This is an optimization exercise on Yosys and OpenROAD, whose aim is small area and a short achievable clock period, not a production implementation.
RTL that was checked went through simulation tests only; none was proved equivalent to the original.
Not every run is shown, and edits may drop behaviour that the tests do not exercise.
No functional check of the RTL was part of runs 2 to 7 and 13.
Power is estimated from default activity; no workload was simulated.

==> design.v <==
module timer
#(
    parameter ADDR_WIDTH    = 32   ,
    parameter DATA_WIDTH    = 32   
)
(
    input                    clk               ,
    input                    rstn              ,
    output logic             slave_rdy         ,
    output logic  [3:0]      timer_int         ,
    input [ADDR_WIDTH-1:0]   raddr             ,
    input                    re                ,
    output logic  [DATA_WIDTH-1:0]   rdata             ,
    input [DATA_WIDTH/8-1:0] rsel              ,
    input [ADDR_WIDTH-1:0]   waddr             ,
    input                    we                ,
    input [DATA_WIDTH-1:0]   wdata             ,
    input [DATA_WIDTH/8-1:0] wsel   
);
logic    [2 :0]  timer_1_control_reg;   
logic    [31:0]  timer_1_load_count;    
logic            timer_1_raw_int_status; 
logic    [2 :0]  timer_2_control_reg;   
logic    [31:0]  timer_2_load_count;    
logic            timer_2_raw_int_status; 
logic    [2 :0]  timer_3_control_reg;   
logic    [31:0]  timer_3_load_count;    
logic            timer_3_raw_int_status; 
logic    [2 :0]  timer_4_control_reg;   
logic    [31:0]  timer_4_load_count;    
logic            timer_4_raw_int_status; 
logic    [31:0]  timer_1_current_value; 
logic            timer_1_int_clear;     
logic            timer_1_int_status;    
logic            timer_1_interrupt;     
logic    [31:0]  timer_2_current_value; 
logic            timer_2_int_clear;     
logic            timer_2_int_status;    
logic            timer_2_interrupt;     
logic    [31:0]  timer_3_current_value; 
logic            timer_3_int_clear;     
logic            timer_3_int_status;    
logic            timer_3_interrupt;     
logic    [31:0]  timer_4_current_value; 
logic            timer_4_int_clear;     
logic            timer_4_int_status;    
logic            timer_4_interrupt;     
logic            timers_int_clear;  
logic first_trans;
logic re_d1;
logic we_d1;
logic re_pos;
logic we_pos;
counter  timer_1 (
  .interrupt              (timer_1_interrupt     ),
  .clk                    (clk                   ),
  .rstn                   (rstn                  ),
  .timer_current_value    (timer_1_current_value ),
  .timer_enable           (timer_1_control_reg[0]),
  .timer_load_count       (timer_1_load_count    ),
  .timer_mode             (timer_1_control_reg[1])
);
counter  timer_2 (
  .interrupt              (timer_2_interrupt     ),
  .clk                    (clk                   ),
  .rstn                   (rstn                  ),
  .timer_current_value    (timer_2_current_value ),
  .timer_enable           (timer_2_control_reg[0]),
  .timer_load_count       (timer_2_load_count    ),
  .timer_mode             (timer_2_control_reg[1])
);
counter  timer_3 (
  .interrupt              (timer_3_interrupt     ),
  .clk                    (clk                   ),
  .rstn                   (rstn                  ),
  .timer_current_value    (timer_3_current_value ),
  .timer_enable           (timer_3_control_reg[0]),
  .timer_load_count       (timer_3_load_count    ),
  .timer_mode             (timer_3_control_reg[1])
);
counter  timer_4 (
  .interrupt              (timer_4_interrupt     ),
  .clk                    (clk                   ),
  .rstn                   (rstn                  ),
  .timer_current_value    (timer_4_current_value ),
  .timer_enable           (timer_4_control_reg[0]),
  .timer_load_count       (timer_4_load_count    ),
  .timer_mode             (timer_4_control_reg[1])
);
always @(posedge clk or negedge rstn)
begin
  if(!rstn)
  begin
    timer_1_load_count <= 32'b0;
    timer_1_control_reg <= 3'b0;
    timer_2_load_count <= 32'b0;
    timer_2_control_reg <= 3'b0;
    timer_3_load_count <= 32'b0;
    timer_3_control_reg <= 3'b0;
    timer_4_load_count <= 32'b0;
    timer_4_control_reg <= 3'b0;
  end
  else
  begin  
    if(we)
    begin
      case(waddr[7:2])
        6'b000000:
        begin
          timer_1_load_count <= wdata;
        end
        6'b000010:
        begin
          timer_1_control_reg <= wdata[2:0];
        end
        6'b000101:
        begin
          timer_2_load_count <= wdata;
        end
        6'b000111:
        begin
          timer_2_control_reg <= wdata[2:0];
        end
        6'b001010:
        begin
          timer_3_load_count <= wdata;
        end
        6'b001100:
        begin
          timer_3_control_reg <= wdata[2:0];
        end
        6'b001111:
        begin
          timer_4_load_count <= wdata;
        end
        6'b010001:
        begin
          timer_4_control_reg <= wdata[2:0];
        end
      endcase
    end
  end
end
always @(posedge clk)
begin
  if(re)  begin
    case(raddr[7:2])
    6'b000000:
    begin
      rdata <= timer_1_load_count;
    end
    6'b000001:
    begin
      rdata <= timer_1_current_value;
    end
    6'b000010:
    begin
      rdata <= {29'b0, timer_1_control_reg};
    end
    6'b000011:
    begin
      rdata <= 32'b0;
    end
    6'b000100:
    begin
      rdata <= {31'b0, timer_1_int_status};
    end
    6'b000101:
    begin
      rdata <= timer_2_load_count;
    end
    6'b000110:
    begin
      rdata <= timer_2_current_value;
    end
    6'b000111:
    begin
      rdata <= {29'b0, timer_2_control_reg};
    end
    6'b001000:
    begin
      rdata <= 32'b0;
    end
    6'b001001:
    begin
      rdata <= {31'b0, timer_2_int_status};
    end
    6'b001010:
    begin
      rdata <= timer_3_load_count;
    end
    6'b001011:
    begin
      rdata <= timer_3_current_value;
    end
    6'b001100:
    begin
      rdata <= {29'b0, timer_3_control_reg};
    end
    6'b001101:
    begin
      rdata <= 32'b0;
    end
    6'b001110:
    begin
      rdata <= {31'b0, timer_3_int_status};
    end
    6'b001111:
    begin
      rdata <= timer_4_load_count;
    end
    6'b010000:
    begin
      rdata <= timer_4_current_value;
    end
    6'b010001:
    begin
      rdata <= {29'b0, timer_4_control_reg};
    end
    6'b010010:
    begin
      rdata <= 32'b0;
    end
    6'b010011:
    begin
      rdata <= {31'b0, timer_4_int_status};
    end
    6'b101000:
    begin
      rdata <= {28'b0, timer_int};
    end
    6'b101001:
    begin
      rdata <= 32'b0;
    end
    6'b101010:
    begin
      rdata <= {28'b0, timer_4_raw_int_status, timer_3_raw_int_status, timer_2_raw_int_status, timer_1_raw_int_status};
    end
    default:
    begin
      rdata <= 32'bx;
    end
    endcase
  end
  else
	begin
	  rdata <= 32'bx;
	end
end
assign timer_int = {timer_4_int_status, timer_3_int_status, timer_2_int_status, timer_1_int_status};
assign first_trans = re_pos || we_pos;
assign re_pos = re && ~re_d1;
assign we_pos = we && ~we_d1;
always @(posedge clk or negedge rstn) begin
    if(!rstn)
        re_d1 <= 1'b0;
    else
        re_d1 <= re;
end
always @(posedge clk or negedge rstn) begin
    if(!rstn)
        we_d1 <= 1'b0;
    else
        we_d1 <= we;
end
assign slave_rdy = ~first_trans;
assign timer_1_int_clear = (raddr[7:2] == 6'b000011) && re;
assign timer_2_int_clear = (raddr[7:2] == 6'b001000) && re;
assign timer_3_int_clear = (raddr[7:2] == 6'b001101) && re;
assign timer_4_int_clear = (raddr[7:2] == 6'b010010) && re;
assign timers_int_clear =  (raddr[7:2] == 6'b101001) && re;
assign timer_1_int_status = timer_1_raw_int_status && !timer_1_control_reg[2];
always @(posedge clk or negedge rstn)
begin
  if(!rstn)
  begin
    timer_1_raw_int_status <= 1'b0;
  end
  else
  begin
    if(timer_1_control_reg[0])
    begin
      if(timer_1_interrupt)
      begin
        timer_1_raw_int_status <= 1'b1;
      end
      else
      begin
        if(timer_1_int_clear || timers_int_clear)
        begin
          timer_1_raw_int_status <= 1'b0;
        end
      end
    end
    else
    begin
      timer_1_raw_int_status <= 1'b0;
    end
  end
end
assign timer_2_int_status = timer_2_raw_int_status && !timer_2_control_reg[2];
always @(posedge clk or negedge rstn)
begin
  if(!rstn)
  begin
    timer_2_raw_int_status <= 1'b0;
  end
  else
  begin
    if(timer_2_control_reg[0])
    begin
      if(timer_2_interrupt)
      begin
        timer_2_raw_int_status <= 1'b1;
      end
      else
      begin
        if(timer_2_int_clear || timers_int_clear)
        begin
          timer_2_raw_int_status <= 1'b0;
        end
      end
    end
    else
    begin
      timer_2_raw_int_status <= 1'b0;
    end
  end
end
assign timer_3_int_status = timer_3_raw_int_status && !timer_3_control_reg[2];
always @(posedge clk or negedge rstn)
begin
  if(!rstn)
  begin
    timer_3_raw_int_status <= 1'b0;
  end
  else
  begin
    if(timer_3_control_reg[0])
    begin
      if(timer_3_interrupt)
      begin
        timer_3_raw_int_status <= 1'b1;
      end
      else
      begin
        if(timer_3_int_clear || timers_int_clear)
        begin
          timer_3_raw_int_status <= 1'b0;
        end
      end
    end
    else
    begin
      timer_3_raw_int_status <= 1'b0;
    end
  end
end
assign timer_4_int_status = timer_4_raw_int_status && !timer_4_control_reg[2];
always @(posedge clk or negedge rstn)
begin
  if(!rstn)
  begin
    timer_4_raw_int_status <= 1'b0;
  end
  else
  begin
    if(timer_4_control_reg[0])
    begin
      if(timer_4_interrupt)
      begin
        timer_4_raw_int_status <= 1'b1;
      end
      else
      begin
        if(timer_4_int_clear || timers_int_clear)
        begin
          timer_4_raw_int_status <= 1'b0;
        end
      end
    end
    else
    begin
      timer_4_raw_int_status <= 1'b0;
    end
  end
end
endmodule
module counter(
  input                 clk                 ,
  input                 rstn                ,
  input                 timer_enable        ,
  input                 timer_mode          ,
  input        [31:0]   timer_load_count    ,
  output logic [31:0]   timer_current_value ,
  output logic          interrupt           
);
logic     [31:0]  counter;            
logic             timer_enable_flop;  
logic            load_cnt_en;        
always @(posedge clk or negedge rstn)
begin
  if(!rstn)
  begin
      timer_enable_flop <=0;
  end
  else
  begin
      timer_enable_flop <=timer_enable ;
  end
end
assign load_cnt_en= (timer_enable && !timer_enable_flop)
                    || !(|counter[31:0]);
always @(posedge clk or negedge rstn)
begin
  if(!rstn)
  begin
      counter[31:0] <=32'hffffffff;
  end
  else if(load_cnt_en)
  begin
    if(timer_mode)
    begin
      counter[31:0]<=timer_load_count[31:0];
    end
    else 
    begin
      counter[31:0]<=32'hffffffff;
    end
  end
  else if (timer_enable)
  begin
    counter[31:0]<=counter[31:0]-1'b1;
  end
  else
  begin
    counter[31:0]<=counter[31:0];
  end
end
assign timer_current_value[31:0]=counter[31:0];
always @(posedge clk or negedge rstn)
begin
  if(!rstn)
  begin
    interrupt <=1'b0;
  end
  else if(!{|counter[31:0]})
  begin
    interrupt <=1'b1;
  end
  else
  begin
    interrupt<=1'b0 ;
  end
end
endmodule
==> run.sh <==
#!/bin/bash
# synth_recipe.tcl (not shown) runs the flow's synth.tcl, then flattens the netlist and writes it again
# the make line also repeats each setting of config.mk as NAME=value (left out here)
make -C /OpenROAD-flow-scripts/flow DESIGN_CONFIG=/design/flow/config.mk WORK_HOME=/design/flow/orfs CLKGATE_MAP_FILE= SYNTH_SCRIPT=/design/flow/synth_recipe.tcl finish
==> config.mk <==
export PLATFORM = sky130hd
export DESIGN_NAME = timer
export DESIGN_NICKNAME = timer
export VERILOG_FILES = /design/flow/design.v
export SDC_FILE = /design/flow/constraint.sdc
export NUM_CORES = 4
export LEC_CHECK = 0
export CAP_MARGIN = 20
export CORE_MARGIN = 2
export CORE_UTILIZATION = 40
export SLEW_MARGIN = 20
==> constraint.sdc <==
create_clock -name core_clock -period 4.0 [get_ports {clk}]
set_input_delay 0.8000 -clock core_clock [delete_from_list [all_inputs] [get_ports {clk}]]
set_output_delay 0.8000 -clock core_clock [all_outputs]
set_load 0.01 [all_outputs]
**Run 1: cell classes on the final placement**

(1.5 px per um)
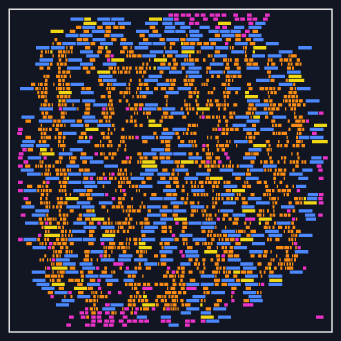
Magenta stands for remaining buffers and delay cells, cells 158, share of their area 7.4%. Yellow stands for clock drivers and dummy loads, cells 69, share of their area 6.5%. Orange stands for combinational and other logic, cells 1351, share of their area 47%. Blue stands for sequential cells, cells 314, share of their area 40%.
Core Util, Final: 46.9%
Core Region: 0.0439 mm^2

**Run 1: the clock network**

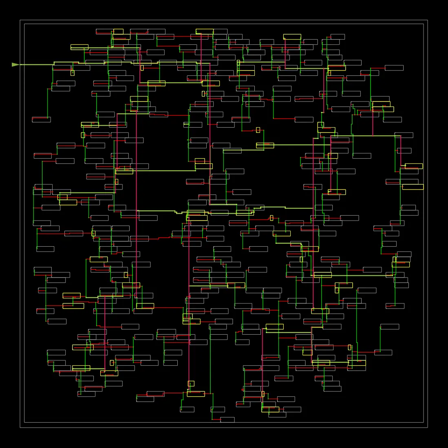
Sink Count: 314
Clk. pwr: 3680 uW
seq_cells: 314
Skew-Pair Late Insertion Delay: 0.56 ns
Setup Skew: 0.0200 ns

**Run 1: I/O nets highlighted**

(3 px per um)
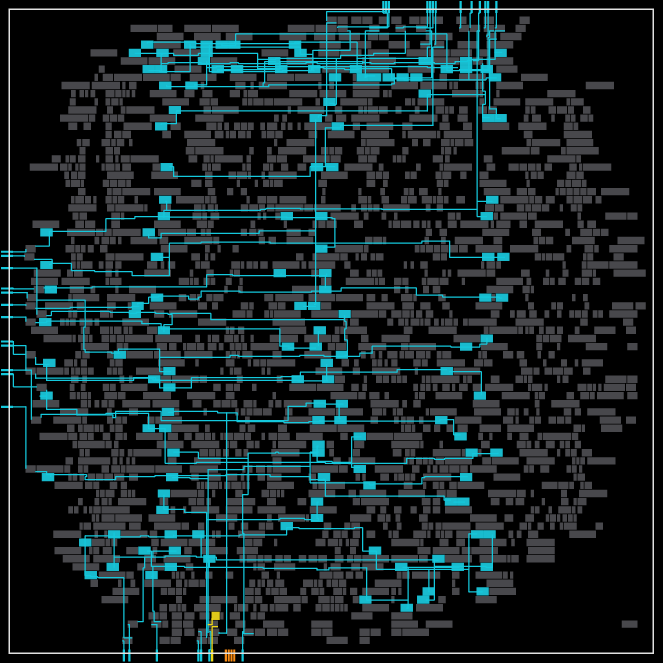
Cyan stands for `wdata`, bits 32, direction input, end cells 140, buffers 32, wire 5010 um. Yellow stands for `slave_rdy`, bits 1, direction output, end cells 1, buffers 1, wire 13.6 um. Orange stands for `wsel`, bits 4, direction input, end cells 0, buffers 0.
port buffer count: 84
Ports: 145

==> metrics.md, run 1 <==
| Metric | Value |
|---|---|
| Multi-In Gates | 1301 |
| Chip height | 214 um |
| Mapped Area | 0.0177 mm^2 |
| Synth Area in Simple Gates | 18.2% |
| Seq area share | 38.1% |
| Clock buf/inv share | 6.30% |
| Max Used Layer | met4 |
| Synth Area in Compound Gates | 22.4% |
| Worst reg-to-reg setup slack | 0.78 ns |
| Area occupied by multi-input gates | 0.00904 mm^2 |
| DP HPWL | 49300 um |
| Worst path depth | 6 |
| TritonRoute pass-1 iters | 6 |
| 1st-iter DRT viols | 1845 |
| Crit-path cells | nor4_1, nand4_1, or3_4, inv_2, nor4_1, or3_1 |
| Seq/Total Area, Yosys | 44.5% |
| Final RePlAce weighted congestion | 0.982 |
| Mapped Cells | 1807 |
| CTS Buffer Depth | 3 |
| Seq cells post-synth | 314 |
| Global route hottest layer | met2 |
| XOR/XNOR Fraction of Synth Area | 0.446% |
| Post-cts resize count | 0 |
| Met1 wire length | 28700 um |
| Met3 Track Usage GR | 5.46% |
| Status | complete, no violations |
| Number of flops mapped to enable cells by yosys | 0 |
| Fin crit period | 3.22 ns |
| Synth top area share | 21.8% |
| Worst setup endpoint | timer_3.counter[28] |
| Die width | 214 um |
| Mean Syn Cell Area | 9.78 um^2 |
| Combinational Power Share | 19.9% |
| First-pass GRT wire length | 102000 um |
| Crit Path Max Fanout | 20 |
| Fillcell total | 4204 |
| Multi-input combinational area share | 43.9% |
| Worst setup margin | 0.784 ns |
| Unrepaired setup endpoints after global routing | false |
| Non-clock inverter count | 50 |
| Largest family of logic cells by synthesized area | compound AO/OA/AOI/OAI gates |
| Share of cells above drive strength 1 | 23.6% |
| Critical path class | register to register |
==> run 1 -> run 2 <==
==> design.v (replaced) <==
module timer
#(
    parameter ADDR_WIDTH    = 32   ,
    parameter DATA_WIDTH    = 32
)
(
    input                    clk               ,
    input                    rstn              ,
    output logic             slave_rdy         ,
    output logic  [3:0]      timer_int         ,
    input [ADDR_WIDTH-1:0]   raddr             ,
    input                    re                ,
    output logic  [DATA_WIDTH-1:0]   rdata             ,
    input [DATA_WIDTH/8-1:0] rsel              ,
    input [ADDR_WIDTH-1:0]   waddr             ,
    input                    we                ,
    input [DATA_WIDTH-1:0]   wdata             ,
    input [DATA_WIDTH/8-1:0] wsel
);
logic [3:0][31:0] lc;
logic [3:0][31:0] cnt;
logic [3:0]       lcv;
logic [3:0]       cv;
logic [3:0][2:0]  ctrl;
logic [3:0]       en_d;
logic [3:0]       expf;
logic [3:0]       raw;
logic             re_d1;
logic             we_d1;
wire [5:0] widx = waddr[7:2];
wire [5:0] ridx = raddr[7:2];
logic [3:0] wr_lc, wr_ctrl;
assign wr_lc[0]   = we & (widx == 6'd0);
assign wr_ctrl[0] = we & (widx == 6'd2);
assign wr_lc[1]   = we & (widx == 6'd5);
assign wr_ctrl[1] = we & (widx == 6'd7);
assign wr_lc[2]   = we & (widx == 6'd10);
assign wr_ctrl[2] = we & (widx == 6'd12);
assign wr_lc[3]   = we & (widx == 6'd15);
assign wr_ctrl[3] = we & (widx == 6'd17);
logic [3:0] clr;
wire clr_all = re & (ridx == 6'd41);
assign clr[0] = re & (ridx == 6'd3);
assign clr[1] = re & (ridx == 6'd8);
assign clr[2] = re & (ridx == 6'd13);
assign clr[3] = re & (ridx == 6'd18);
logic [3:0] ist;
assign ist[0] = raw[0] & ~ctrl[0][2];
assign ist[1] = raw[1] & ~ctrl[1][2];
assign ist[2] = raw[2] & ~ctrl[2][2];
assign ist[3] = raw[3] & ~ctrl[3][2];
assign timer_int = ist;
genvar n;
generate
for (n = 0; n < 4; n = n + 1) begin : tm
  wire en   = ctrl[n][0];
  wire mode = ctrl[n][1];
  wire zero = cv[n] & (cnt[n] == 32'd0);
  wire load = (en & ~en_d[n]) | zero;
  wire [31:0] lval = mode ? (lc[n] & {32{lcv[n]}}) : 32'hffffffff;
  always @(posedge clk) begin
    if (wr_lc[n]) lc[n] <= wdata;
    cnt[n] <= load ? lval : cnt[n] - {31'd0, en};
    en_d[n] <= en;
    expf[n] <= zero;
  end
  always @(posedge clk or negedge rstn) begin
    if (!rstn) begin
      lcv[n]  <= 1'b0;
      cv[n]   <= 1'b0;
      ctrl[n] <= 3'b0;
      raw[n]  <= 1'b0;
    end else begin
      if (wr_lc[n]) lcv[n] <= 1'b1;
      if (load) cv[n] <= 1'b1;
      if (wr_ctrl[n]) ctrl[n] <= wdata[2:0];
      if (!en) raw[n] <= 1'b0;
      else if (expf[n]) raw[n] <= 1'b1;
      else if (clr[n] | clr_all) raw[n] <= 1'b0;
    end
  end
end
endgenerate
logic [31:0] rd_next;
always @(*) begin
  case (ridx)
    6'd0:  rd_next = lc[0] & {32{lcv[0]}};
    6'd1:  rd_next = cnt[0] | {32{~cv[0]}};
    6'd2:  rd_next = {29'b0, ctrl[0]};
    6'd4:  rd_next = {31'b0, ist[0]};
    6'd5:  rd_next = lc[1] & {32{lcv[1]}};
    6'd6:  rd_next = cnt[1] | {32{~cv[1]}};
    6'd7:  rd_next = {29'b0, ctrl[1]};
    6'd9:  rd_next = {31'b0, ist[1]};
    6'd10: rd_next = lc[2] & {32{lcv[2]}};
    6'd11: rd_next = cnt[2] | {32{~cv[2]}};
    6'd12: rd_next = {29'b0, ctrl[2]};
    6'd14: rd_next = {31'b0, ist[2]};
    6'd15: rd_next = lc[3] & {32{lcv[3]}};
    6'd16: rd_next = cnt[3] | {32{~cv[3]}};
    6'd17: rd_next = {29'b0, ctrl[3]};
    6'd19: rd_next = {31'b0, ist[3]};
    6'd40: rd_next = {28'b0, ist};
    6'd42: rd_next = {28'b0, raw};
    default: rd_next = 32'b0;
  endcase
end
always @(posedge clk) rdata <= rd_next;
always @(posedge clk or negedge rstn) begin
  if (!rstn) begin
    re_d1 <= 1'b0;
    we_d1 <= 1'b0;
  end else begin
    re_d1 <= re;
    we_d1 <= we;
  end
end
assign slave_rdy = ~((re & ~re_d1) | (we & ~we_d1));
endmodule
==> metrics.md, run 2 <==
| Metric | Value |
|---|---|
| Crit Path Max Fanout | 15 |
| DIE AREA | 0.0411 mm^2 |
| Synth Area in Simple Gates | 20.8% |
| Chip height | 203 um |
| Worst setup margin | 0.716 ns |
| 1st-iter DRT viols | 1728 |
| Mean Syn Cell Area | 9.64 um^2 |
| Seq_cells | 322 |
| Combinational Power Share | 18.4% |
| Met3 Track Usage GR | 6.57% |
| Share of cells above drive strength 1 | 10.1% |
| Synth top area share | 24.3% |
| Critical path class | register to register |
| Seq/Total Area, Yosys | 49.7% |
| Port buffer count | 84 |
| CTS Buffer Depth | 3 |
| Seq cells post-synth | 322 |
| Status | complete, no violations |
| Worst setup endpoint | cnt[20] |
| Final RePlAce weighted congestion | 0.936 |
| Core Region | 0.0388 mm^2 |
| Fillcell total | 3537 |
| Multi-In Gates | 1119 |
| Mapped Area | 0.0158 mm^2 |
| TritonRoute pass-1 iters | 6 |
| Synth Area in Compound Gates | 12.9% |
| Worst path depth | 6 |
| Largest family of logic cells by synthesized area | simple AND/OR/NAND/NOR gates |
| First-pass GRT wire length | 82500 um |
| Area occupied by multi-input gates | 0.00722 mm^2 |
| Met1 wire length | 23900 um |
| Clk. pwr | 3670 uW |
| XOR/XNOR Fraction of Synth Area | 6.04% |
| Number of flops mapped to enable cells by yosys | 128 |
| Skew-Pair Late Insertion Delay | 0.56 ns |
| Core Util, Final | 48.3% |
| Post-cts resize count | 0 |
| Non-clock inverter count | 90 |
| DP HPWL | 37900 um |
| Unrepaired setup endpoints after global routing | false |
| Max Used Layer | met4 |
| Fin crit period | 3.28 ns |
| Global route hottest layer | met2 |
| Mapped Cells | 1639 |
| Ports | 145 |
| Worst slew pin tran | 1.14 ns |
**Run 2: routed metal, one color a layer**

(2 px per um) Only two layers are drawn.
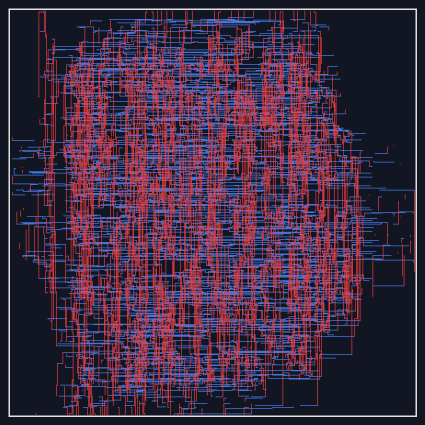
Blue stands for metal 1, wire length 23.9 mm. Red stands for metal 2, wire length 23.9 mm.
Post-Route WL: 55800 um
Total Routing Usage GR: 26.9%
vias post-DR: 13587
routed len/inst: 24.6 um

**Run 2: register map, names as in the netlist**

(2 px per um) Other sequential cells in the stronger gray, the rest of the logic in the fainter gray.
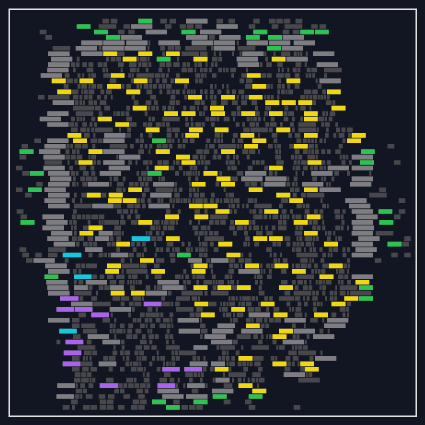
Cyan stands for `lcv`, flops 4. Green stands for `rdata`, flops 32, where all over the die. Yellow stands for `cnt`, flops 128. Purple stands for `ctrl`, flops 12, where south-west.

**Run 2: cell classes on the final placement**

(2 px per um)
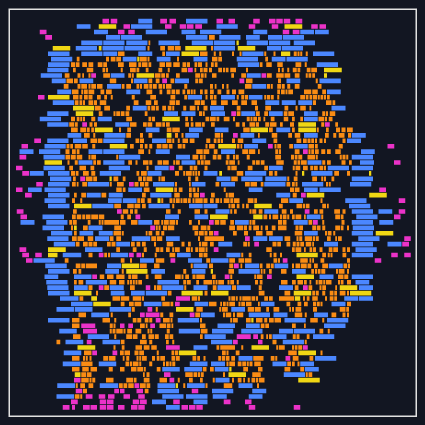
Orange stands for combinational and other logic, cells 1209, share of their area 42%. Blue stands for sequential cells, cells 322, share of their area 43%. Magenta stands for remaining buffers and delay cells, cells 148, share of their area 7.7%. Yellow stands for clock drivers and dummy loads, cells 66, share of their area 7.2%.

**Run 2: gate-type map**

(2 px per um)
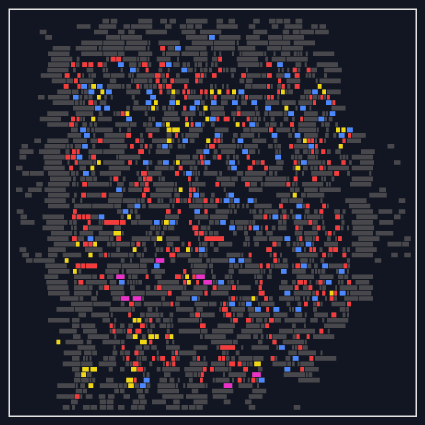
Blue stands for xor and xnor cells, cells 109. Red stands for aoi and oai cells, cells 292. Yellow stands for and/or cells, cells 66. Magenta stands for fa/ha/maj cells, cells 8.
multi-input combinational area share: 38.5%
final std cells w/o fill: 2263
commonest non-fill, non-tap cell in the layout: dfxtp_1

==> run 2 -> run 3 <==
--- a/config.mk
+++ b/config.mk
@@ -7,5 +7,7 @@
 export LEC_CHECK = 0
+export ABC_CLOCK_PERIOD_IN_PS = 2000
 export CAP_MARGIN = 20
 export CORE_MARGIN = 2
-export CORE_UTILIZATION = 40
+export CORE_UTILIZATION = 55
+export SETUP_SLACK_MARGIN = 1.6
 export SLEW_MARGIN = 20
==> metrics.md, run 3 <==
| Metric | Value |
|---|---|
| Share of cells above drive strength 1 | 14.7% |
| XOR/XNOR Fraction of Synth Area | 6.04% |
| Synth Area in Compound Gates | 12.9% |
| Worst path depth | 7 |
| Met1 wire length | 24200 um |
| Core Util, Final | 67.5% |
| Combinational Power Share | 19.2% |
| Worst setup margin | 1.59 ns |
| Critical path class | input port to register |
| Unrepaired setup endpoints after global routing | false |
| Clk. pwr | 3310 uW |
| Worst slew pin tran | 1.07 ns |
| Largest family of logic cells by synthesized area | simple AND/OR/NAND/NOR gates |
| TritonRoute pass-1 iters | 6 |
| Commonest non-fill, non-tap cell in the layout | dfxtp_1 |
| Area occupied by multi-input gates | 0.00758 mm^2 |
| Final std cells w/o fill | 2162 |
| Non-clock inverter count | 90 |
| Ports | 145 |
| Seq area share | 40.9% |
| Worst setup endpoint | rdata[7] |
| Synth top area share | 24.3% |
| Die width | 173 um |
| Mapped Cells | 1639 |
| Setup Skew | 0.0175 ns |
| Core Region | 0.0285 mm^2 |
| First-pass GRT wire length | 82800 um |
| Post-cts resize count | 73 |
| Synth Area in Simple Gates | 20.8% |
| CTS Buffer Depth | 3 |
| Final RePlAce weighted congestion | 0.955 |
| Global route hottest layer | met1 |
| Clock buf/inv share | 6.03% |
| Crit-path cells | clkdlybuf4s50_1, nor2b_2, nand2_1, buf_12, o22ai_1, a311oi_2, nand4_1 |
| Status | complete, no violations |
| Multi-In Gates | 1119 |
| Seq cells post-synth | 322 |
| Fin crit period | 2.41 ns |
| Worst reg-to-reg setup slack | 1.64 ns |
| Fillcell total | 2316 |
| Sink Count | 322 |
**Run 3: cell classes on the final placement**

(2 px per um)
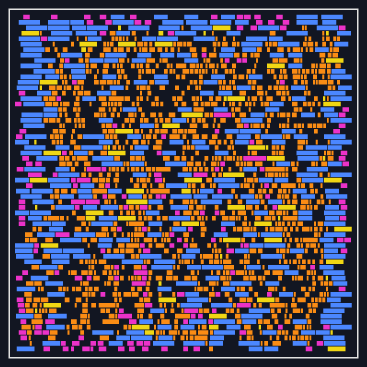
Yellow stands for clock drivers and dummy loads, cells 64, share of their area 6.2%. Blue stands for sequential cells, cells 322, share of their area 42%. Magenta stands for remaining buffers and delay cells, cells 181, share of their area 9.5%. Orange stands for combinational and other logic, cells 1209, share of their area 42%.

**Run 3: register map, names as in the netlist**

(2 px per um) Other sequential cells in the stronger gray, the rest of the logic in the fainter gray.
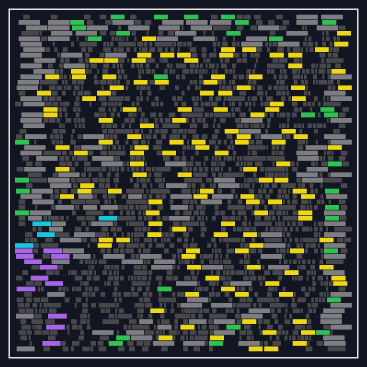
Purple stands for `ctrl`, flops 12, where south-west. Cyan stands for `lcv`, flops 4. Green stands for `rdata`, flops 32, where all over the die. Yellow stands for `cnt`, flops 128, where all over the die.
Another 146 sequential cells are not colored.

**Run 3: gate-type map**

(2 px per um)
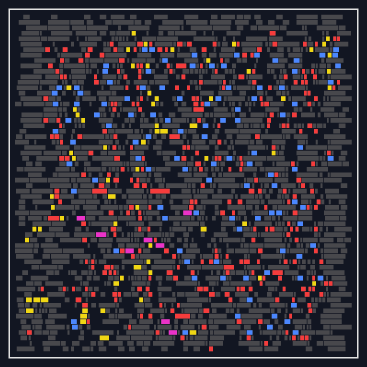
Yellow stands for and/or cells, cells 66, where all over the die. Red stands for aoi and oai cells, cells 292, where all over the die. Blue stands for xor and xnor cells, cells 109, where all over the die. Magenta stands for fa/ha/maj cells, cells 8.

**Run 3: routed metal, one color a layer**

(3 px per um) Only two layers are drawn.
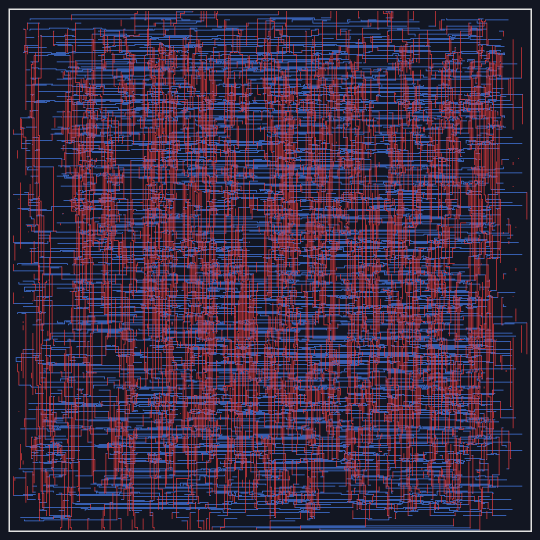
Blue stands for metal 1, wire length 24.2 mm. Red stands for metal 2, wire length 23.7 mm.
vias post-DR: 14008
routed len/inst: 26.8 um
Total Routing Usage GR: 37.2%
Post-Route WL: 57900 um

==> run 3 -> run 4 <==
--- a/config.mk
+++ b/config.mk
@@ -7,3 +7,3 @@
 export LEC_CHECK = 0
-export ABC_CLOCK_PERIOD_IN_PS = 2000
+export ABC_CLOCK_PERIOD_IN_PS = 1800
 export CAP_MARGIN = 20
@@ -11,3 +11,3 @@
 export CORE_UTILIZATION = 55
-export SETUP_SLACK_MARGIN = 1.6
+export SETUP_SLACK_MARGIN = 2.0
 export SLEW_MARGIN = 20
==> metrics.md, run 4 <==
| Metric | Value |
|---|---|
| Mapped Area | 0.0158 mm^2 |
| CTS Buffer Depth | 3 |
| Clock buf/inv share | 5.46% |
| First-pass GRT wire length | 93900 um |
| Synth Area in Simple Gates | 20.8% |
| Seq area share | 36.5% |
| Share of cells above drive strength 1 | 28.1% |
| Routed len/inst | 29.8 um |
| Worst setup margin | 1.62 ns |
| XOR/XNOR Fraction of Synth Area | 6.04% |
| Die width | 173 um |
| Worst reg-to-reg setup slack | 1.62 ns |
| Largest family of logic cells by synthesized area | simple AND/OR/NAND/NOR gates |
| Combinational Power Share | 23.7% |
| Worst slew pin tran | 1.00 ns |
| Number of flops mapped to enable cells by yosys | 128 |
| Met1 wire length | 23700 um |
| Crit-path cells | or3_4, or4_4, o31ai_4, buf_12, buf_16, nand3_1, o21a_1 |
| Multi-In Gates | 1122 |
| Final RePlAce weighted congestion | 0.918 |
| Status | complete, no violations |
| Global route hottest layer | met2 |
| Fillcell total | 1959 |
| Worst setup endpoint | cnt[94] |
| Ports | 145 |
| Area occupied by multi-input gates | 0.00855 mm^2 |
| Vias post-DR | 15075 |
**Run 4: register map, names as in the netlist**

(2 px per um) Other sequential cells in the stronger gray, the rest of the logic in the fainter gray.
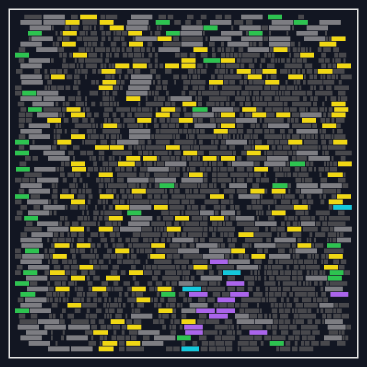
Cyan stands for `lcv`, flops 4. Purple stands for `ctrl`, flops 12, where south. Yellow stands for `cnt`, flops 128, where all over the die. Green stands for `rdata`, flops 32, where all over the die.

**Run 4: routed metal, one color a layer**

(3 px per um) Only two layers are drawn.
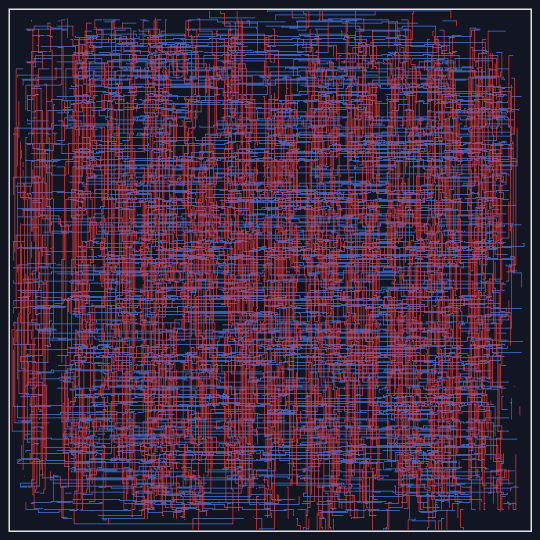
Blue stands for metal 1, wire length 23.7 mm. Red stands for metal 2, wire length 29.0 mm.
Total Routing Usage GR: 42.6%
Post-Route WL: 67100 um

**Run 4: gate-type map**

(2 px per um)
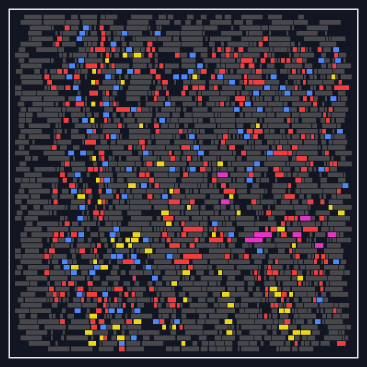
Red stands for aoi and oai cells, cells 292, where all over the die. Magenta stands for fa/ha/maj cells, cells 8. Blue stands for xor and xnor cells, cells 109, where all over the die. Yellow stands for and/or cells, cells 68.
final std cells w/o fill: 2252
multi-input combinational area share: 39.5%

**Run 4: the clock network**

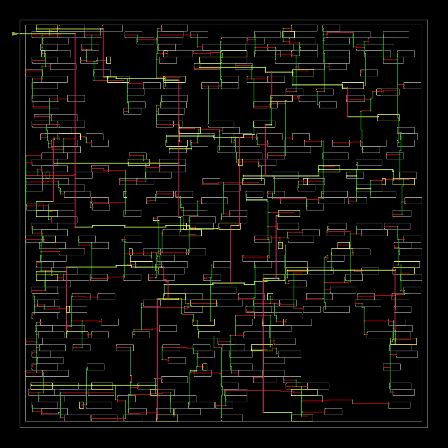
# clk buffers: 44
Skew-Pair Late Insertion Delay: 0.53 ns
Clk. pwr: 3390 uW
seq_cells: 322
Setup Skew: 0.0142 ns

==> run 4 -> run 5 <==
--- a/config.mk
+++ b/config.mk
@@ -7,7 +7,7 @@
 export LEC_CHECK = 0
-export ABC_CLOCK_PERIOD_IN_PS = 1800
+export ABC_CLOCK_PERIOD_IN_PS = 2000
 export CAP_MARGIN = 20
 export CORE_MARGIN = 2
-export CORE_UTILIZATION = 55
-export SETUP_SLACK_MARGIN = 2.0
+export CORE_UTILIZATION = 65
+export SETUP_SLACK_MARGIN = 1.8
 export SLEW_MARGIN = 20
==> metrics.md, run 5 <==
| Metric | Value |
|---|---|
| Met1 wire length | 20500 um |
| Clock buf/inv share | 5.81% |
| Area occupied by multi-input gates | 0.00788 mm^2 |
| Crit-path cells | or4_4, or4_4, o31ai_4, buf_12, buf_8, clkbuf_16, a31oi_1 |
| Global route hottest layer | met2 |
| XOR/XNOR Fraction of Synth Area | 6.04% |
| Vias post-DR | 14705 |
| Core Util, Final | 82.0% |
| Chip height | 160 um |
| Met3 Track Usage GR | 12.3% |
| Die width | 160 um |
| Synth Area in Simple Gates | 20.8% |
| Seq_cells | 322 |
| Commonest non-fill, non-tap cell in the layout | dfxtp_1 |
| Post-Route WL | 59800 um |
| Final RePlAce weighted congestion | 0.984 |
| Worst reg-to-reg setup slack | 1.59 ns |
| DIE AREA | 0.0256 mm^2 |
| Worst setup endpoint | cnt[68] |
| Post-cts resize count | 116 |
| Non-clock inverter count | 90 |
| Fillcell total | 1526 |
| Critical path class | register to register |
| Largest family of logic cells by synthesized area | simple AND/OR/NAND/NOR gates |
| Seq area share | 39.8% |
| Status | complete, no violations |
| TritonRoute pass-1 iters | 6 |
| Core Region | 0.0241 mm^2 |
| Mapped Area | 0.0158 mm^2 |
| Worst setup margin | 1.59 ns |
| Ports | 145 |
| Mean Syn Cell Area | 9.64 um^2 |
| DP HPWL | 35900 um |
**Run 5: routed metal, one color a layer**

(3 px per um) Only two layers are drawn.
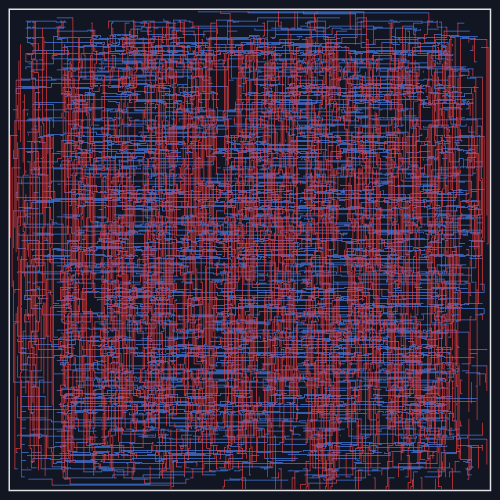
Blue stands for metal 1, wire length 20.5 mm. Red stands for metal 2, wire length 26.4 mm.

**Run 5: register map, names as in the netlist**

(2 px per um) Other sequential cells in the stronger gray, the rest of the logic in the fainter gray.
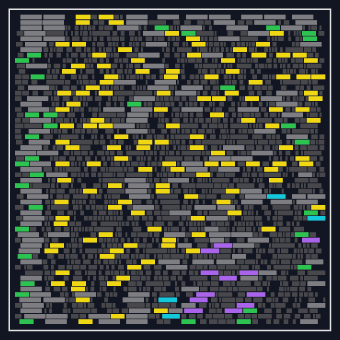
Purple stands for `ctrl`, flops 12. Cyan stands for `lcv`, flops 4. Green stands for `rdata`, flops 32, where all over the die. Yellow stands for `cnt`, flops 128, where all over the die.
Another 146 sequential cells are not colored.

**Run 5: gate-type map**

(2 px per um)
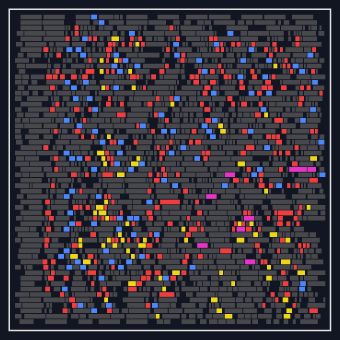
Yellow stands for and/or cells, cells 69. Blue stands for xor and xnor cells, cells 109, where all over the die. Red stands for aoi and oai cells, cells 292, where all over the die. Magenta stands for fa/ha/maj cells, cells 8.

**Run 5: the clock network**

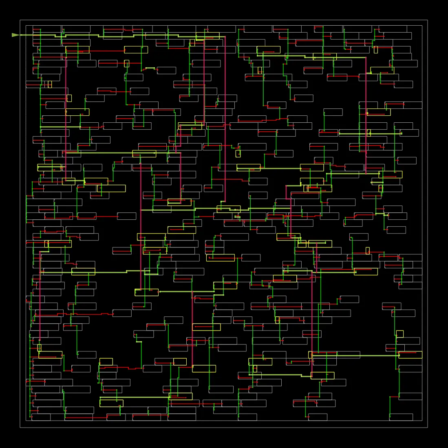
Setup Skew: 0.0210 ns
Clk. pwr: 3310 uW
Skew-Pair Late Insertion Delay: 0.52 ns
CTS buffer count: 34
Sink Count: 322

--- run 6 (changed files replaced; the others as in run 5) ---
==> design.v <==
module timer
#(
    parameter ADDR_WIDTH    = 32   ,
    parameter DATA_WIDTH    = 32
)
(
    input                    clk               ,
    input                    rstn              ,
    output logic             slave_rdy         ,
    output logic  [3:0]      timer_int         ,
    input [ADDR_WIDTH-1:0]   raddr             ,
    input                    re                ,
    output logic  [DATA_WIDTH-1:0]   rdata             ,
    input [DATA_WIDTH/8-1:0] rsel              ,
    input [ADDR_WIDTH-1:0]   waddr             ,
    input                    we                ,
    input [DATA_WIDTH-1:0]   wdata             ,
    input [DATA_WIDTH/8-1:0] wsel
);
logic [3:0][31:0] lc;
logic [3:0][31:0] cnt;
logic [3:0]       lcv;
logic [3:0]       cv;
logic [3:0][2:0]  ctrl;
logic [3:0]       en_d;
logic [3:0]       expf;
logic [3:0]       zq;     
logic [3:0]       lcz;    
logic [3:0]       raw;
logic             re_d1;
logic             we_d1;
wire [5:0] widx = waddr[7:2];
wire [5:0] ridx = raddr[7:2];
logic [3:0] wr_lc, wr_ctrl;
assign wr_lc[0]   = we & (widx == 6'd0);
assign wr_ctrl[0] = we & (widx == 6'd2);
assign wr_lc[1]   = we & (widx == 6'd5);
assign wr_ctrl[1] = we & (widx == 6'd7);
assign wr_lc[2]   = we & (widx == 6'd10);
assign wr_ctrl[2] = we & (widx == 6'd12);
assign wr_lc[3]   = we & (widx == 6'd15);
assign wr_ctrl[3] = we & (widx == 6'd17);
logic [3:0] clr;
wire clr_all = re & (ridx == 6'd41);
assign clr[0] = re & (ridx == 6'd3);
assign clr[1] = re & (ridx == 6'd8);
assign clr[2] = re & (ridx == 6'd13);
assign clr[3] = re & (ridx == 6'd18);
logic [3:0] ist;
assign ist[0] = raw[0] & ~ctrl[0][2];
assign ist[1] = raw[1] & ~ctrl[1][2];
assign ist[2] = raw[2] & ~ctrl[2][2];
assign ist[3] = raw[3] & ~ctrl[3][2];
assign timer_int = ist;
wire wz = (wdata == 32'd0);
genvar n;
generate
for (n = 0; n < 4; n = n + 1) begin : tm
  wire en   = ctrl[n][0];
  wire mode = ctrl[n][1];
  wire load = (en & ~en_d[n]) | zq[n];
  wire zq_next = load ? (mode & (~lcv[n] | lcz[n]))
                      : (en & cv[n] & (cnt[n] == 32'd1));
  wire [31:0] c = cnt[n];
  wire [7:0] g;
  for (genvar j = 0; j < 8; j = j + 1) begin : grp
    assign g[j] = ~|c[4*j+3:4*j];
  end
  wire [7:0] ge;
  assign ge[0] = en;
  assign ge[1] = en & g[0];
  assign ge[2] = en & g[0] & g[1];
  assign ge[3] = ge[2] & g[2];
  assign ge[4] = ge[2] & g[2] & g[3];
  assign ge[5] = ge[4] & g[4];
  assign ge[6] = ge[4] & g[4] & g[5];
  assign ge[7] = ge[6] & g[6];
  wire [31:0] b;
  for (genvar j = 0; j < 8; j = j + 1) begin : bor
    assign b[4*j]   = ge[j];
    assign b[4*j+1] = ge[j] & ~c[4*j];
    assign b[4*j+2] = ge[j] & ~c[4*j] & ~c[4*j+1];
    assign b[4*j+3] = ge[j] & ~c[4*j] & ~c[4*j+1] & ~c[4*j+2];
  end
  wire sel_lc = load & mode & lcv[n];
  wire one    = load & ~mode;
  always @(posedge clk) begin
    if (wr_lc[n]) begin
      lc[n]  <= wdata;
      lcz[n] <= wz;
    end
    cnt[n] <= (lc[n] & {32{sel_lc}}) | {32{one}} | ({32{~load}} & (c ^ b));
    en_d[n] <= en;
    expf[n] <= zq[n];
  end
  always @(posedge clk or negedge rstn) begin
    if (!rstn) zq[n] <= 1'b0;
    else       zq[n] <= zq_next;
  end
  always @(posedge clk or negedge rstn) begin
    if (!rstn) begin
      lcv[n]  <= 1'b0;
      cv[n]   <= 1'b0;
      ctrl[n] <= 3'b0;
      raw[n]  <= 1'b0;
    end else begin
      if (wr_lc[n]) lcv[n] <= 1'b1;
      if (load) cv[n] <= 1'b1;
      if (wr_ctrl[n]) ctrl[n] <= wdata[2:0];
      if (!en) raw[n] <= 1'b0;
      else if (expf[n]) raw[n] <= 1'b1;
      else if (clr[n] | clr_all) raw[n] <= 1'b0;
    end
  end
end
endgenerate
wire [5:0] i = ridx;
wire [3:0] s_lc, s_cnt, s_ctrl, s_is;
assign s_lc[0]   = ~i[4] & ~i[3] & ~i[2] & ~i[1] & ~i[0];    
assign s_cnt[0]  = ~i[4] & ~i[3] & ~i[2] & ~i[1] &  i[0];    
assign s_ctrl[0] = ~i[4] & ~i[3] & ~i[2] &  i[1] & ~i[0];    
assign s_is[0]   = ~i[3] &  i[2] & ~i[1] & ~i[0];            
assign s_lc[1]   = ~i[3] &  i[2] & ~i[1] &  i[0];            
assign s_cnt[1]  = ~i[3] &  i[2] &  i[1] & ~i[0];            
assign s_ctrl[1] = ~i[3] &  i[2] &  i[1] &  i[0];            
assign s_is[1]   = ~i[5] &  i[3] & ~i[2] & ~i[1] &  i[0];    
assign s_lc[2]   = ~i[5] &  i[3] & ~i[2] &  i[1] & ~i[0];    
assign s_cnt[2]  =  i[3] & ~i[2] &  i[1] &  i[0];            
assign s_ctrl[2] =  i[3] &  i[2] & ~i[1] & ~i[0];            
assign s_is[2]   =  i[3] &  i[2] &  i[1] & ~i[0];            
assign s_lc[3]   =  i[3] &  i[2] &  i[1] &  i[0];            
assign s_cnt[3]  =  i[4] & ~i[1] & ~i[0];                    
assign s_ctrl[3] =  i[4] & ~i[1] &  i[0];                    
assign s_is[3]   =  i[4] &  i[1] &  i[0];                    
wire   s_ti      =  i[5] & ~i[1] & ~i[0];                    
wire   s_raw     =  i[5] &  i[1];                            
wire [3:0] g_lc  = s_lc & lcv;
wire [3:0] g_cnt = s_cnt & cv;
wire       ones  = |(s_cnt & ~cv);
logic [31:0] rd_next;
always @(*) begin
  rd_next = {32{ones}};
  for (int k = 0; k < 4; k = k + 1)
    rd_next = rd_next | (lc[k] & {32{g_lc[k]}}) | (cnt[k] & {32{g_cnt[k]}})
            | {29'b0, ctrl[k] & {3{s_ctrl[k]}}} | {31'b0, ist[k] & s_is[k]};
  rd_next[3:0] = rd_next[3:0] | (ist & {4{s_ti}}) | (raw & {4{s_raw}});
end
always @(posedge clk) rdata <= rd_next;
always @(posedge clk or negedge rstn) begin
  if (!rstn) begin
    re_d1 <= 1'b0;
    we_d1 <= 1'b0;
  end else begin
    re_d1 <= re;
    we_d1 <= we;
  end
end
assign slave_rdy = ~((re & ~re_d1) | (we & ~we_d1));
endmodule
==> config.mk <==
export PLATFORM = sky130hd
export DESIGN_NAME = timer
export DESIGN_NICKNAME = timer
export VERILOG_FILES = /design/flow/design.v
export SDC_FILE = /design/flow/constraint.sdc
export NUM_CORES = 4
export LEC_CHECK = 0
export ABC_CLOCK_PERIOD_IN_PS = 2000
export CAP_MARGIN = 20
export CORE_MARGIN = 2
export CORE_UTILIZATION = 55
export SETUP_SLACK_MARGIN = 1.7
export SLEW_MARGIN = 20
==> metrics.md, run 6 <==
| Metric | Value |
|---|---|
| Status | complete, no violations |
| Seq/Total Area, Yosys | 53.8% |
| Total Routing Usage GR | 33.7% |
| Fin crit period | 2.47 ns |
| Skew-Pair Late Insertion Delay | 0.52 ns |
| Seq area share | 43.3% |
| Multi-input combinational area share | 37.0% |
| Area occupied by multi-input gates | 0.00692 mm^2 |
| Post-cts resize count | 90 |
| Ports | 145 |
| Worst path depth | 11 |
| Final std cells w/o fill | 1914 |
| Met1 wire length | 20200 um |
| Worst reg-to-reg setup slack | 1.53 ns |
| Number of flops mapped to enable cells by yosys | 132 |
| CTS buffer count | 37 |
| DIE AREA | 0.0286 mm^2 |
| Crit-path cells | nor4b_4, nand2_2, nor3_4, nand2_2, nor3_4, ha_2, ha_4, ha_4, xor2_1, nor2_1, a31oi_1 |
| First-pass GRT wire length | 72000 um |
| Worst setup endpoint | cnt[91] |
| Seq cells post-synth | 330 |
| Core Util, Final | 69.6% |
| Port buffer count | 84 |
| Post-Route WL | 49400 um |
| DP HPWL | 31600 um |
| Final RePlAce weighted congestion | 0.897 |
| Core Region | 0.0269 mm^2 |
| Synth Area in Simple Gates | 16.6% |
| Met3 Track Usage GR | 7.79% |
| Unrepaired setup endpoints after global routing | true |
| Chip height | 169 um |
| Share of cells above drive strength 1 | 18.1% |
| Non-clock inverter count | 112 |
| Global route hottest layer | met2 |
| CTS Buffer Depth | 3 |
| Synth top area share | 26.4% |
| Die width | 169 um |
| Fillcell total | 2072 |
**Run 6: gate-type map**

(2 px per um)
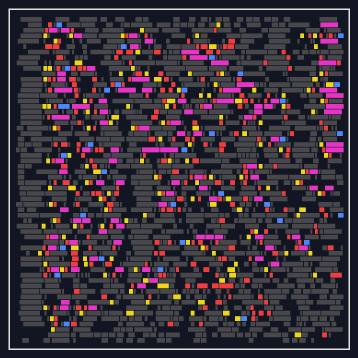
Red stands for aoi and oai cells, cells 245, where all over the die. Magenta stands for fa/ha/maj cells, cells 96. Blue stands for xor and xnor cells, cells 33, where all over the die. Yellow stands for and/or cells, cells 134, where all over the die.

**Run 6: the clock network**

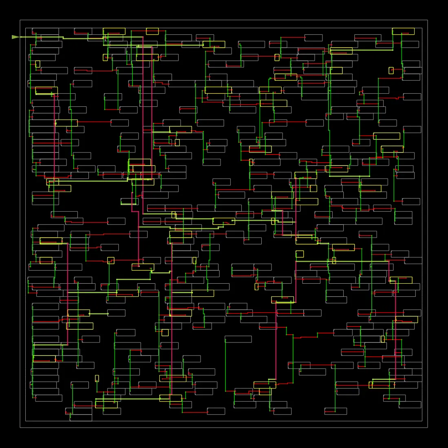
# clk buffers: 51
Clk. pwr: 3590 uW
Setup Skew: 0.0141 ns
seq_cells: 330

**Run 6: register map, names as in the netlist**

(2 px per um) Other sequential cells in the stronger gray, the rest of the logic in the fainter gray.
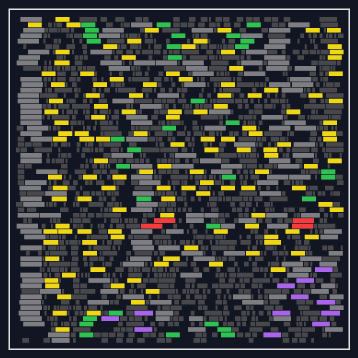
Red stands for `lcz`, flops 4. Yellow stands for `cnt`, flops 128, where all over the die. Purple stands for `ctrl`, flops 12. Green stands for `rdata`, flops 32.
Another 154 sequential cells are not colored.
Seq. pwr: 4640 uW
register area: 0.00810 mm^2

**Run 6: cell classes on the final placement**

(2 px per um)
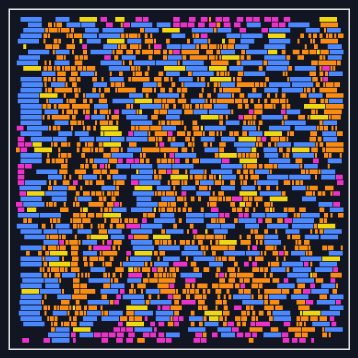
Magenta stands for remaining buffers and delay cells, cells 163, share of their area 8.4%. Yellow stands for clock drivers and dummy loads, cells 68, share of their area 7.1%. Orange stands for combinational and other logic, cells 1010, share of their area 40%. Blue stands for sequential cells, cells 330, share of their area 44%.

==> run 6 -> run 7 <==
--- a/config.mk
+++ b/config.mk
@@ -10,3 +10,5 @@
 export CORE_MARGIN = 2
-export CORE_UTILIZATION = 55
+export CORE_UTILIZATION = 65
+export CTS_BUF_LIST = sky130_fd_sc_hd__clkbuf_4 sky130_fd_sc_hd__clkbuf_8
+export CTS_CLUSTER_SIZE = 30
 export SETUP_SLACK_MARGIN = 1.7
==> metrics.md, run 7 <==
| Metric | Value |
|---|---|
| Status | complete, no violations |
| Post-cts resize count | 105 |
| Sink Count | 330 |
| Mapped Cells | 1432 |
| CTS buffer count | 51 |
| Setup Skew | 0.0218 ns |
| Worst setup endpoint | cnt[83] |
| Met3 Track Usage GR | 7.89% |
| Share of cells above drive strength 1 | 19.6% |
| Seq cells post-synth | 330 |
| Area occupied by multi-input gates | 0.00698 mm^2 |
| Max Used Layer | met4 |
| Worst reg-to-reg setup slack | 1.59 ns |
| XOR/XNOR Fraction of Synth Area | 1.92% |
| Fillcell total | 1412 |
| Mapped Area | 0.0150 mm^2 |
| TritonRoute pass-1 iters | 10 |
| Synth Area in Simple Gates | 16.6% |
| Met1 wire length | 17600 um |
| First-pass GRT wire length | 68500 um |
| Seq area share | 44.3% |
| Worst slew pin tran | 1.01 ns |
| Seq/Total Area, Yosys | 53.8% |
| 1st-iter DRT viols | 1730 |
| Core Region | 0.0226 mm^2 |
| Largest family of logic cells by synthesized area | simple AND/OR/NAND/NOR gates |
| Final RePlAce weighted congestion | 0.924 |
| Multi-In Gates | 897 |
| Routed len/inst | 24.4 um |
| Fin crit period | 2.41 ns |
| Crit-path cells | or4_4, nor3_4, nand2_2, buf_4, buf_6, inv_4, ha_4, ha_4, ha_4, xor2_1, nor2_1, a31oi_1 |
| Post-Route WL | 45900 um |
| Chip height | 156 um |
| Combinational Power Share | 19.5% |
| Synth Area in Compound Gates | 13.3% |
| Global route hottest layer | met2 |
**Run 7: register map, names as in the netlist**

(2 px per um) Other sequential cells in the stronger gray, the rest of the logic in the fainter gray.
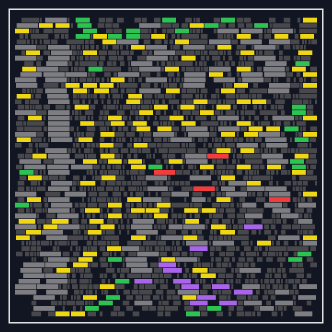
Yellow stands for `cnt`, flops 128, where all over the die. Green stands for `rdata`, flops 32, where all over the die. Purple stands for `ctrl`, flops 12, where south. Red stands for `lcz`, flops 4.

**Run 7: routed metal, one color a layer**

(3 px per um) Only two layers are drawn.
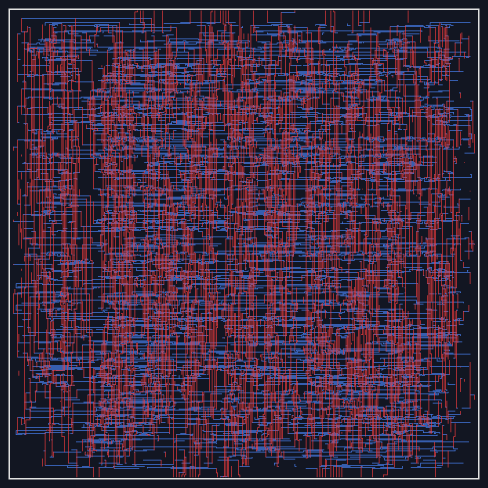
Blue stands for metal 1, wire length 17600 um. Red stands for metal 2, wire length 21.1 mm.

**Run 7: the clock network**

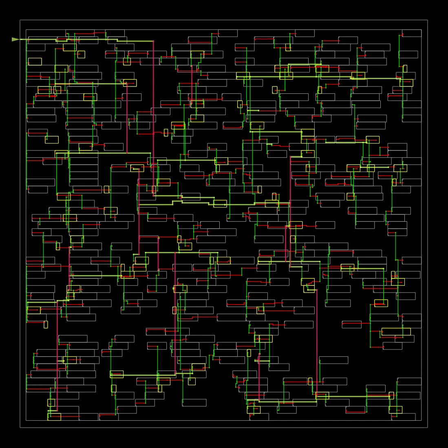
Skew-Pair Late Insertion Delay: 0.59 ns
# clk buffers: 67
Clk. pwr: 2820 uW

**Run 7: gate-type map**

(2 px per um)
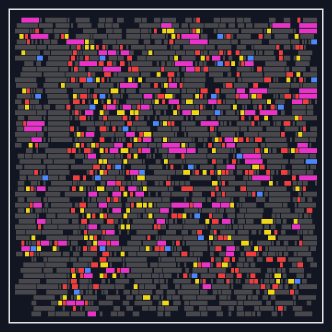
Blue stands for xor and xnor cells, cells 33, where all over the die. Magenta stands for fa/ha/maj cells, cells 96, where all over the die. Red stands for aoi and oai cells, cells 245, where all over the die. Yellow stands for and/or cells, cells 133, where all over the die.
final std cells w/o fill: 1879
multi-input combinational area share: 38.1%

==> run 7 -> run 8 <==
--- a/design.v
+++ b/design.v
@@ -68,18 +68,19 @@
   end
-  wire [7:0] ge;
-  assign ge[0] = en;
-  assign ge[1] = en & g[0];
-  assign ge[2] = en & g[0] & g[1];
-  assign ge[3] = ge[2] & g[2];
-  assign ge[4] = ge[2] & g[2] & g[3];
-  assign ge[5] = ge[4] & g[4];
-  assign ge[6] = ge[4] & g[4] & g[5];
-  assign ge[7] = ge[6] & g[6];
-  wire [31:0] b;
+  wire [7:0] gz;
+  assign gz[0] = 1'b1;
+  assign gz[1] = g[0];
+  assign gz[2] = g[0] & g[1];
+  assign gz[3] = gz[2] & g[2];
+  assign gz[4] = gz[2] & g[2] & g[3];
+  assign gz[5] = gz[4] & g[4];
+  assign gz[6] = gz[4] & g[4] & g[5];
+  assign gz[7] = gz[6] & g[6];
+  wire [31:0] z;
   for (genvar j = 0; j < 8; j = j + 1) begin : bor
-    assign b[4*j]   = ge[j];
-    assign b[4*j+1] = ge[j] & ~c[4*j];
-    assign b[4*j+2] = ge[j] & ~c[4*j] & ~c[4*j+1];
-    assign b[4*j+3] = ge[j] & ~c[4*j] & ~c[4*j+1] & ~c[4*j+2];
+    assign z[4*j]   = gz[j];
+    assign z[4*j+1] = gz[j] & ~c[4*j];
+    assign z[4*j+2] = gz[j] & ~c[4*j] & ~c[4*j+1];
+    assign z[4*j+3] = gz[j] & ~c[4*j] & ~c[4*j+1] & ~c[4*j+2];
   end
+  wire [31:0] b = z & {32{en}};
   wire sel_lc = load & mode & lcv[n];
==> metrics.md, run 8 <==
| Metric | Value |
|---|---|
| Status | complete, no violations |
| Share of cells above drive strength 1 | 14.3% |
| Worst setup endpoint | cnt[126] |
| Met1 wire length | 19000 um |
| Post-cts resize count | 37 |
| Crit-path cells | or4_4, or3_2, o31a_1, nor3_1, a31oi_1 |
| Commonest non-fill, non-tap cell in the layout | nand2_1 |
| Setup Skew | 0.0146 ns |
| Multi-In Gates | 1025 |
| # clk buffers | 81 |
| Final RePlAce weighted congestion | 0.975 |
| DIE AREA | 0.0244 mm^2 |
| First-pass GRT wire length | 67700 um |
| Seq. pwr | 4860 uW |
| Register area | 0.00809 mm^2 |
| Skew-Pair Late Insertion Delay | 0.59 ns |
| Global route hottest layer | met1 |
| Seq/Total Area, Yosys | 53.6% |
| Non-clock inverter count | 20 |
| Synth Area in Compound Gates | 14.4% |
| Fin crit period | 2.33 ns |
| CTS buffer count | 53 |
| Mapped Area | 0.0151 mm^2 |
| Combinational Power Share | 16.5% |
| CTS Buffer Depth | 3 |
| Worst path depth | 5 |
| DP HPWL | 31100 um |
| Met3 Track Usage GR | 11.3% |
| Clock buf/inv share | 6.09% |
| Worst reg-to-reg setup slack | 1.67 ns |
| Ports | 145 |
| Critical path class | register to register |
| Clk. pwr | 2890 uW |
| Largest family of logic cells by synthesized area | simple AND/OR/NAND/NOR gates |
| Multi-input combinational area share | 38.5% |
| Synth Area in Simple Gates | 22.8% |
| Crit Path Max Fanout | 8 |
| Mapped Cells | 1479 |
**Run 8: register map, names as in the netlist**

(2 px per um) Other sequential cells in the stronger gray, the rest of the logic in the fainter gray.
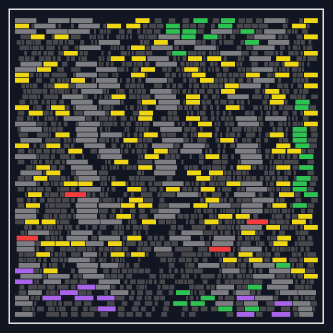
Green stands for `rdata`, flops 32. Yellow stands for `cnt`, flops 128. Red stands for `lcz`, flops 4. Purple stands for `ctrl`, flops 12.

**Run 8: gate-type map**

(2 px per um)
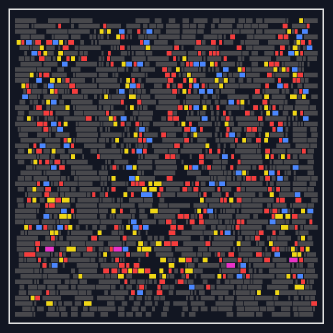
Red stands for aoi and oai cells, cells 282, where all over the die. Blue stands for xor and xnor cells, cells 81. Yellow stands for and/or cells, cells 142, where all over the die. Magenta stands for fa/ha/maj cells, cells 4.

**Run 8: cell classes on the final placement**

(2 px per um)
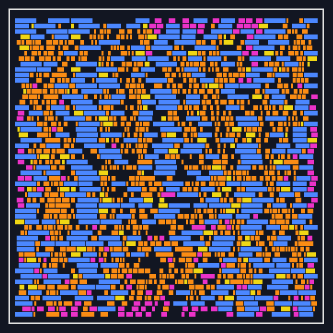
Magenta stands for remaining buffers and delay cells, cells 132, share of their area 7.0%. Orange stands for combinational and other logic, cells 1045, share of their area 40%. Yellow stands for clock drivers and dummy loads, cells 100, share of their area 6.2%. Blue stands for sequential cells, cells 330, share of their area 47%.
Core Util, Final: 77.4%
Seq area share: 46.0%

**Run 8: routed metal, one color a layer**

(3 px per um) Only two layers are drawn.
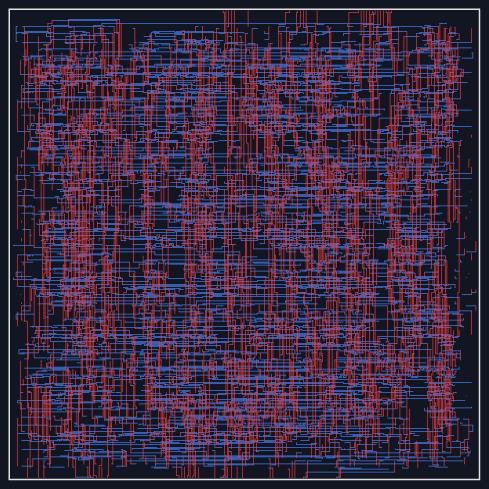
Blue stands for metal 1, wire length 19000 um. Red stands for metal 2, wire length 18700 um.
Total Routing Usage GR: 36.5%
vias post-DR: 12785

==> run 8 -> run 9 <==
--- a/config.mk
+++ b/config.mk
@@ -13,3 +13,3 @@
 export CTS_CLUSTER_SIZE = 30
-export SETUP_SLACK_MARGIN = 1.7
+export SETUP_SLACK_MARGIN = 1.9
 export SLEW_MARGIN = 20
==> metrics.md, run 9 <==
| Metric | Value |
|---|---|
| Seq. pwr | 4910 uW |
| Mapped Cells | 1479 |
| Skew-Pair Late Insertion Delay | 0.59 ns |
| Mean Syn Cell Area | 10.2 um^2 |
| GRT overflow | 0 |
| Multi-In Gates | 1024 |
| XOR/XNOR Fraction of Synth Area | 4.71% |
| Largest family of logic cells by synthesized area | simple AND/OR/NAND/NOR gates |
| Area occupied by multi-input gates | 0.00711 mm^2 |
| CTS Buffer Depth | 3 |
| Synth top area share | 26.3% |
| TritonRoute pass-1 iters | 7 |
| Ports | 145 |
| Register area | 0.00811 mm^2 |
| Final RePlAce weighted congestion | 0.962 |
| Post-cts resize count | 149 |
| Number of flops mapped to enable cells by yosys | 132 |
| Combinational Power Share | 16.7% |
| Non-clock inverter count | 20 |
| Clock buf/inv share | 6.35% |
| Critical path class | register to register |
| RR Startpoint | cnt[100] |
| Share of cells above drive strength 1 | 21.3% |
| DP Area | 0.0162 mm^2 |
| Hold depth | 0 |
| Switching fraction of total power | 31.8% |
| Core Region | 0.0227 mm^2 |
| M1 GR Usage | 58.7% |
| Fin crit period | 2.15 ns |
| VDD IR max | 0.590 mV |
| Worst setup margin | 1.85 ns |
| Worst slew pin tran | 1.14 ns |
| Unrepaired setup endpoints after global routing | true |
| Synth Area in Simple Gates | 22.8% |
| Seq cells post-synth | 330 |
| Global route hottest layer | met1 |
| Chip height | 156 um |
| Crit Path Max Fanout | 5 |
| Max Used Layer | met4 |
| Crit-path cells | or4_4, or3_4, buf_16, nor4_4, xnor2_1, a21oi_1 |
| Synth Area in Compound Gates | 14.4% |
| Status | complete, no violations |
| DP HPWL | 31200 um |
| Worst setup endpoint | cnt[127] |
| Seq_cells | 330 |
| Clk. pwr | 3210 uW |
| Fillcell total | 1379 |
| Worst hold endpoint | expf[3] |
| Seq/Total Area, Yosys | 53.6% |
| Met1 wire length | 19300 um |
| Worst path depth | 6 |
| Die width | 156 um |
| Port buffer count | 84 |
| First-pass GRT wire length | 72200 um |
| Mapped Area | 0.0151 mm^2 |
**Run 9: cell classes on the final placement**

(2 px per um)
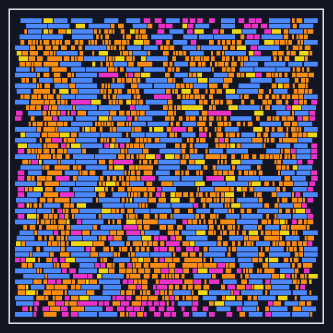
Blue stands for sequential cells, cells 330, share of their area 44%. Magenta stands for remaining buffers and delay cells, cells 187, share of their area 10%. Orange stands for combinational and other logic, cells 1044, share of their area 39%. Yellow stands for clock drivers and dummy loads, cells 102, share of their area 6.5%.
Seq area share: 43.3%
Cell Rows: 55
Core Util, Final: 82.5%

**Run 9: gate-type map**

(2 px per um)
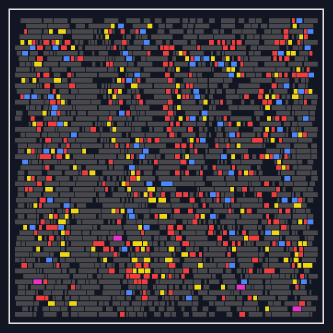
Red stands for aoi and oai cells, cells 282, where all over the die. Blue stands for xor and xnor cells, cells 81. Magenta stands for fa/ha/maj cells, cells 4. Yellow stands for and/or cells, cells 141, where all over the die.
commonest non-fill, non-tap cell in the layout: nand2_1
final std cells w/o fill: 1948
multi-input combinational area share: 38.0%

**Run 9: the clock network**

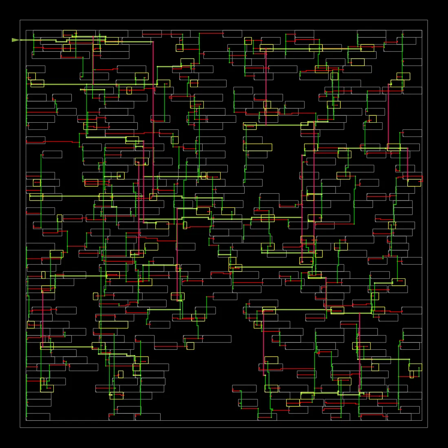
# clk buffers: 88
Sink Count: 330
CTS buffer count: 54
Setup Skew: 0.0217 ns

**Run 9: routed metal, one color a layer**

(3 px per um) Only two layers are drawn.
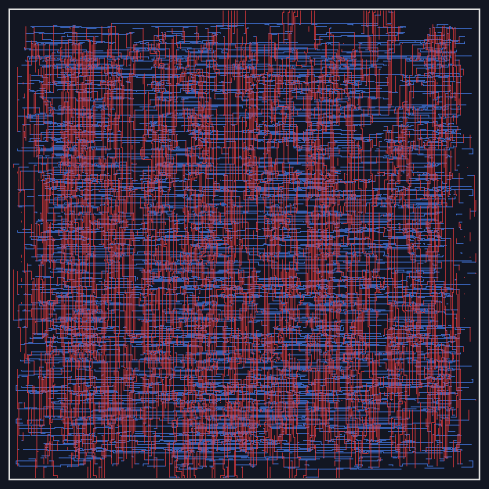
Red stands for metal 2, wire length 21.6 mm. Blue stands for metal 1, wire length 19300 um.
routed len/inst: 25.5 um
vias post-DR: 13606
Total Routing Usage GR: 38.9%
Post-Route WL: 49800 um

==> run 9 -> run 10 <==
==> flow/run.sh (new file) <==
#!/bin/bash
# Standard ORFS layout, except that port buffers start as buf_1
# (repair_timing upsizes the critical ones).
bash standard.sh "BUFFER_PORTS_ARGS=-buffer_cell sky130_fd_sc_hd__buf_1" finish > standard.log 2>&1
==> standard.sh (new file) <==
#!/bin/bash
# synth_recipe.tcl (not shown) runs the flow's synth.tcl, then flattens the netlist and writes it again
# the make line also repeats each setting of config.mk as NAME=value (left out here)
make -C /OpenROAD-flow-scripts/flow DESIGN_CONFIG=/design/flow/config.mk WORK_HOME=/design/flow/orfs CLKGATE_MAP_FILE= SYNTH_SCRIPT=/design/flow/synth_recipe.tcl "${@:-finish}"
--- a/config.mk
+++ b/config.mk
@@ -13,3 +13,3 @@
 export CTS_CLUSTER_SIZE = 30
-export SETUP_SLACK_MARGIN = 1.9
+export SETUP_SLACK_MARGIN = 1.7
 export SLEW_MARGIN = 20
removed: run.sh
==> metrics.md, run 10 <==
| Metric | Value |
|---|---|
| DIE AREA | 0.0244 mm^2 |
| TritonRoute pass-1 iters | 6 |
| Clock buf/inv share | 7.02% |
| Status | complete, no violations |
| Port buffer count | 84 |
| Worst setup margin | 1.70 ns |
| Sink Count | 330 |
| Met1 wire length | 19100 um |
| Vias post-DR | 12523 |
| Final std cells w/o fill | 1892 |
| Chip height | 156 um |
| Die width | 156 um |
| Met3 Track Usage GR | 10.0% |
| DP HPWL | 30800 um |
| Post-cts resize count | 12 |
| Commonest non-fill, non-tap cell in the layout | nand2_1 |
| Mapped Area | 0.0151 mm^2 |
| Combinational Power Share | 14.7% |
| CTS buffer count | 54 |
| Residual DRC | 0 |
| Mean Syn Cell Area | 10.2 um^2 |
| Seq_cells | 330 |
| Cell Rows | 55 |
| Fillcell total | 1618 |
| Unrepaired setup endpoints after global routing | true |
| # setup viols final | 0 |
| Max Used Layer | met4 |
| XOR/XNOR Fraction of Synth Area | 4.71% |
| First-pass GRT wire length | 67000 um |
| Number of flops mapped to enable cells by yosys | 132 |
| Switching fraction of total power | 30.7% |
| Total Routing Usage GR | 36.3% |
| Fin crit period | 2.30 ns |
| DP Area | 0.0157 mm^2 |
| Worst path depth | 6 |
| Mapped Cells | 1479 |
| RR Startpoint | cnt[101] |
| Worst setup endpoint | cnt[107] |
| Ports | 145 |
| Number of nets with antenna violations after routing | 0 |
| Count of pins over their slew limit | 0 |
| Worst reg-to-reg setup slack | 1.70 ns |
| Crit Path Max Fanout | 17 |
| Seq/Total Area, Yosys | 53.6% |
| M1 GR Usage | 55.8% |
| VDD IR max | 0.512 mV |
| Area occupied by multi-input gates | 0.00674 mm^2 |
| 1st-iter DRT viols | 1639 |
| Crit-path cells | or4_4, or3_4, buf_4, nor4_2, xnor2_1, a21oi_1 |
| Multi-In Gates | 1024 |
| Share of cells above drive strength 1 | 13.9% |
| Synth Area in Simple Gates | 22.8% |
| Critical path class | register to register |
| Routed len/inst | 23.4 um |
| Seq cells post-synth | 330 |
| Final RePlAce weighted congestion | 0.961 |
| Largest family of logic cells by synthesized area | simple AND/OR/NAND/NOR gates |
| Worst slew pin tran | 1.14 ns |
| CTS Buffer Depth | 3 |
**Run 10: gate-type map**

(2 px per um)
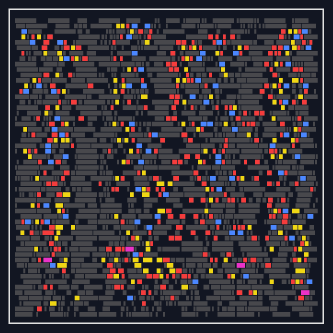
Blue stands for xor and xnor cells, cells 81, where all over the die. Red stands for aoi and oai cells, cells 282, where all over the die. Magenta stands for fa/ha/maj cells, cells 4. Yellow stands for and/or cells, cells 141, where all over the die.

**Run 10: the clock network**

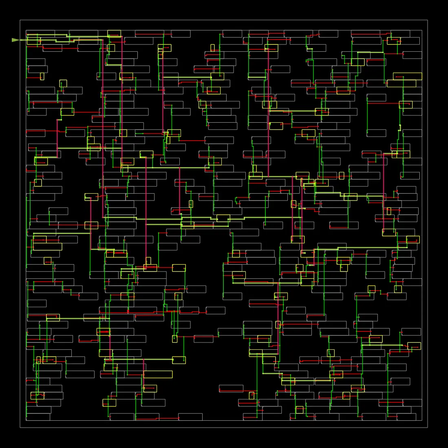
Setup Skew: 0.0245 ns
# clk buffers: 82
Clk. pwr: 3220 uW

**Run 10: cell classes on the final placement**

(2 px per um)
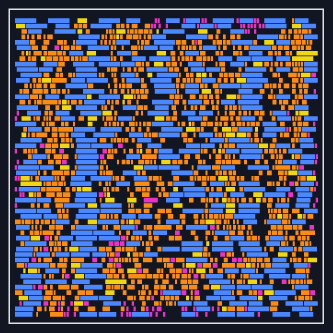
Blue stands for sequential cells, cells 330, share of their area 48%. Magenta stands for remaining buffers and delay cells, cells 130, share of their area 4.0%. Orange stands for combinational and other logic, cells 1044, share of their area 41%. Yellow stands for clock drivers and dummy loads, cells 102, share of their area 7.2%.

**Run 10: register map, names as in the netlist**

(2 px per um) Other sequential cells in the stronger gray, the rest of the logic in the fainter gray.
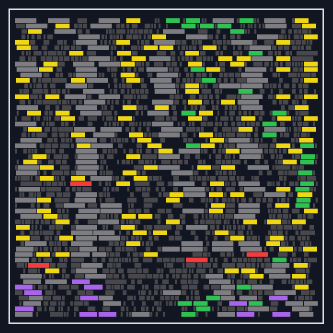
Green stands for `rdata`, flops 32. Yellow stands for `cnt`, flops 128, where all over the die. Purple stands for `ctrl`, flops 12. Red stands for `lcz`, flops 4.
Another 154 sequential cells are not colored.
Core Util, Final: 75.5%
Seq area share: 47.2%
register area: 0.00808 mm^2
Seq. pwr: 4850 uW

==> run 10 -> run 11 <==
--- a/config.mk
+++ b/config.mk
@@ -11,4 +11,5 @@
 export CORE_UTILIZATION = 65
-export CTS_BUF_LIST = sky130_fd_sc_hd__clkbuf_4 sky130_fd_sc_hd__clkbuf_8
-export CTS_CLUSTER_SIZE = 30
+export CTS_BUF_LIST = sky130_fd_sc_hd__clkbuf_16
+export CTS_CLUSTER_DIAMETER = 80
+export CTS_CLUSTER_SIZE = 24
 export SETUP_SLACK_MARGIN = 1.7
==> metrics.md, run 11 <==
| Metric | Value |
|---|---|
| Worst path depth | 5 |
| Non-clk buf share | 4.24% |
| Count of pins over their slew limit | 0 |
| Cell Rows | 55 |
| First-pass GRT wire length | 65600 um |
| Residual DRC | 0 |
| Mapped Area | 0.0151 mm^2 |
| Fillcell total | 1703 |
| Commonest non-fill, non-tap cell in the layout | nand2_1 |
| Critical Path Slowest Stage Cell | or4_1 |
| 1st-iter DRT viols | 1537 |
| TritonRoute pass-1 iters | 6 |
| DP Area | 0.0157 mm^2 |
| Synth top area share | 26.3% |
| Synth Area in Simple Gates | 22.8% |
| Met1 wire length | 19200 um |
| Area occupied by multi-input gates | 0.00673 mm^2 |
| Post-cts resize count | 13 |
| Global route hottest layer | met1 |
| Fin crit period | 2.31 ns |
| Status | complete, no violations |
| VDD IR max | 0.420 mV |
| Seq area share | 49.2% |
| Number of flops mapped to enable cells by yosys | 132 |
| CTS Buffer Depth | 3 |
| Mapped Cells | 1479 |
| M1 GR Usage | 56.5% |
| Max Used Layer | met4 |
| Register area | 0.00809 mm^2 |
| Worst setup endpoint | cnt[116] |
| RR Startpoint | cnt[104] |
| Unrepaired setup endpoints after global routing | true |
| Dominant cells by area after synthesis | edfxtp_1 26%, dfxtp_1 22%, dfrtp_1 5.0% |
| Worst reg-to-reg setup slack | 1.69 ns |
| Combinational Power Share | 17.1% |
| Seq/Total Area, Yosys | 53.6% |
| Core Region | 0.0227 mm^2 |
| XOR/XNOR Fraction of Synth Area | 4.71% |
| Worst slew pin tran | 1.18 ns |
| DIE AREA | 0.0244 mm^2 |
| Die width | 156 um |
| # setup viols final | 0 |
| Ports | 145 |
| Critical path class | register to register |
| Crit-path cells | or4_1, nor4_4, nand4b_1, o21a_1, o31a_1 |
| Port buffer count | 84 |
| Crit Path Max Fanout | 7 |
| Clock buf/inv share | 3.02% |
| Share of cells above drive strength 1 | 9.58% |
| Sequential group share of total power | 59.6% |
| Sink Count | 330 |
| Final RePlAce weighted congestion | 0.961 |
| Multi-In Gates | 1024 |
| Synth Area in Compound Gates | 14.4% |
| Chip height | 156 um |
| GRT overflow | 0 |
| Largest family of logic cells by synthesized area | simple AND/OR/NAND/NOR gates |
| Number of nets with antenna violations after routing | 0 |
| Non-clock inverter count | 20 |
**Run 11: register map, names as in the netlist**

(2 px per um) Other sequential cells in the stronger gray, the rest of the logic in the fainter gray.
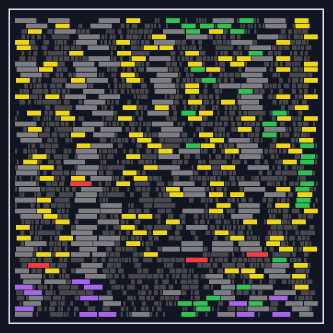
Red stands for `lcz`, flops 4. Yellow stands for `cnt`, flops 128, where all over the die. Green stands for `rdata`, flops 32. Purple stands for `ctrl`, flops 12.
Another 154 sequential cells are not colored.

**Run 11: gate-type map**

(2 px per um)
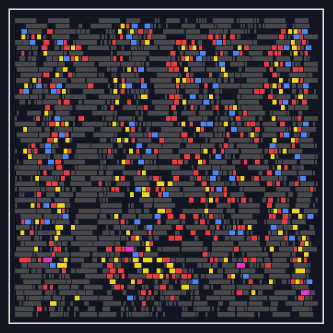
Yellow stands for and/or cells, cells 141, where all over the die. Magenta stands for fa/ha/maj cells, cells 4. Red stands for aoi and oai cells, cells 282, where all over the die. Blue stands for xor and xnor cells, cells 81, where all over the die.
multi-input combinational area share: 40.9%
final std cells w/o fill: 1819

**Run 11: the clock network**

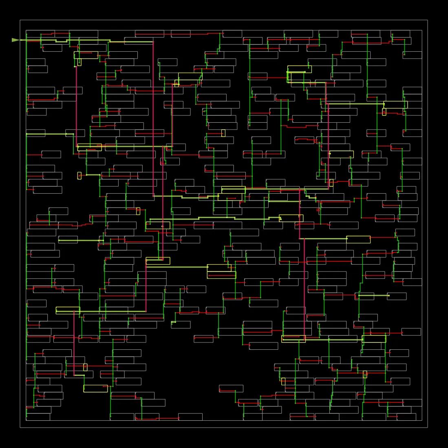
Clk. pwr: 1900 uW
Skew-Pair Late Insertion Delay: 0.51 ns
Setup Skew: 0.0123 ns
CTS buffer count: 17

**Run 11: routed metal, one color a layer**

(3 px per um) Only two layers are drawn.
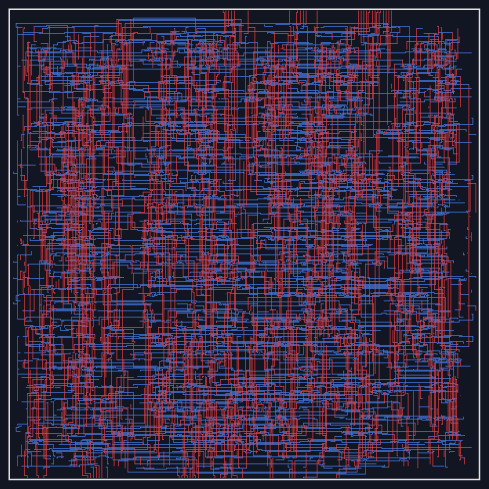
Red stands for metal 2, wire length 18200 um. Blue stands for metal 1, wire length 19200 um.
Post-Route WL: 43700 um
routed len/inst: 24.0 um
Total Routing Usage GR: 35.4%
vias post-DR: 12301

==> run 11 -> run 12 <==
==> flow/run.sh (replaced) <==
#!/bin/bash
# Standard ORFS layout with two extra settings:
#  - port buffers start as buf_1 (repair_timing upsizes the critical ones)
#  - power recovery after global routing downsizes non-critical gates
bash standard.sh "BUFFER_PORTS_ARGS=-buffer_cell sky130_fd_sc_hd__buf_1" RECOVER_POWER=100 finish > standard.log 2>&1
--- a/config.mk
+++ b/config.mk
@@ -11,5 +11,4 @@
 export CORE_UTILIZATION = 65
-export CTS_BUF_LIST = sky130_fd_sc_hd__clkbuf_16
-export CTS_CLUSTER_DIAMETER = 80
-export CTS_CLUSTER_SIZE = 24
+export CTS_BUF_LIST = sky130_fd_sc_hd__clkbuf_4 sky130_fd_sc_hd__clkbuf_8
+export CTS_CLUSTER_SIZE = 30
 export SETUP_SLACK_MARGIN = 1.7
==> metrics.md, run 12 <==
| Metric | Value |
|---|---|
| DP HPWL | 30800 um |
| Worst reg-to-reg setup slack | 1.13 ns |
| Cell Rows | 55 |
| Multi-In Gates | 1024 |
| Sequential group share of total power | 51.3% |
| DIE AREA | 0.0244 mm^2 |
| Critical Path Slowest Stage Cell | and3_1 |
| 1st-iter DRT viols | 1644 |
| Post-cts resize count | 12 |
| VDD IR max | 0.510 mV |
| Fin crit period | 3.00 ns |
| Status | failed layout checks |
| RR Startpoint | ctrl[0] |
| GRT overflow | 0 |
| First-pass GRT wire length | 67000 um |
| Max Used Layer | met4 |
| Area occupied by multi-input gates | 0.00654 mm^2 |
| Final RePlAce weighted congestion | 0.961 |
| XOR/XNOR Fraction of Synth Area | 4.71% |
| Synth Area in Simple Gates | 22.8% |
| Total Routing Usage GR | 36.3% |
| Clock buf/inv share | 7.14% |
| Global route hottest layer | met1 |
| Non-clock inverter count | 20 |
| Combinational Power Share | 14.5% |
| Critical path class | input port to register |
| Dominant cells by area after synthesis | edfxtp_1 26%, dfxtp_1 22%, dfrtp_1 5.0% |
| Unrepaired setup endpoints after global routing | true |
| Number of flops mapped to enable cells by yosys | 132 |
| Residual DRC | 0 |
| Port buffer count | 84 |
| Ports | 145 |
| Vias post-DR | 12546 |
| Non-clk buf share | 3.58% |
| Max-Cap Viols | 5 |
| Routed len/inst | 23.5 um |
| Synth Area in Compound Gates | 14.4% |
| Worst setup margin | 1.00 ns |
| SO Viols | capacitance limit, slew limit |
| Seq_cells | 330 |
| Chip height | 156 um |
| CTS Buffer Depth | 3 |
| Met1 wire length | 19200 um |
| Largest family of logic cells by synthesized area | simple AND/OR/NAND/NOR gates |
| Seq. pwr | 4820 uW |
| Switching fraction of total power | 30.5% |
| Commonest non-fill, non-tap cell in the layout | nand2_1 |
| Register area | 0.00808 mm^2 |
| Mapped Cells | 1479 |
| DP Area | 0.0157 mm^2 |
| Count of pins over their slew limit | 160 |
**Run 12: cell classes on the final placement**

(2 px per um)
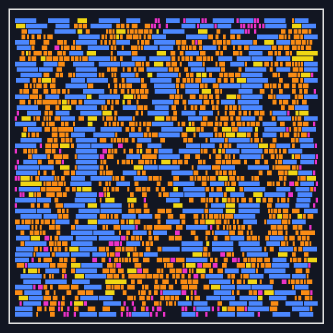
Orange stands for combinational and other logic, cells 1044, share of their area 40%. Blue stands for sequential cells, cells 330, share of their area 49%. Magenta stands for remaining buffers and delay cells, cells 130, share of their area 3.7%. Yellow stands for clock drivers and dummy loads, cells 102, share of their area 7.3%.
Core Util, Final: 74.2%
final instance area: 0.0169 mm^2
Core Region: 0.0227 mm^2
Seq area share: 47.9%

**Run 12: routed metal, one color a layer**

(3 px per um) Only two layers are drawn.
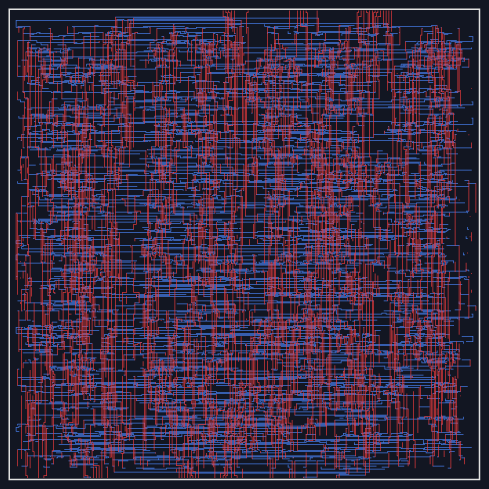
Blue stands for metal 1, wire length 19200 um. Red stands for metal 2, wire length 18400 um.

**Run 12: gate-type map**

(2 px per um)
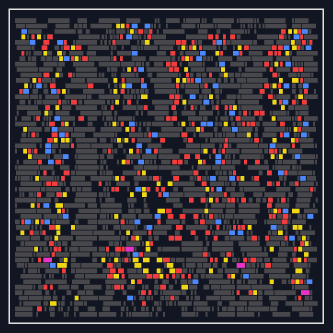
Blue stands for xor and xnor cells, cells 81, where all over the die. Yellow stands for and/or cells, cells 141, where all over the die. Red stands for aoi and oai cells, cells 282, where all over the die. Magenta stands for fa/ha/maj cells, cells 4.

**Run 12: the clock network**

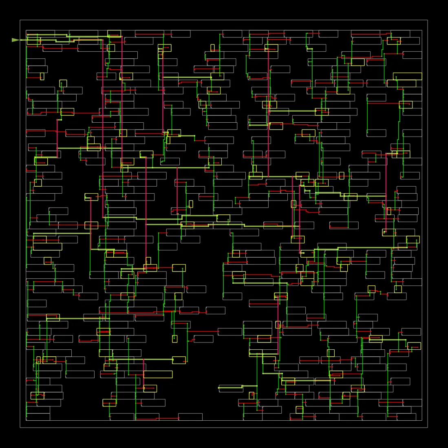
CTS buffer count: 54
Skew-Pair Late Insertion Delay: 0.59 ns
Setup Skew: 0.0195 ns
Clk. pwr: 3210 uW

==> run 12 -> run 13 <==
--- a/design.v
+++ b/design.v
@@ -19,4 +19,4 @@
 );
-logic [3:0][31:0] lc;
-logic [3:0][31:0] cnt;
+logic [3:0][31:0] nlc;
+logic [3:0][31:0] ncnt;
 logic [3:0]       lcv;
@@ -42,2 +42,4 @@
 assign wr_ctrl[3] = we & (widx == 6'd17);
+wire [31:0] nwdata = ~wdata;
+wire        wz     = (wdata == 32'd0);
 logic [3:0] clr;
@@ -54,3 +56,2 @@
 assign timer_int = ist;
-wire wz = (wdata == 32'd0);
 genvar n;
@@ -61,8 +62,8 @@
   wire load = (en & ~en_d[n]) | zq[n];
+  wire [31:0] q = ncnt[n];
   wire zq_next = load ? (mode & (~lcv[n] | lcz[n]))
-                      : (en & cv[n] & (cnt[n] == 32'd1));
-  wire [31:0] c = cnt[n];
+                      : (en & cv[n] & (q == 32'hfffffffe));
   wire [7:0] g;
   for (genvar j = 0; j < 8; j = j + 1) begin : grp
-    assign g[j] = ~|c[4*j+3:4*j];
+    assign g[j] = &q[4*j+3:4*j];
   end
@@ -78,23 +79,19 @@
   wire [31:0] z;
-  for (genvar j = 0; j < 8; j = j + 1) begin : bor
+  for (genvar j = 0; j < 8; j = j + 1) begin : tog
     assign z[4*j]   = gz[j];
-    assign z[4*j+1] = gz[j] & ~c[4*j];
-    assign z[4*j+2] = gz[j] & ~c[4*j] & ~c[4*j+1];
-    assign z[4*j+3] = gz[j] & ~c[4*j] & ~c[4*j+1] & ~c[4*j+2];
+    assign z[4*j+1] = gz[j] & q[4*j];
+    assign z[4*j+2] = gz[j] & q[4*j] & q[4*j+1];
+    assign z[4*j+3] = gz[j] & q[4*j] & q[4*j+1] & q[4*j+2];
   end
-  wire [31:0] b = z & {32{en}};
+  wire [31:0] t = z & {32{en}};
   wire sel_lc = load & mode & lcv[n];
-  wire one    = load & ~mode;
+  wire one    = load & mode & ~lcv[n];
   always @(posedge clk) begin
     if (wr_lc[n]) begin
-      lc[n]  <= wdata;
+      nlc[n] <= nwdata;
       lcz[n] <= wz;
     end
-    cnt[n] <= (lc[n] & {32{sel_lc}}) | {32{one}} | ({32{~load}} & (c ^ b));
+    ncnt[n] <= (nlc[n] & {32{sel_lc}}) | {32{one}} | ({32{~load}} & (q ^ t));
     en_d[n] <= en;
     expf[n] <= zq[n];
-  end
-  always @(posedge clk or negedge rstn) begin
-    if (!rstn) zq[n] <= 1'b0;
-    else       zq[n] <= zq_next;
   end
@@ -106,2 +103,3 @@
       raw[n]  <= 1'b0;
+      zq[n]   <= 1'b0;
     end else begin
@@ -113,2 +111,3 @@
       else if (clr[n] | clr_all) raw[n] <= 1'b0;
+      zq[n] <= zq_next;
     end
@@ -144,3 +143,3 @@
   for (int k = 0; k < 4; k = k + 1)
-    rd_next = rd_next | (lc[k] & {32{g_lc[k]}}) | (cnt[k] & {32{g_cnt[k]}})
+    rd_next = rd_next | (~nlc[k] & {32{g_lc[k]}}) | (~ncnt[k] & {32{g_cnt[k]}})
             | {29'b0, ctrl[k] & {3{s_ctrl[k]}}} | {31'b0, ist[k] & s_is[k]};
==> run.sh (new file) <==
#!/bin/bash
# synth_recipe.tcl (not shown) runs the flow's synth.tcl, then flattens the netlist and writes it again
# the make line also repeats each setting of config.mk as NAME=value (left out here)
make -C /OpenROAD-flow-scripts/flow DESIGN_CONFIG=/design/flow/config.mk WORK_HOME=/design/flow/orfs CLKGATE_MAP_FILE= SYNTH_SCRIPT=/design/flow/synth_recipe.tcl finish
removed: flow/run.sh
removed: standard.sh
==> metrics.md, run 13 <==
| Metric | Value |
|---|---|
| Area occupied by multi-input gates | 0.00689 mm^2 |
| Ports | 145 |
| Skew-Pair Late Insertion Delay | 0.60 ns |
| Status | complete, no violations |
| Total Routing Usage GR | 37.3% |
| Commonest non-fill, non-tap cell in the layout | dfxtp_1 |
| Critical Path Slowest Stage Cell | nor4_1 |
| Non-clock inverter count | 54 |
| Residual DRC | 0 |
| Vias post-DR | 12888 |
| XOR/XNOR Fraction of Synth Area | 6.94% |
| Dominant cells by area after synthesis | edfxtp_1 26%, dfxtp_1 22%, dfrtp_1 4.9% |
| Final RePlAce weighted congestion | 0.971 |
| Sequential group share of total power | 49.7% |
| Worst setup endpoint | rdata[23] |
| Setup Skew | 0.0334 ns |
| Final instance area | 0.0181 mm^2 |
| Mapped Area | 0.0153 mm^2 |
| # setup viols final | 0 |
| Fin crit period | 2.31 ns |
| Multi-input combinational area share | 38.0% |
| First-pass GRT wire length | 68800 um |
| Global route hottest layer | met1 |
| GRT overflow | 0 |
| 1st-iter DRT viols | 1705 |
| Max-Cap Viols | 0 |
| CTS buffer count | 52 |
| Switching fraction of total power | 32.0% |
| Combinational Power Share | 19.4% |
| Worst hold endpoint | expf[0] |
| Cell Rows | 56 |
| Post-Route WL | 46800 um |
| Synth top area share | 26.0% |
| CTS Buffer Depth | 3 |
| DP HPWL | 30600 um |
| Met3 Track Usage GR | 13.5% |
| Clk. pwr | 3070 uW |
| Largest family of logic cells by synthesized area | simple AND/OR/NAND/NOR gates |
| Clock buf/inv share | 6.25% |
| Mean Syn Cell Area | 10.1 um^2 |
| Worst path depth | 9 |
| M1 GR Usage | 55.1% |
| Unrepaired setup endpoints after global routing | false |
**Run 13: routed metal, one color a layer**

(3 px per um) Only two layers are drawn.
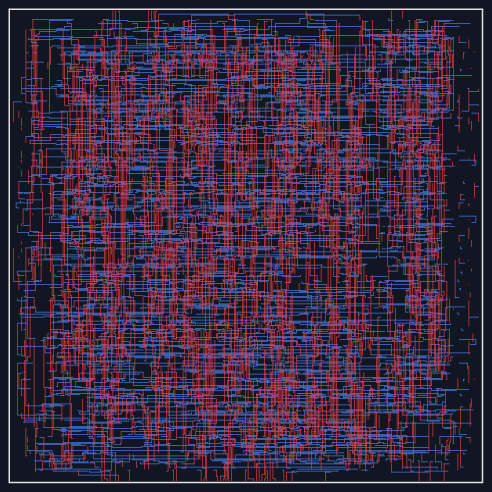
Red stands for metal 2, wire length 19300 um. Blue stands for metal 1, wire length 19000 um.

**Run 13: register map, names as in the netlist**

(2 px per um) Other sequential cells in the stronger gray, the rest of the logic in the fainter gray.
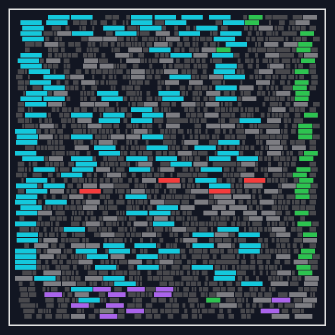
Cyan stands for `nlc`, flops 128, where all over the die. Purple stands for `ctrl`, flops 12. Red stands for `lcz`, flops 4. Green stands for `rdata`, flops 32, where a column on the right.
Another 154 sequential cells are not colored.
register area: 0.00808 mm^2
Seq area share: 44.6%
Core Util, Final: 77.9%
Seq. pwr: 4940 uW

**Run 13: gate-type map**

(2 px per um)
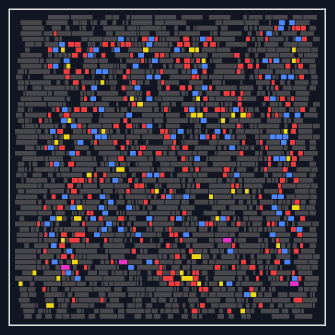
Red stands for aoi and oai cells, cells 269, where all over the die. Yellow stands for and/or cells, cells 48, where all over the die. Blue stands for xor and xnor cells, cells 121, where all over the die. Magenta stands for fa/ha/maj cells, cells 4.

**Run 13: cell classes on the final placement**

(2 px per um)
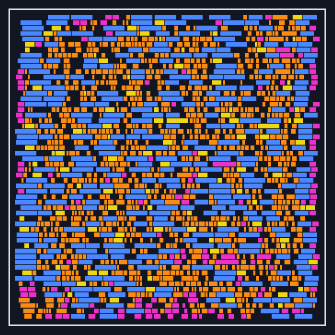
Blue stands for sequential cells, cells 330, share of their area 46%. Magenta stands for remaining buffers and delay cells, cells 144, share of their area 7.9%. Yellow stands for clock drivers and dummy loads, cells 98, share of their area 6.4%. Orange stands for combinational and other logic, cells 1087, share of their area 40%.

--- run 14 (changed files replaced; the others as in run 13) ---
removed: run.sh
==> design.v <==
module timer
#(
    parameter ADDR_WIDTH    = 32   ,
    parameter DATA_WIDTH    = 32
)
(
    input                    clk               ,
    input                    rstn              ,
    output logic             slave_rdy         ,
    output logic  [3:0]      timer_int         ,
    input [ADDR_WIDTH-1:0]   raddr             ,
    input                    re                ,
    output logic  [DATA_WIDTH-1:0]   rdata             ,
    input [DATA_WIDTH/8-1:0] rsel              ,
    input [ADDR_WIDTH-1:0]   waddr             ,
    input                    we                ,
    input [DATA_WIDTH-1:0]   wdata             ,
    input [DATA_WIDTH/8-1:0] wsel
);
logic [3:0][31:0] lc;
logic [3:0][31:0] cnt;
logic [3:0]       lcv;
logic [3:0]       cv;
logic [3:0][2:0]  ctrl;
logic [3:0]       en_d;
logic [3:0]       expf;
logic [3:0]       zq;     
logic [3:0]       lcz;    
logic [3:0]       raw;
logic             re_d1;
logic             we_d1;
wire [5:0] widx = waddr[7:2];
wire [5:0] ridx = raddr[7:2];
logic [3:0] wr_lc, wr_ctrl;
assign wr_lc[0]   = we & (widx == 6'd0);
assign wr_ctrl[0] = we & (widx == 6'd2);
assign wr_lc[1]   = we & (widx == 6'd5);
assign wr_ctrl[1] = we & (widx == 6'd7);
assign wr_lc[2]   = we & (widx == 6'd10);
assign wr_ctrl[2] = we & (widx == 6'd12);
assign wr_lc[3]   = we & (widx == 6'd15);
assign wr_ctrl[3] = we & (widx == 6'd17);
logic [3:0] clr;
wire clr_all = re & (ridx == 6'd41);
assign clr[0] = re & (ridx == 6'd3);
assign clr[1] = re & (ridx == 6'd8);
assign clr[2] = re & (ridx == 6'd13);
assign clr[3] = re & (ridx == 6'd18);
logic [3:0] ist;
assign ist[0] = raw[0] & ~ctrl[0][2];
assign ist[1] = raw[1] & ~ctrl[1][2];
assign ist[2] = raw[2] & ~ctrl[2][2];
assign ist[3] = raw[3] & ~ctrl[3][2];
assign timer_int = ist;
wire wz = (wdata == 32'd0);
genvar n;
generate
for (n = 0; n < 4; n = n + 1) begin : tm
  wire en   = ctrl[n][0];
  wire mode = ctrl[n][1];
  wire load = (en & ~en_d[n]) | zq[n];
  wire zq_next = load ? (mode & (~lcv[n] | lcz[n]))
                      : (en & cv[n] & (cnt[n] == 32'd1));
  wire [31:0] c = cnt[n];
  wire [7:0] g;
  for (genvar j = 0; j < 8; j = j + 1) begin : grp
    assign g[j] = ~|c[4*j+3:4*j];
  end
  wire [7:0] gz;
  assign gz[0] = 1'b1;
  assign gz[1] = g[0];
  assign gz[2] = g[0] & g[1];
  assign gz[3] = gz[2] & g[2];
  assign gz[4] = gz[2] & g[2] & g[3];
  assign gz[5] = gz[4] & g[4];
  assign gz[6] = gz[4] & g[4] & g[5];
  assign gz[7] = gz[6] & g[6];
  wire [31:0] z;
  for (genvar j = 0; j < 8; j = j + 1) begin : bor
    assign z[4*j]   = gz[j];
    assign z[4*j+1] = gz[j] & ~c[4*j];
    assign z[4*j+2] = gz[j] & ~c[4*j] & ~c[4*j+1];
    assign z[4*j+3] = gz[j] & ~c[4*j] & ~c[4*j+1] & ~c[4*j+2];
  end
  wire [31:0] b = z & {32{en}};
  wire sel_lc = load & mode & lcv[n];
  wire one    = load & ~mode;
  always @(posedge clk) begin
    if (wr_lc[n]) begin
      lc[n]  <= wdata;
      lcz[n] <= wz;
    end
    cnt[n] <= (lc[n] & {32{sel_lc}}) | {32{one}} | ({32{~load}} & (c ^ b));
    en_d[n] <= en;
    expf[n] <= zq[n];
  end
  always @(posedge clk or negedge rstn) begin
    if (!rstn) zq[n] <= 1'b0;
    else       zq[n] <= zq_next;
  end
  always @(posedge clk or negedge rstn) begin
    if (!rstn) begin
      lcv[n]  <= 1'b0;
      cv[n]   <= 1'b0;
      ctrl[n] <= 3'b0;
      raw[n]  <= 1'b0;
    end else begin
      if (wr_lc[n]) lcv[n] <= 1'b1;
      if (load) cv[n] <= 1'b1;
      if (wr_ctrl[n]) ctrl[n] <= wdata[2:0];
      if (!en) raw[n] <= 1'b0;
      else if (expf[n]) raw[n] <= 1'b1;
      else if (clr[n] | clr_all) raw[n] <= 1'b0;
    end
  end
end
endgenerate
wire [5:0] i = ridx;
wire [3:0] s_lc, s_cnt, s_ctrl, s_is;
assign s_lc[0]   = ~i[4] & ~i[3] & ~i[2] & ~i[1] & ~i[0];    
assign s_cnt[0]  = ~i[4] & ~i[3] & ~i[2] & ~i[1] &  i[0];    
assign s_ctrl[0] = ~i[4] & ~i[3] & ~i[2] &  i[1] & ~i[0];    
assign s_is[0]   = ~i[3] &  i[2] & ~i[1] & ~i[0];            
assign s_lc[1]   = ~i[3] &  i[2] & ~i[1] &  i[0];            
assign s_cnt[1]  = ~i[3] &  i[2] &  i[1] & ~i[0];            
assign s_ctrl[1] = ~i[3] &  i[2] &  i[1] &  i[0];            
assign s_is[1]   = ~i[5] &  i[3] & ~i[2] & ~i[1] &  i[0];    
assign s_lc[2]   = ~i[5] &  i[3] & ~i[2] &  i[1] & ~i[0];    
assign s_cnt[2]  =  i[3] & ~i[2] &  i[1] &  i[0];            
assign s_ctrl[2] =  i[3] &  i[2] & ~i[1] & ~i[0];            
assign s_is[2]   =  i[3] &  i[2] &  i[1] & ~i[0];            
assign s_lc[3]   =  i[3] &  i[2] &  i[1] &  i[0];            
assign s_cnt[3]  =  i[4] & ~i[1] & ~i[0];                    
assign s_ctrl[3] =  i[4] & ~i[1] &  i[0];                    
assign s_is[3]   =  i[4] &  i[1] &  i[0];                    
wire   s_ti      =  i[5] & ~i[1] & ~i[0];                    
wire   s_raw     =  i[5] &  i[1];                            
wire [3:0] g_lc  = s_lc & lcv;
wire [3:0] g_cnt = s_cnt & cv;
wire       ones  = |(s_cnt & ~cv);
logic [31:0] rd_next;
always @(*) begin
  rd_next = {32{ones}};
  for (int k = 0; k < 4; k = k + 1)
    rd_next = rd_next | (lc[k] & {32{g_lc[k]}}) | (cnt[k] & {32{g_cnt[k]}})
            | {29'b0, ctrl[k] & {3{s_ctrl[k]}}} | {31'b0, ist[k] & s_is[k]};
  rd_next[3:0] = rd_next[3:0] | (ist & {4{s_ti}}) | (raw & {4{s_raw}});
end
always @(posedge clk) rdata <= rd_next;
always @(posedge clk or negedge rstn) begin
  if (!rstn) begin
    re_d1 <= 1'b0;
    we_d1 <= 1'b0;
  end else begin
    re_d1 <= re;
    we_d1 <= we;
  end
end
assign slave_rdy = ~((re & ~re_d1) | (we & ~we_d1));
endmodule
==> flow/run.sh <==
#!/bin/bash
# Standard ORFS layout (standard.sh) with these changes:
#  - port buffers start as buf_1 (repair_timing upsizes the critical ones);
#  - DONT_USE_CELLS is the platform's list plus the slow wide OR/NOR/AND/NAND
#    gates and the delay cells (flow/dont_use.txt), so synthesis maps to
#    faster gates and the resizer does not size port buffers into delay cells.
HERE=$(pwd)
DU=$(tr '\n' ' ' < "$HERE/flow/dont_use.txt")
bash standard.sh "BUFFER_PORTS_ARGS=-buffer_cell sky130_fd_sc_hd__buf_1" \
  "DONT_USE_CELLS=$DU" finish > standard.log 2>&1
==> flow/dont_use.txt <==
sky130_fd_sc_hd__probe_p_8
sky130_fd_sc_hd__probec_p_8
sky130_fd_sc_hd__lpflow_bleeder_1
sky130_fd_sc_hd__lpflow_clkbufkapwr_1
sky130_fd_sc_hd__lpflow_clkbufkapwr_16
sky130_fd_sc_hd__lpflow_clkbufkapwr_2
sky130_fd_sc_hd__lpflow_clkbufkapwr_4
sky130_fd_sc_hd__lpflow_clkbufkapwr_8
sky130_fd_sc_hd__lpflow_clkinvkapwr_1
sky130_fd_sc_hd__lpflow_clkinvkapwr_16
sky130_fd_sc_hd__lpflow_clkinvkapwr_2
sky130_fd_sc_hd__lpflow_clkinvkapwr_4
sky130_fd_sc_hd__lpflow_clkinvkapwr_8
sky130_fd_sc_hd__lpflow_decapkapwr_12
sky130_fd_sc_hd__lpflow_decapkapwr_3
sky130_fd_sc_hd__lpflow_decapkapwr_4
sky130_fd_sc_hd__lpflow_decapkapwr_6
sky130_fd_sc_hd__lpflow_decapkapwr_8
sky130_fd_sc_hd__lpflow_inputiso0n_1
sky130_fd_sc_hd__lpflow_inputiso0p_1
sky130_fd_sc_hd__lpflow_inputiso1n_1
sky130_fd_sc_hd__lpflow_inputiso1p_1
sky130_fd_sc_hd__lpflow_inputisolatch_1
sky130_fd_sc_hd__lpflow_isobufsrc_1
sky130_fd_sc_hd__lpflow_isobufsrc_16
sky130_fd_sc_hd__lpflow_isobufsrc_2
sky130_fd_sc_hd__lpflow_isobufsrc_4
sky130_fd_sc_hd__lpflow_isobufsrc_8
sky130_fd_sc_hd__lpflow_isobufsrckapwr_16
sky130_fd_sc_hd__lpflow_lsbuf_lh_hl_isowell_tap_1
sky130_fd_sc_hd__lpflow_lsbuf_lh_hl_isowell_tap_2
sky130_fd_sc_hd__lpflow_lsbuf_lh_hl_isowell_tap_4
sky130_fd_sc_hd__lpflow_lsbuf_lh_isowell_4
sky130_fd_sc_hd__lpflow_lsbuf_lh_isowell_tap_1
sky130_fd_sc_hd__lpflow_lsbuf_lh_isowell_tap_2
sky130_fd_sc_hd__lpflow_lsbuf_lh_isowell_tap_4
sky130_fd_sc_hd__and4_1
sky130_fd_sc_hd__and4_2
sky130_fd_sc_hd__and4_4
sky130_fd_sc_hd__and4b_1
sky130_fd_sc_hd__and4b_2
sky130_fd_sc_hd__and4b_4
sky130_fd_sc_hd__and4bb_1
sky130_fd_sc_hd__and4bb_2
sky130_fd_sc_hd__and4bb_4
sky130_fd_sc_hd__clkdlybuf4s15_1
sky130_fd_sc_hd__clkdlybuf4s15_2
sky130_fd_sc_hd__clkdlybuf4s18_1
sky130_fd_sc_hd__clkdlybuf4s18_2
sky130_fd_sc_hd__clkdlybuf4s25_1
sky130_fd_sc_hd__clkdlybuf4s25_2
sky130_fd_sc_hd__clkdlybuf4s50_1
sky130_fd_sc_hd__clkdlybuf4s50_2
sky130_fd_sc_hd__dlygate4sd1_1
sky130_fd_sc_hd__dlygate4sd2_1
sky130_fd_sc_hd__dlygate4sd3_1
sky130_fd_sc_hd__dlymetal6s2s_1
sky130_fd_sc_hd__dlymetal6s4s_1
sky130_fd_sc_hd__dlymetal6s6s_1
sky130_fd_sc_hd__nand4_1
sky130_fd_sc_hd__nand4_2
sky130_fd_sc_hd__nand4_4
sky130_fd_sc_hd__nand4b_1
sky130_fd_sc_hd__nand4b_2
sky130_fd_sc_hd__nand4b_4
sky130_fd_sc_hd__nand4bb_1
sky130_fd_sc_hd__nand4bb_2
sky130_fd_sc_hd__nand4bb_4
sky130_fd_sc_hd__nor3_1
sky130_fd_sc_hd__nor3_2
sky130_fd_sc_hd__nor3_4
sky130_fd_sc_hd__nor3b_1
sky130_fd_sc_hd__nor3b_2
sky130_fd_sc_hd__nor3b_4
sky130_fd_sc_hd__nor4_1
sky130_fd_sc_hd__nor4_2
sky130_fd_sc_hd__nor4_4
sky130_fd_sc_hd__nor4b_1
sky130_fd_sc_hd__nor4b_2
sky130_fd_sc_hd__nor4b_4
sky130_fd_sc_hd__nor4bb_1
sky130_fd_sc_hd__nor4bb_2
sky130_fd_sc_hd__nor4bb_4
sky130_fd_sc_hd__or3_1
sky130_fd_sc_hd__or3_2
sky130_fd_sc_hd__or3_4
sky130_fd_sc_hd__or3b_1
sky130_fd_sc_hd__or3b_2
sky130_fd_sc_hd__or3b_4
sky130_fd_sc_hd__or4_1
sky130_fd_sc_hd__or4_2
sky130_fd_sc_hd__or4_4
sky130_fd_sc_hd__or4b_1
sky130_fd_sc_hd__or4b_2
sky130_fd_sc_hd__or4b_4
sky130_fd_sc_hd__or4bb_1
sky130_fd_sc_hd__or4bb_2
sky130_fd_sc_hd__or4bb_4
==> standard.sh <==
#!/bin/bash
# synth_recipe.tcl (not shown) runs the flow's synth.tcl, then flattens the netlist and writes it again
# the make line also repeats each setting of config.mk as NAME=value (left out here)
make -C /OpenROAD-flow-scripts/flow DESIGN_CONFIG=/design/flow/config.mk WORK_HOME=/design/flow/orfs CLKGATE_MAP_FILE= SYNTH_SCRIPT=/design/flow/synth_recipe.tcl "${@:-finish}"
==> config.mk <==
export PLATFORM = sky130hd
export DESIGN_NAME = timer
export DESIGN_NICKNAME = timer
export VERILOG_FILES = /design/flow/design.v
export SDC_FILE = /design/flow/constraint.sdc
export NUM_CORES = 4
export LEC_CHECK = 0
export ABC_CLOCK_PERIOD_IN_PS = 2000
export CAP_MARGIN = 20
export CORE_MARGIN = 2
export CORE_UTILIZATION = 65
export CTS_BUF_LIST = sky130_fd_sc_hd__clkbuf_16
export CTS_CLUSTER_DIAMETER = 80
export CTS_CLUSTER_SIZE = 24
export SETUP_SLACK_MARGIN = 1.7
export SLEW_MARGIN = 20
==> metrics.md, run 14 <==
| Metric | Value |
|---|---|
| Worst setup margin | 1.74 ns |
| Seq_cells | 330 |
| TritonRoute pass-1 iters | 6 |
| Chip height | 158 um |
| CTS Buffer Depth | 3 |
| Non-clock inverter count | 27 |
| Non-clk buf share | 3.27% |
| Max-Cap Viols | 0 |
| Fillcell total | 1842 |
| Share of cells above drive strength 1 | 6.83% |
| Worst reg-to-reg setup slack | 1.75 ns |
| Synth Area in Compound Gates | 15.8% |
| Die width | 158 um |
| Status | complete, no violations |
| DIE AREA | 0.0249 mm^2 |
| Mapped Area | 0.0154 mm^2 |
| Met1 wire length | 19400 um |
| Clk. pwr | 1860 uW |
| DP HPWL | 32800 um |
| Largest family of logic cells by synthesized area | simple AND/OR/NAND/NOR gates |
| Crit Path Max Fanout | 29 |
| Total Routing Usage GR | 38.2% |
| Ports | 145 |
| Routed len/inst | 24.3 um |
| Critical Path Slowest Stage Cell | a221oi_1 |
| DP Area | 0.0159 mm^2 |
| Sink Count | 330 |
| 1st-iter DRT viols | 1924 |
| Max Used Layer | met4 |
| XOR/XNOR Fraction of Synth Area | 4.84% |
| Critical path class | input port to register |
| GRT overflow | 0 |
| M1 GR Usage | 54.8% |
| Seq cells post-synth | 330 |
| Post-cts resize count | 18 |
| Fin crit period | 2.26 ns |
| First-pass GRT wire length | 71100 um |
| Worst slew pin tran | 1.08 ns |
| Count of pins over their slew limit | 0 |
| Commonest non-fill, non-tap cell in the layout | nand2_1 |
| Vias post-DR | 12930 |
| Synth top area share | 25.8% |
| Multi-In Gates | 1137 |
| Met3 Track Usage GR | 9.06% |
| Final instance area | 0.0164 mm^2 |
| Global route hottest layer | met2 |
| Mean Syn Cell Area | 9.60 um^2 |
| Combinational Power Share | 19.4% |
| Post-Route WL | 47700 um |
| Mapped Cells | 1603 |
| Switching fraction of total power | 32.3% |
**Run 14: gate-type map**

(2 px per um)
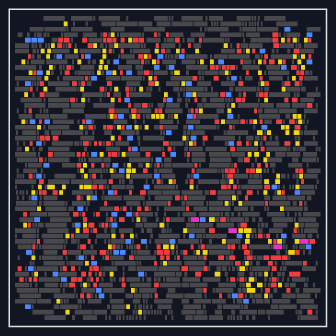
Red stands for aoi and oai cells, cells 302, where all over the die. Blue stands for xor and xnor cells, cells 85, where all over the die. Yellow stands for and/or cells, cells 177, where all over the die. Magenta stands for fa/ha/maj cells, cells 4.

**Run 14: routed metal, one color a layer**

(3 px per um) Only two layers are drawn.
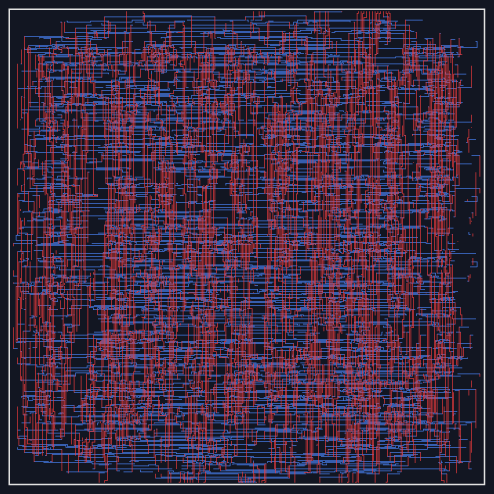
Blue stands for metal 1, wire length 19400 um. Red stands for metal 2, wire length 20.8 mm.

**Run 14: cell classes on the final placement**

(2 px per um)
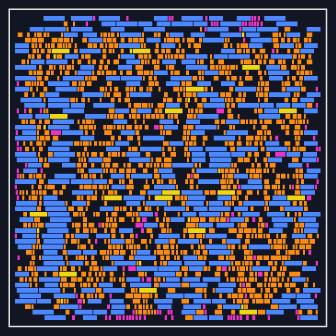
Magenta stands for remaining buffers and delay cells, cells 118, share of their area 3.4%. Blue stands for sequential cells, cells 330, share of their area 51%. Orange stands for combinational and other logic, cells 1164, share of their area 43%. Yellow stands for clock drivers and dummy loads, cells 29, share of their area 2.9%.
Cell Rows: 56
Seq area share: 49.3%
Core Util, Final: 70.2%
Core Region: 0.0233 mm^2

**Run 14: register map, names as in the netlist**

(2 px per um) Other sequential cells in the stronger gray, the rest of the logic in the fainter gray.
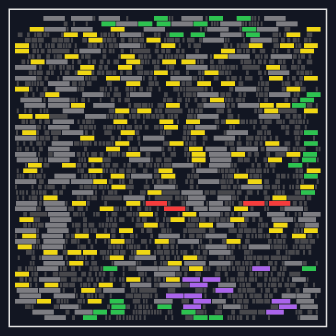
Red stands for `lcz`, flops 4. Purple stands for `ctrl`, flops 12. Green stands for `rdata`, flops 32, where all over the die. Yellow stands for `cnt`, flops 128, where all over the die.
Another 154 sequential cells are not colored.
register area: 0.00808 mm^2
Seq. pwr: 4650 uW

==> run 14 -> run 15 <==
--- a/config.mk
+++ b/config.mk
@@ -14,3 +14,3 @@
 export CTS_CLUSTER_SIZE = 24
-export SETUP_SLACK_MARGIN = 1.7
+export SETUP_SLACK_MARGIN = 1.9
 export SLEW_MARGIN = 20
==> metrics.md, run 15 <==
| Metric | Value |
|---|---|
| Status | complete, no violations |
| Global route hottest layer | met2 |
| Mean Syn Cell Area | 9.60 um^2 |
| Number of nets with antenna violations after routing | 0 |
| Seq cells post-synth | 330 |
| Critical Path Slowest Stage Cell | a2111o_1 |
| Combinational Power Share | 20.3% |
| Number of flops mapped to enable cells by yosys | 132 |
| M1 GR Usage | 54.2% |
| CTS buffer count | 17 |
| Register area | 0.00809 mm^2 |
| Worst setup margin | 1.84 ns |
| Residual DRC | 0 |
| Crit-path cells | buf_2, buf_6, nor2b_2, and3_4, buf_1, a22oi_2, nand2_1, a2111o_1 |
| VDD IR max | 0.525 mV |
| Synth top area share | 25.8% |
| Largest family of logic cells by synthesized area | simple AND/OR/NAND/NOR gates |
| Vias post-DR | 13326 |
| Cell Rows | 56 |
| RR Startpoint | cnt[104] |
| Worst setup endpoint | rdata[12] |
| # setup viols final | 0 |
| Sink Count | 330 |
| Area occupied by multi-input gates | 0.00694 mm^2 |
| Final RePlAce weighted congestion | 0.935 |
| Mapped Cells | 1603 |
| DP HPWL | 33000 um |
| Seq/Total Area, Yosys | 52.5% |
| Unrepaired setup endpoints after global routing | true |
| Seq. pwr | 4620 uW |
| GRT overflow | 0 |
| Sequential group share of total power | 56.9% |
| Non-clk buf share | 4.47% |
| Share of cells above drive strength 1 | 9.71% |
| Final instance area | 0.0167 mm^2 |
| Die width | 158 um |
| Switching fraction of total power | 32.3% |
| Max-Cap Viols | 0 |
| DIE AREA | 0.0249 mm^2 |
| Seq area share | 48.3% |
| CTS Buffer Depth | 3 |
| Post-Route WL | 49700 um |
| DP Area | 0.0159 mm^2 |
| 1st-iter DRT viols | 1880 |
| Port buffer count | 84 |
| Count of pins over their slew limit | 0 |
| First-pass GRT wire length | 72700 um |
| Non-clock inverter count | 27 |
| Max Used Layer | met4 |
| Ports | 145 |
| Mapped Area | 0.0154 mm^2 |
| Chip height | 158 um |
| Fin crit period | 2.16 ns |
| Met1 wire length | 19300 um |
| Total Routing Usage GR | 39.2% |
| Worst reg-to-reg setup slack | 1.97 ns |
| Multi-In Gates | 1139 |
| Commonest non-fill, non-tap cell in the layout | nand2_1 |
| Clock buf/inv share | 2.81% |
| TritonRoute pass-1 iters | 9 |
**Run 15: cell classes on the final placement**

(2 px per um)
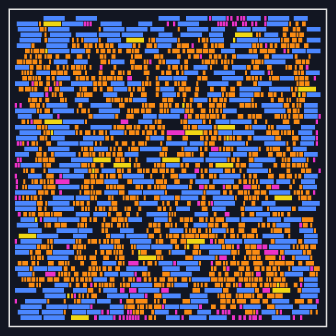
Orange stands for combinational and other logic, cells 1166, share of their area 43%. Blue stands for sequential cells, cells 330, share of their area 49%. Yellow stands for clock drivers and dummy loads, cells 29, share of their area 2.9%. Magenta stands for remaining buffers and delay cells, cells 143, share of their area 4.6%.

**Run 15: gate-type map**

(2 px per um)
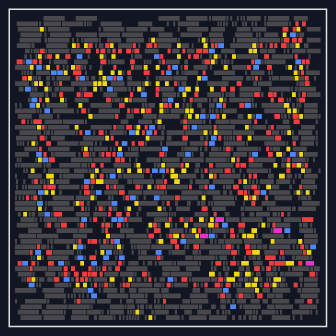
Red stands for aoi and oai cells, cells 302, where all over the die. Magenta stands for fa/ha/maj cells, cells 4. Blue stands for xor and xnor cells, cells 85, where all over the die. Yellow stands for and/or cells, cells 178, where all over the die.
multi-input combinational area share: 41.4%
final std cells w/o fill: 1988

**Run 15: routed metal, one color a layer**

(3 px per um) Only two layers are drawn.
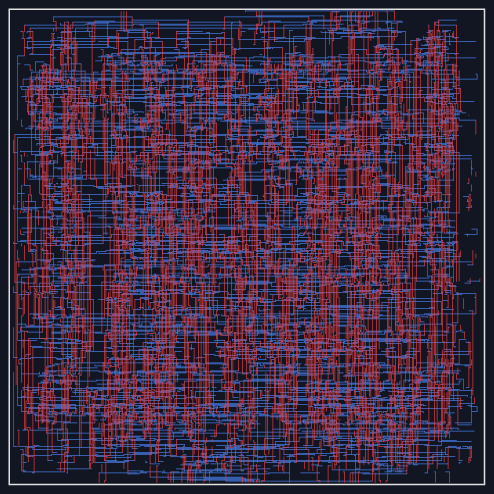
Blue stands for metal 1, wire length 19300 um. Red stands for metal 2, wire length 21.9 mm.

**Run 15: the clock network**

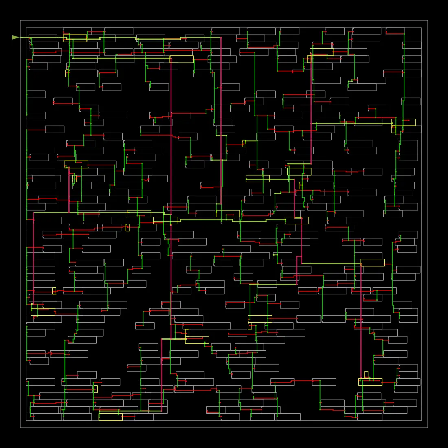
# clk buffers: 17
Setup Skew: 0.0200 ns
Clk. pwr: 1850 uW
Skew-Pair Late Insertion Delay: 0.52 ns

==> run 15 -> run 16 <==
--- a/config.mk
+++ b/config.mk
@@ -14,3 +14,3 @@
 export CTS_CLUSTER_SIZE = 24
-export SETUP_SLACK_MARGIN = 1.9
+export SETUP_SLACK_MARGIN = 2.1
 export SLEW_MARGIN = 20
==> metrics.md, run 16 <==
| Metric | Value |
|---|---|
| Status | complete, no violations |
| M1 GR Usage | 60.8% |
| Fillcell total | 1644 |
| Number of flops mapped to enable cells by yosys | 132 |
| # setup viols final | 0 |
| Core Region | 0.0233 mm^2 |
| GRT overflow | 0 |
| Commonest non-fill, non-tap cell in the layout | nand2_1 |
| Clk. pwr | 2010 uW |
| Combinational Power Share | 20.3% |
| Crit Path Max Fanout | 3 |
| Critical Path Slowest Stage Cell | dfrtp_1 |
| CTS buffer count | 18 |
| Total Routing Usage GR | 39.5% |
| Sink Count | 330 |
| Residual DRC | 0 |
| Max Used Layer | met4 |
| Met1 wire length | 20700 um |
| Non-clk buf share | 7.17% |
| Seq/Total Area, Yosys | 52.5% |
| Worst slew pin tran | 0.890 ns |
| Final RePlAce weighted congestion | 1.01 |
| Synth top area share | 25.8% |
| TritonRoute pass-1 iters | 6 |
| Share of cells above drive strength 1 | 16.0% |
| XOR/XNOR Fraction of Synth Area | 4.84% |
| Skew-Pair Late Insertion Delay | 0.53 ns |
| Non-clock inverter count | 27 |
| CTS Buffer Depth | 3 |
| Worst setup margin | 1.94 ns |
| DP Area | 0.0161 mm^2 |
| Mapped Area | 0.0154 mm^2 |
| Max-Cap Viols | 0 |
| Crit-path cells | nor2b_4, buf_6 |
| 1st-iter DRT viols | 1949 |
| Sequential group share of total power | 55.7% |
| Seq_cells | 330 |
| Synth Area in Compound Gates | 15.8% |
| Cell Rows | 56 |
| First-pass GRT wire length | 73100 um |
| Chip height | 158 um |
| Synth Area in Simple Gates | 21.8% |
| Count of pins over their slew limit | 0 |
| Setup Skew | 0.0210 ns |
| Switching fraction of total power | 32.6% |
| Worst path depth | 2 |
| Final instance area | 0.0179 mm^2 |
| Mean Syn Cell Area | 9.60 um^2 |
| Area occupied by multi-input gates | 0.00744 mm^2 |
| Mapped Cells | 1603 |
| Die width | 158 um |
| Seq cells post-synth | 330 |
| Dominant cells by area after synthesis | edfxtp_1 26%, dfxtp_1 22%, nand2_1 5.0% |
| Ports | 145 |
| Number of nets with antenna violations after routing | 0 |
| RR Startpoint | lcv[2] |
**Run 16: gate-type map**

(2 px per um)
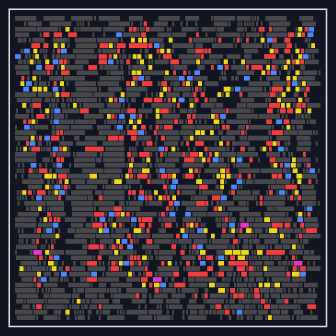
Magenta stands for fa/ha/maj cells, cells 4. Red stands for aoi and oai cells, cells 302, where all over the die. Yellow stands for and/or cells, cells 179, where all over the die. Blue stands for xor and xnor cells, cells 85, where all over the die.
final std cells w/o fill: 2061
multi-input combinational area share: 41.7%

**Run 16: cell classes on the final placement**

(2 px per um)
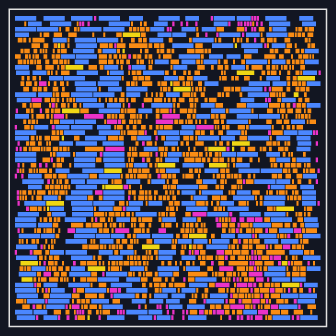
Orange stands for combinational and other logic, cells 1168, share of their area 43%. Magenta stands for remaining buffers and delay cells, cells 212, share of their area 7.3%. Blue stands for sequential cells, cells 330, share of their area 46%. Yellow stands for clock drivers and dummy loads, cells 32, share of their area 3.1%.

**Run 16: routed metal, one color a layer**

(3 px per um) Only two layers are drawn.
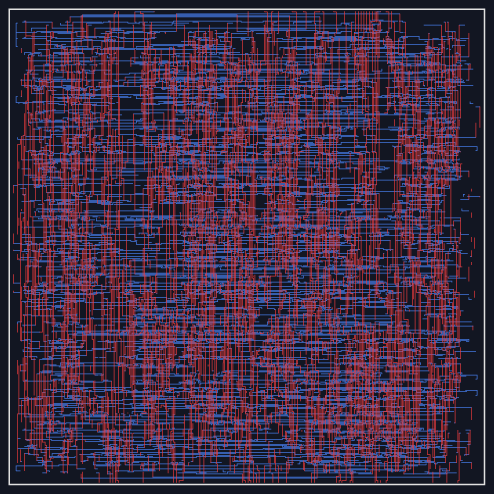
Red stands for metal 2, wire length 21.4 mm. Blue stands for metal 1, wire length 20.7 mm.
Post-Route WL: 51200 um
routed len/inst: 24.9 um
vias post-DR: 13510

**Run 16: register map, names as in the netlist**

(2 px per um) Other sequential cells in the stronger gray, the rest of the logic in the fainter gray.
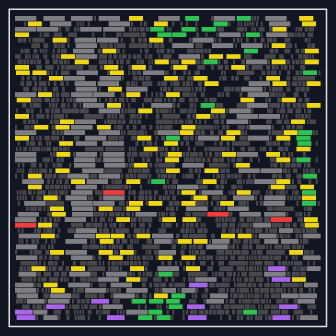
Purple stands for `ctrl`, flops 12. Green stands for `rdata`, flops 32. Red stands for `lcz`, flops 4. Yellow stands for `cnt`, flops 128, where all over the die.
Core Util, Final: 76.6%
register area: 0.00809 mm^2
Seq. pwr: 4680 uW
Seq area share: 45.3%


==> notes/layouts.md <==
Pictures saved along the way, in no particular order.

The clock network.
panel A
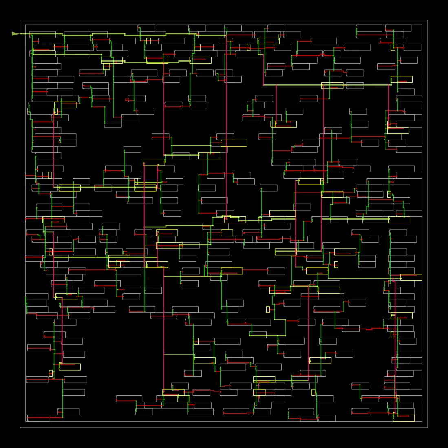
panel B
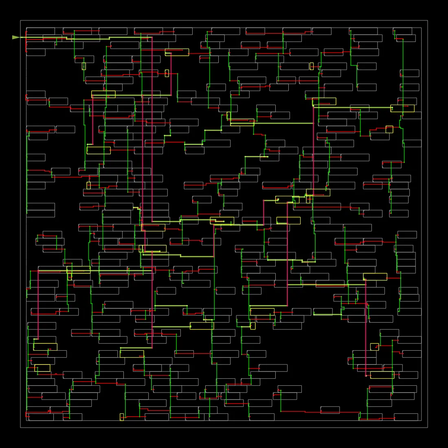
panel C
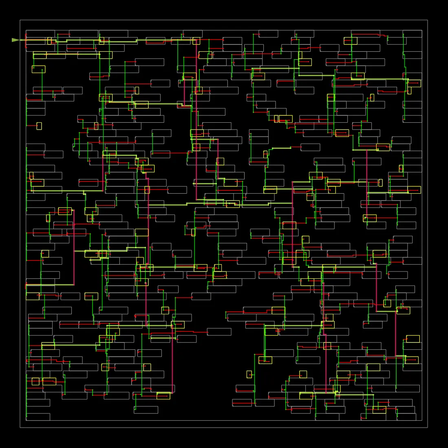
panel D
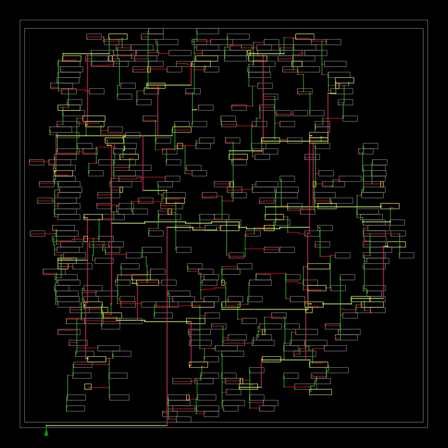
panel E
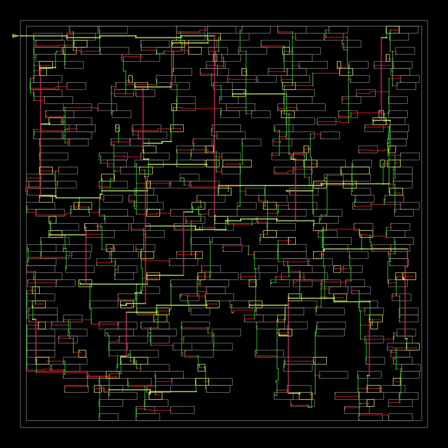
panel F
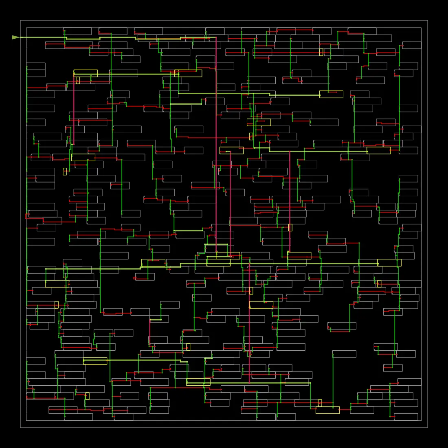
Panel D is run 2.
Panel C is run 8.
Panel A is run 3.
Panel F is run 14.
Panel B is run 16.
Panel E is run 13.

## re-timing with driven ports
No port has a modelled driver above. Below, the same layouts with a new extraction and two added sets of constraints.
Step 1, drivers: a clkbuf_16 drives clk and a buf_2 each remaining input, both assumed.
Step 2 moves the port delays by t, midway between the first and last clock arrival at a register: inputs arrive t later, outputs are due t later. That takes back most of the time a late clock gives input paths.
Three values: ideal, step 1, step 2; two values: the first two.
run	t, ns	setup WS [ns]	latest minus earliest clock arrival (ns)	worst register clock-pin slew, ns
run 1	0.612	0.784 / 0.784 / 0.544	0.020 / 0.020	0.07 / 0.07
run 2	0.600	0.716 / 0.716 / 0.432	0.030 / 0.030	0.07 / 0.07
run 3	0.570	1.592 / 1.627 / 1.058	0.019 / 0.019	0.06 / 0.06
run 4	0.577	1.621 / 1.621 / 1.312	0.015 / 0.015	0.07 / 0.07
run 5	0.563	1.587 / 1.587 / 1.265	0.022 / 0.022	0.07 / 0.07
run 6	0.566	1.531 / 1.531 / 1.184	0.016 / 0.015	0.06 / 0.06
run 7	0.619	1.591 / 1.591 / 1.076	0.023 / 0.023	0.07 / 0.07
run 8	0.621	1.671 / 1.635 / 1.096	0.016 / 0.017	0.07 / 0.07
run 9	0.625	1.846 / 1.829 / 1.260	0.022 / 0.022	0.08 / 0.08
run 10	0.621	1.704 / 1.704 / 1.215	0.025 / 0.025	0.07 / 0.07
run 11	0.554	1.694 / 1.694 / 1.247	0.013 / 0.014	0.10 / 0.10
run 12	0.622	1.003 / 1.023 / 0.401	0.023 / 0.022	0.07 / 0.07
run 13	0.629	1.695 / 1.693 / 1.090	0.034 / 0.034	0.07 / 0.07
run 14	0.562	1.740 / 1.747 / 1.208	0.024 / 0.024	0.10 / 0.10
run 15	0.565	1.840 / 1.868 / 1.306	0.020 / 0.020	0.11 / 0.11
run 16	0.569	1.939 / 1.888 / 1.387	0.025 / 0.025	0.10 / 0.10
For run 13, which loses most, drivers alone change the setup slack by -0.002 ns; drivers and shift together by -0.605 ns.
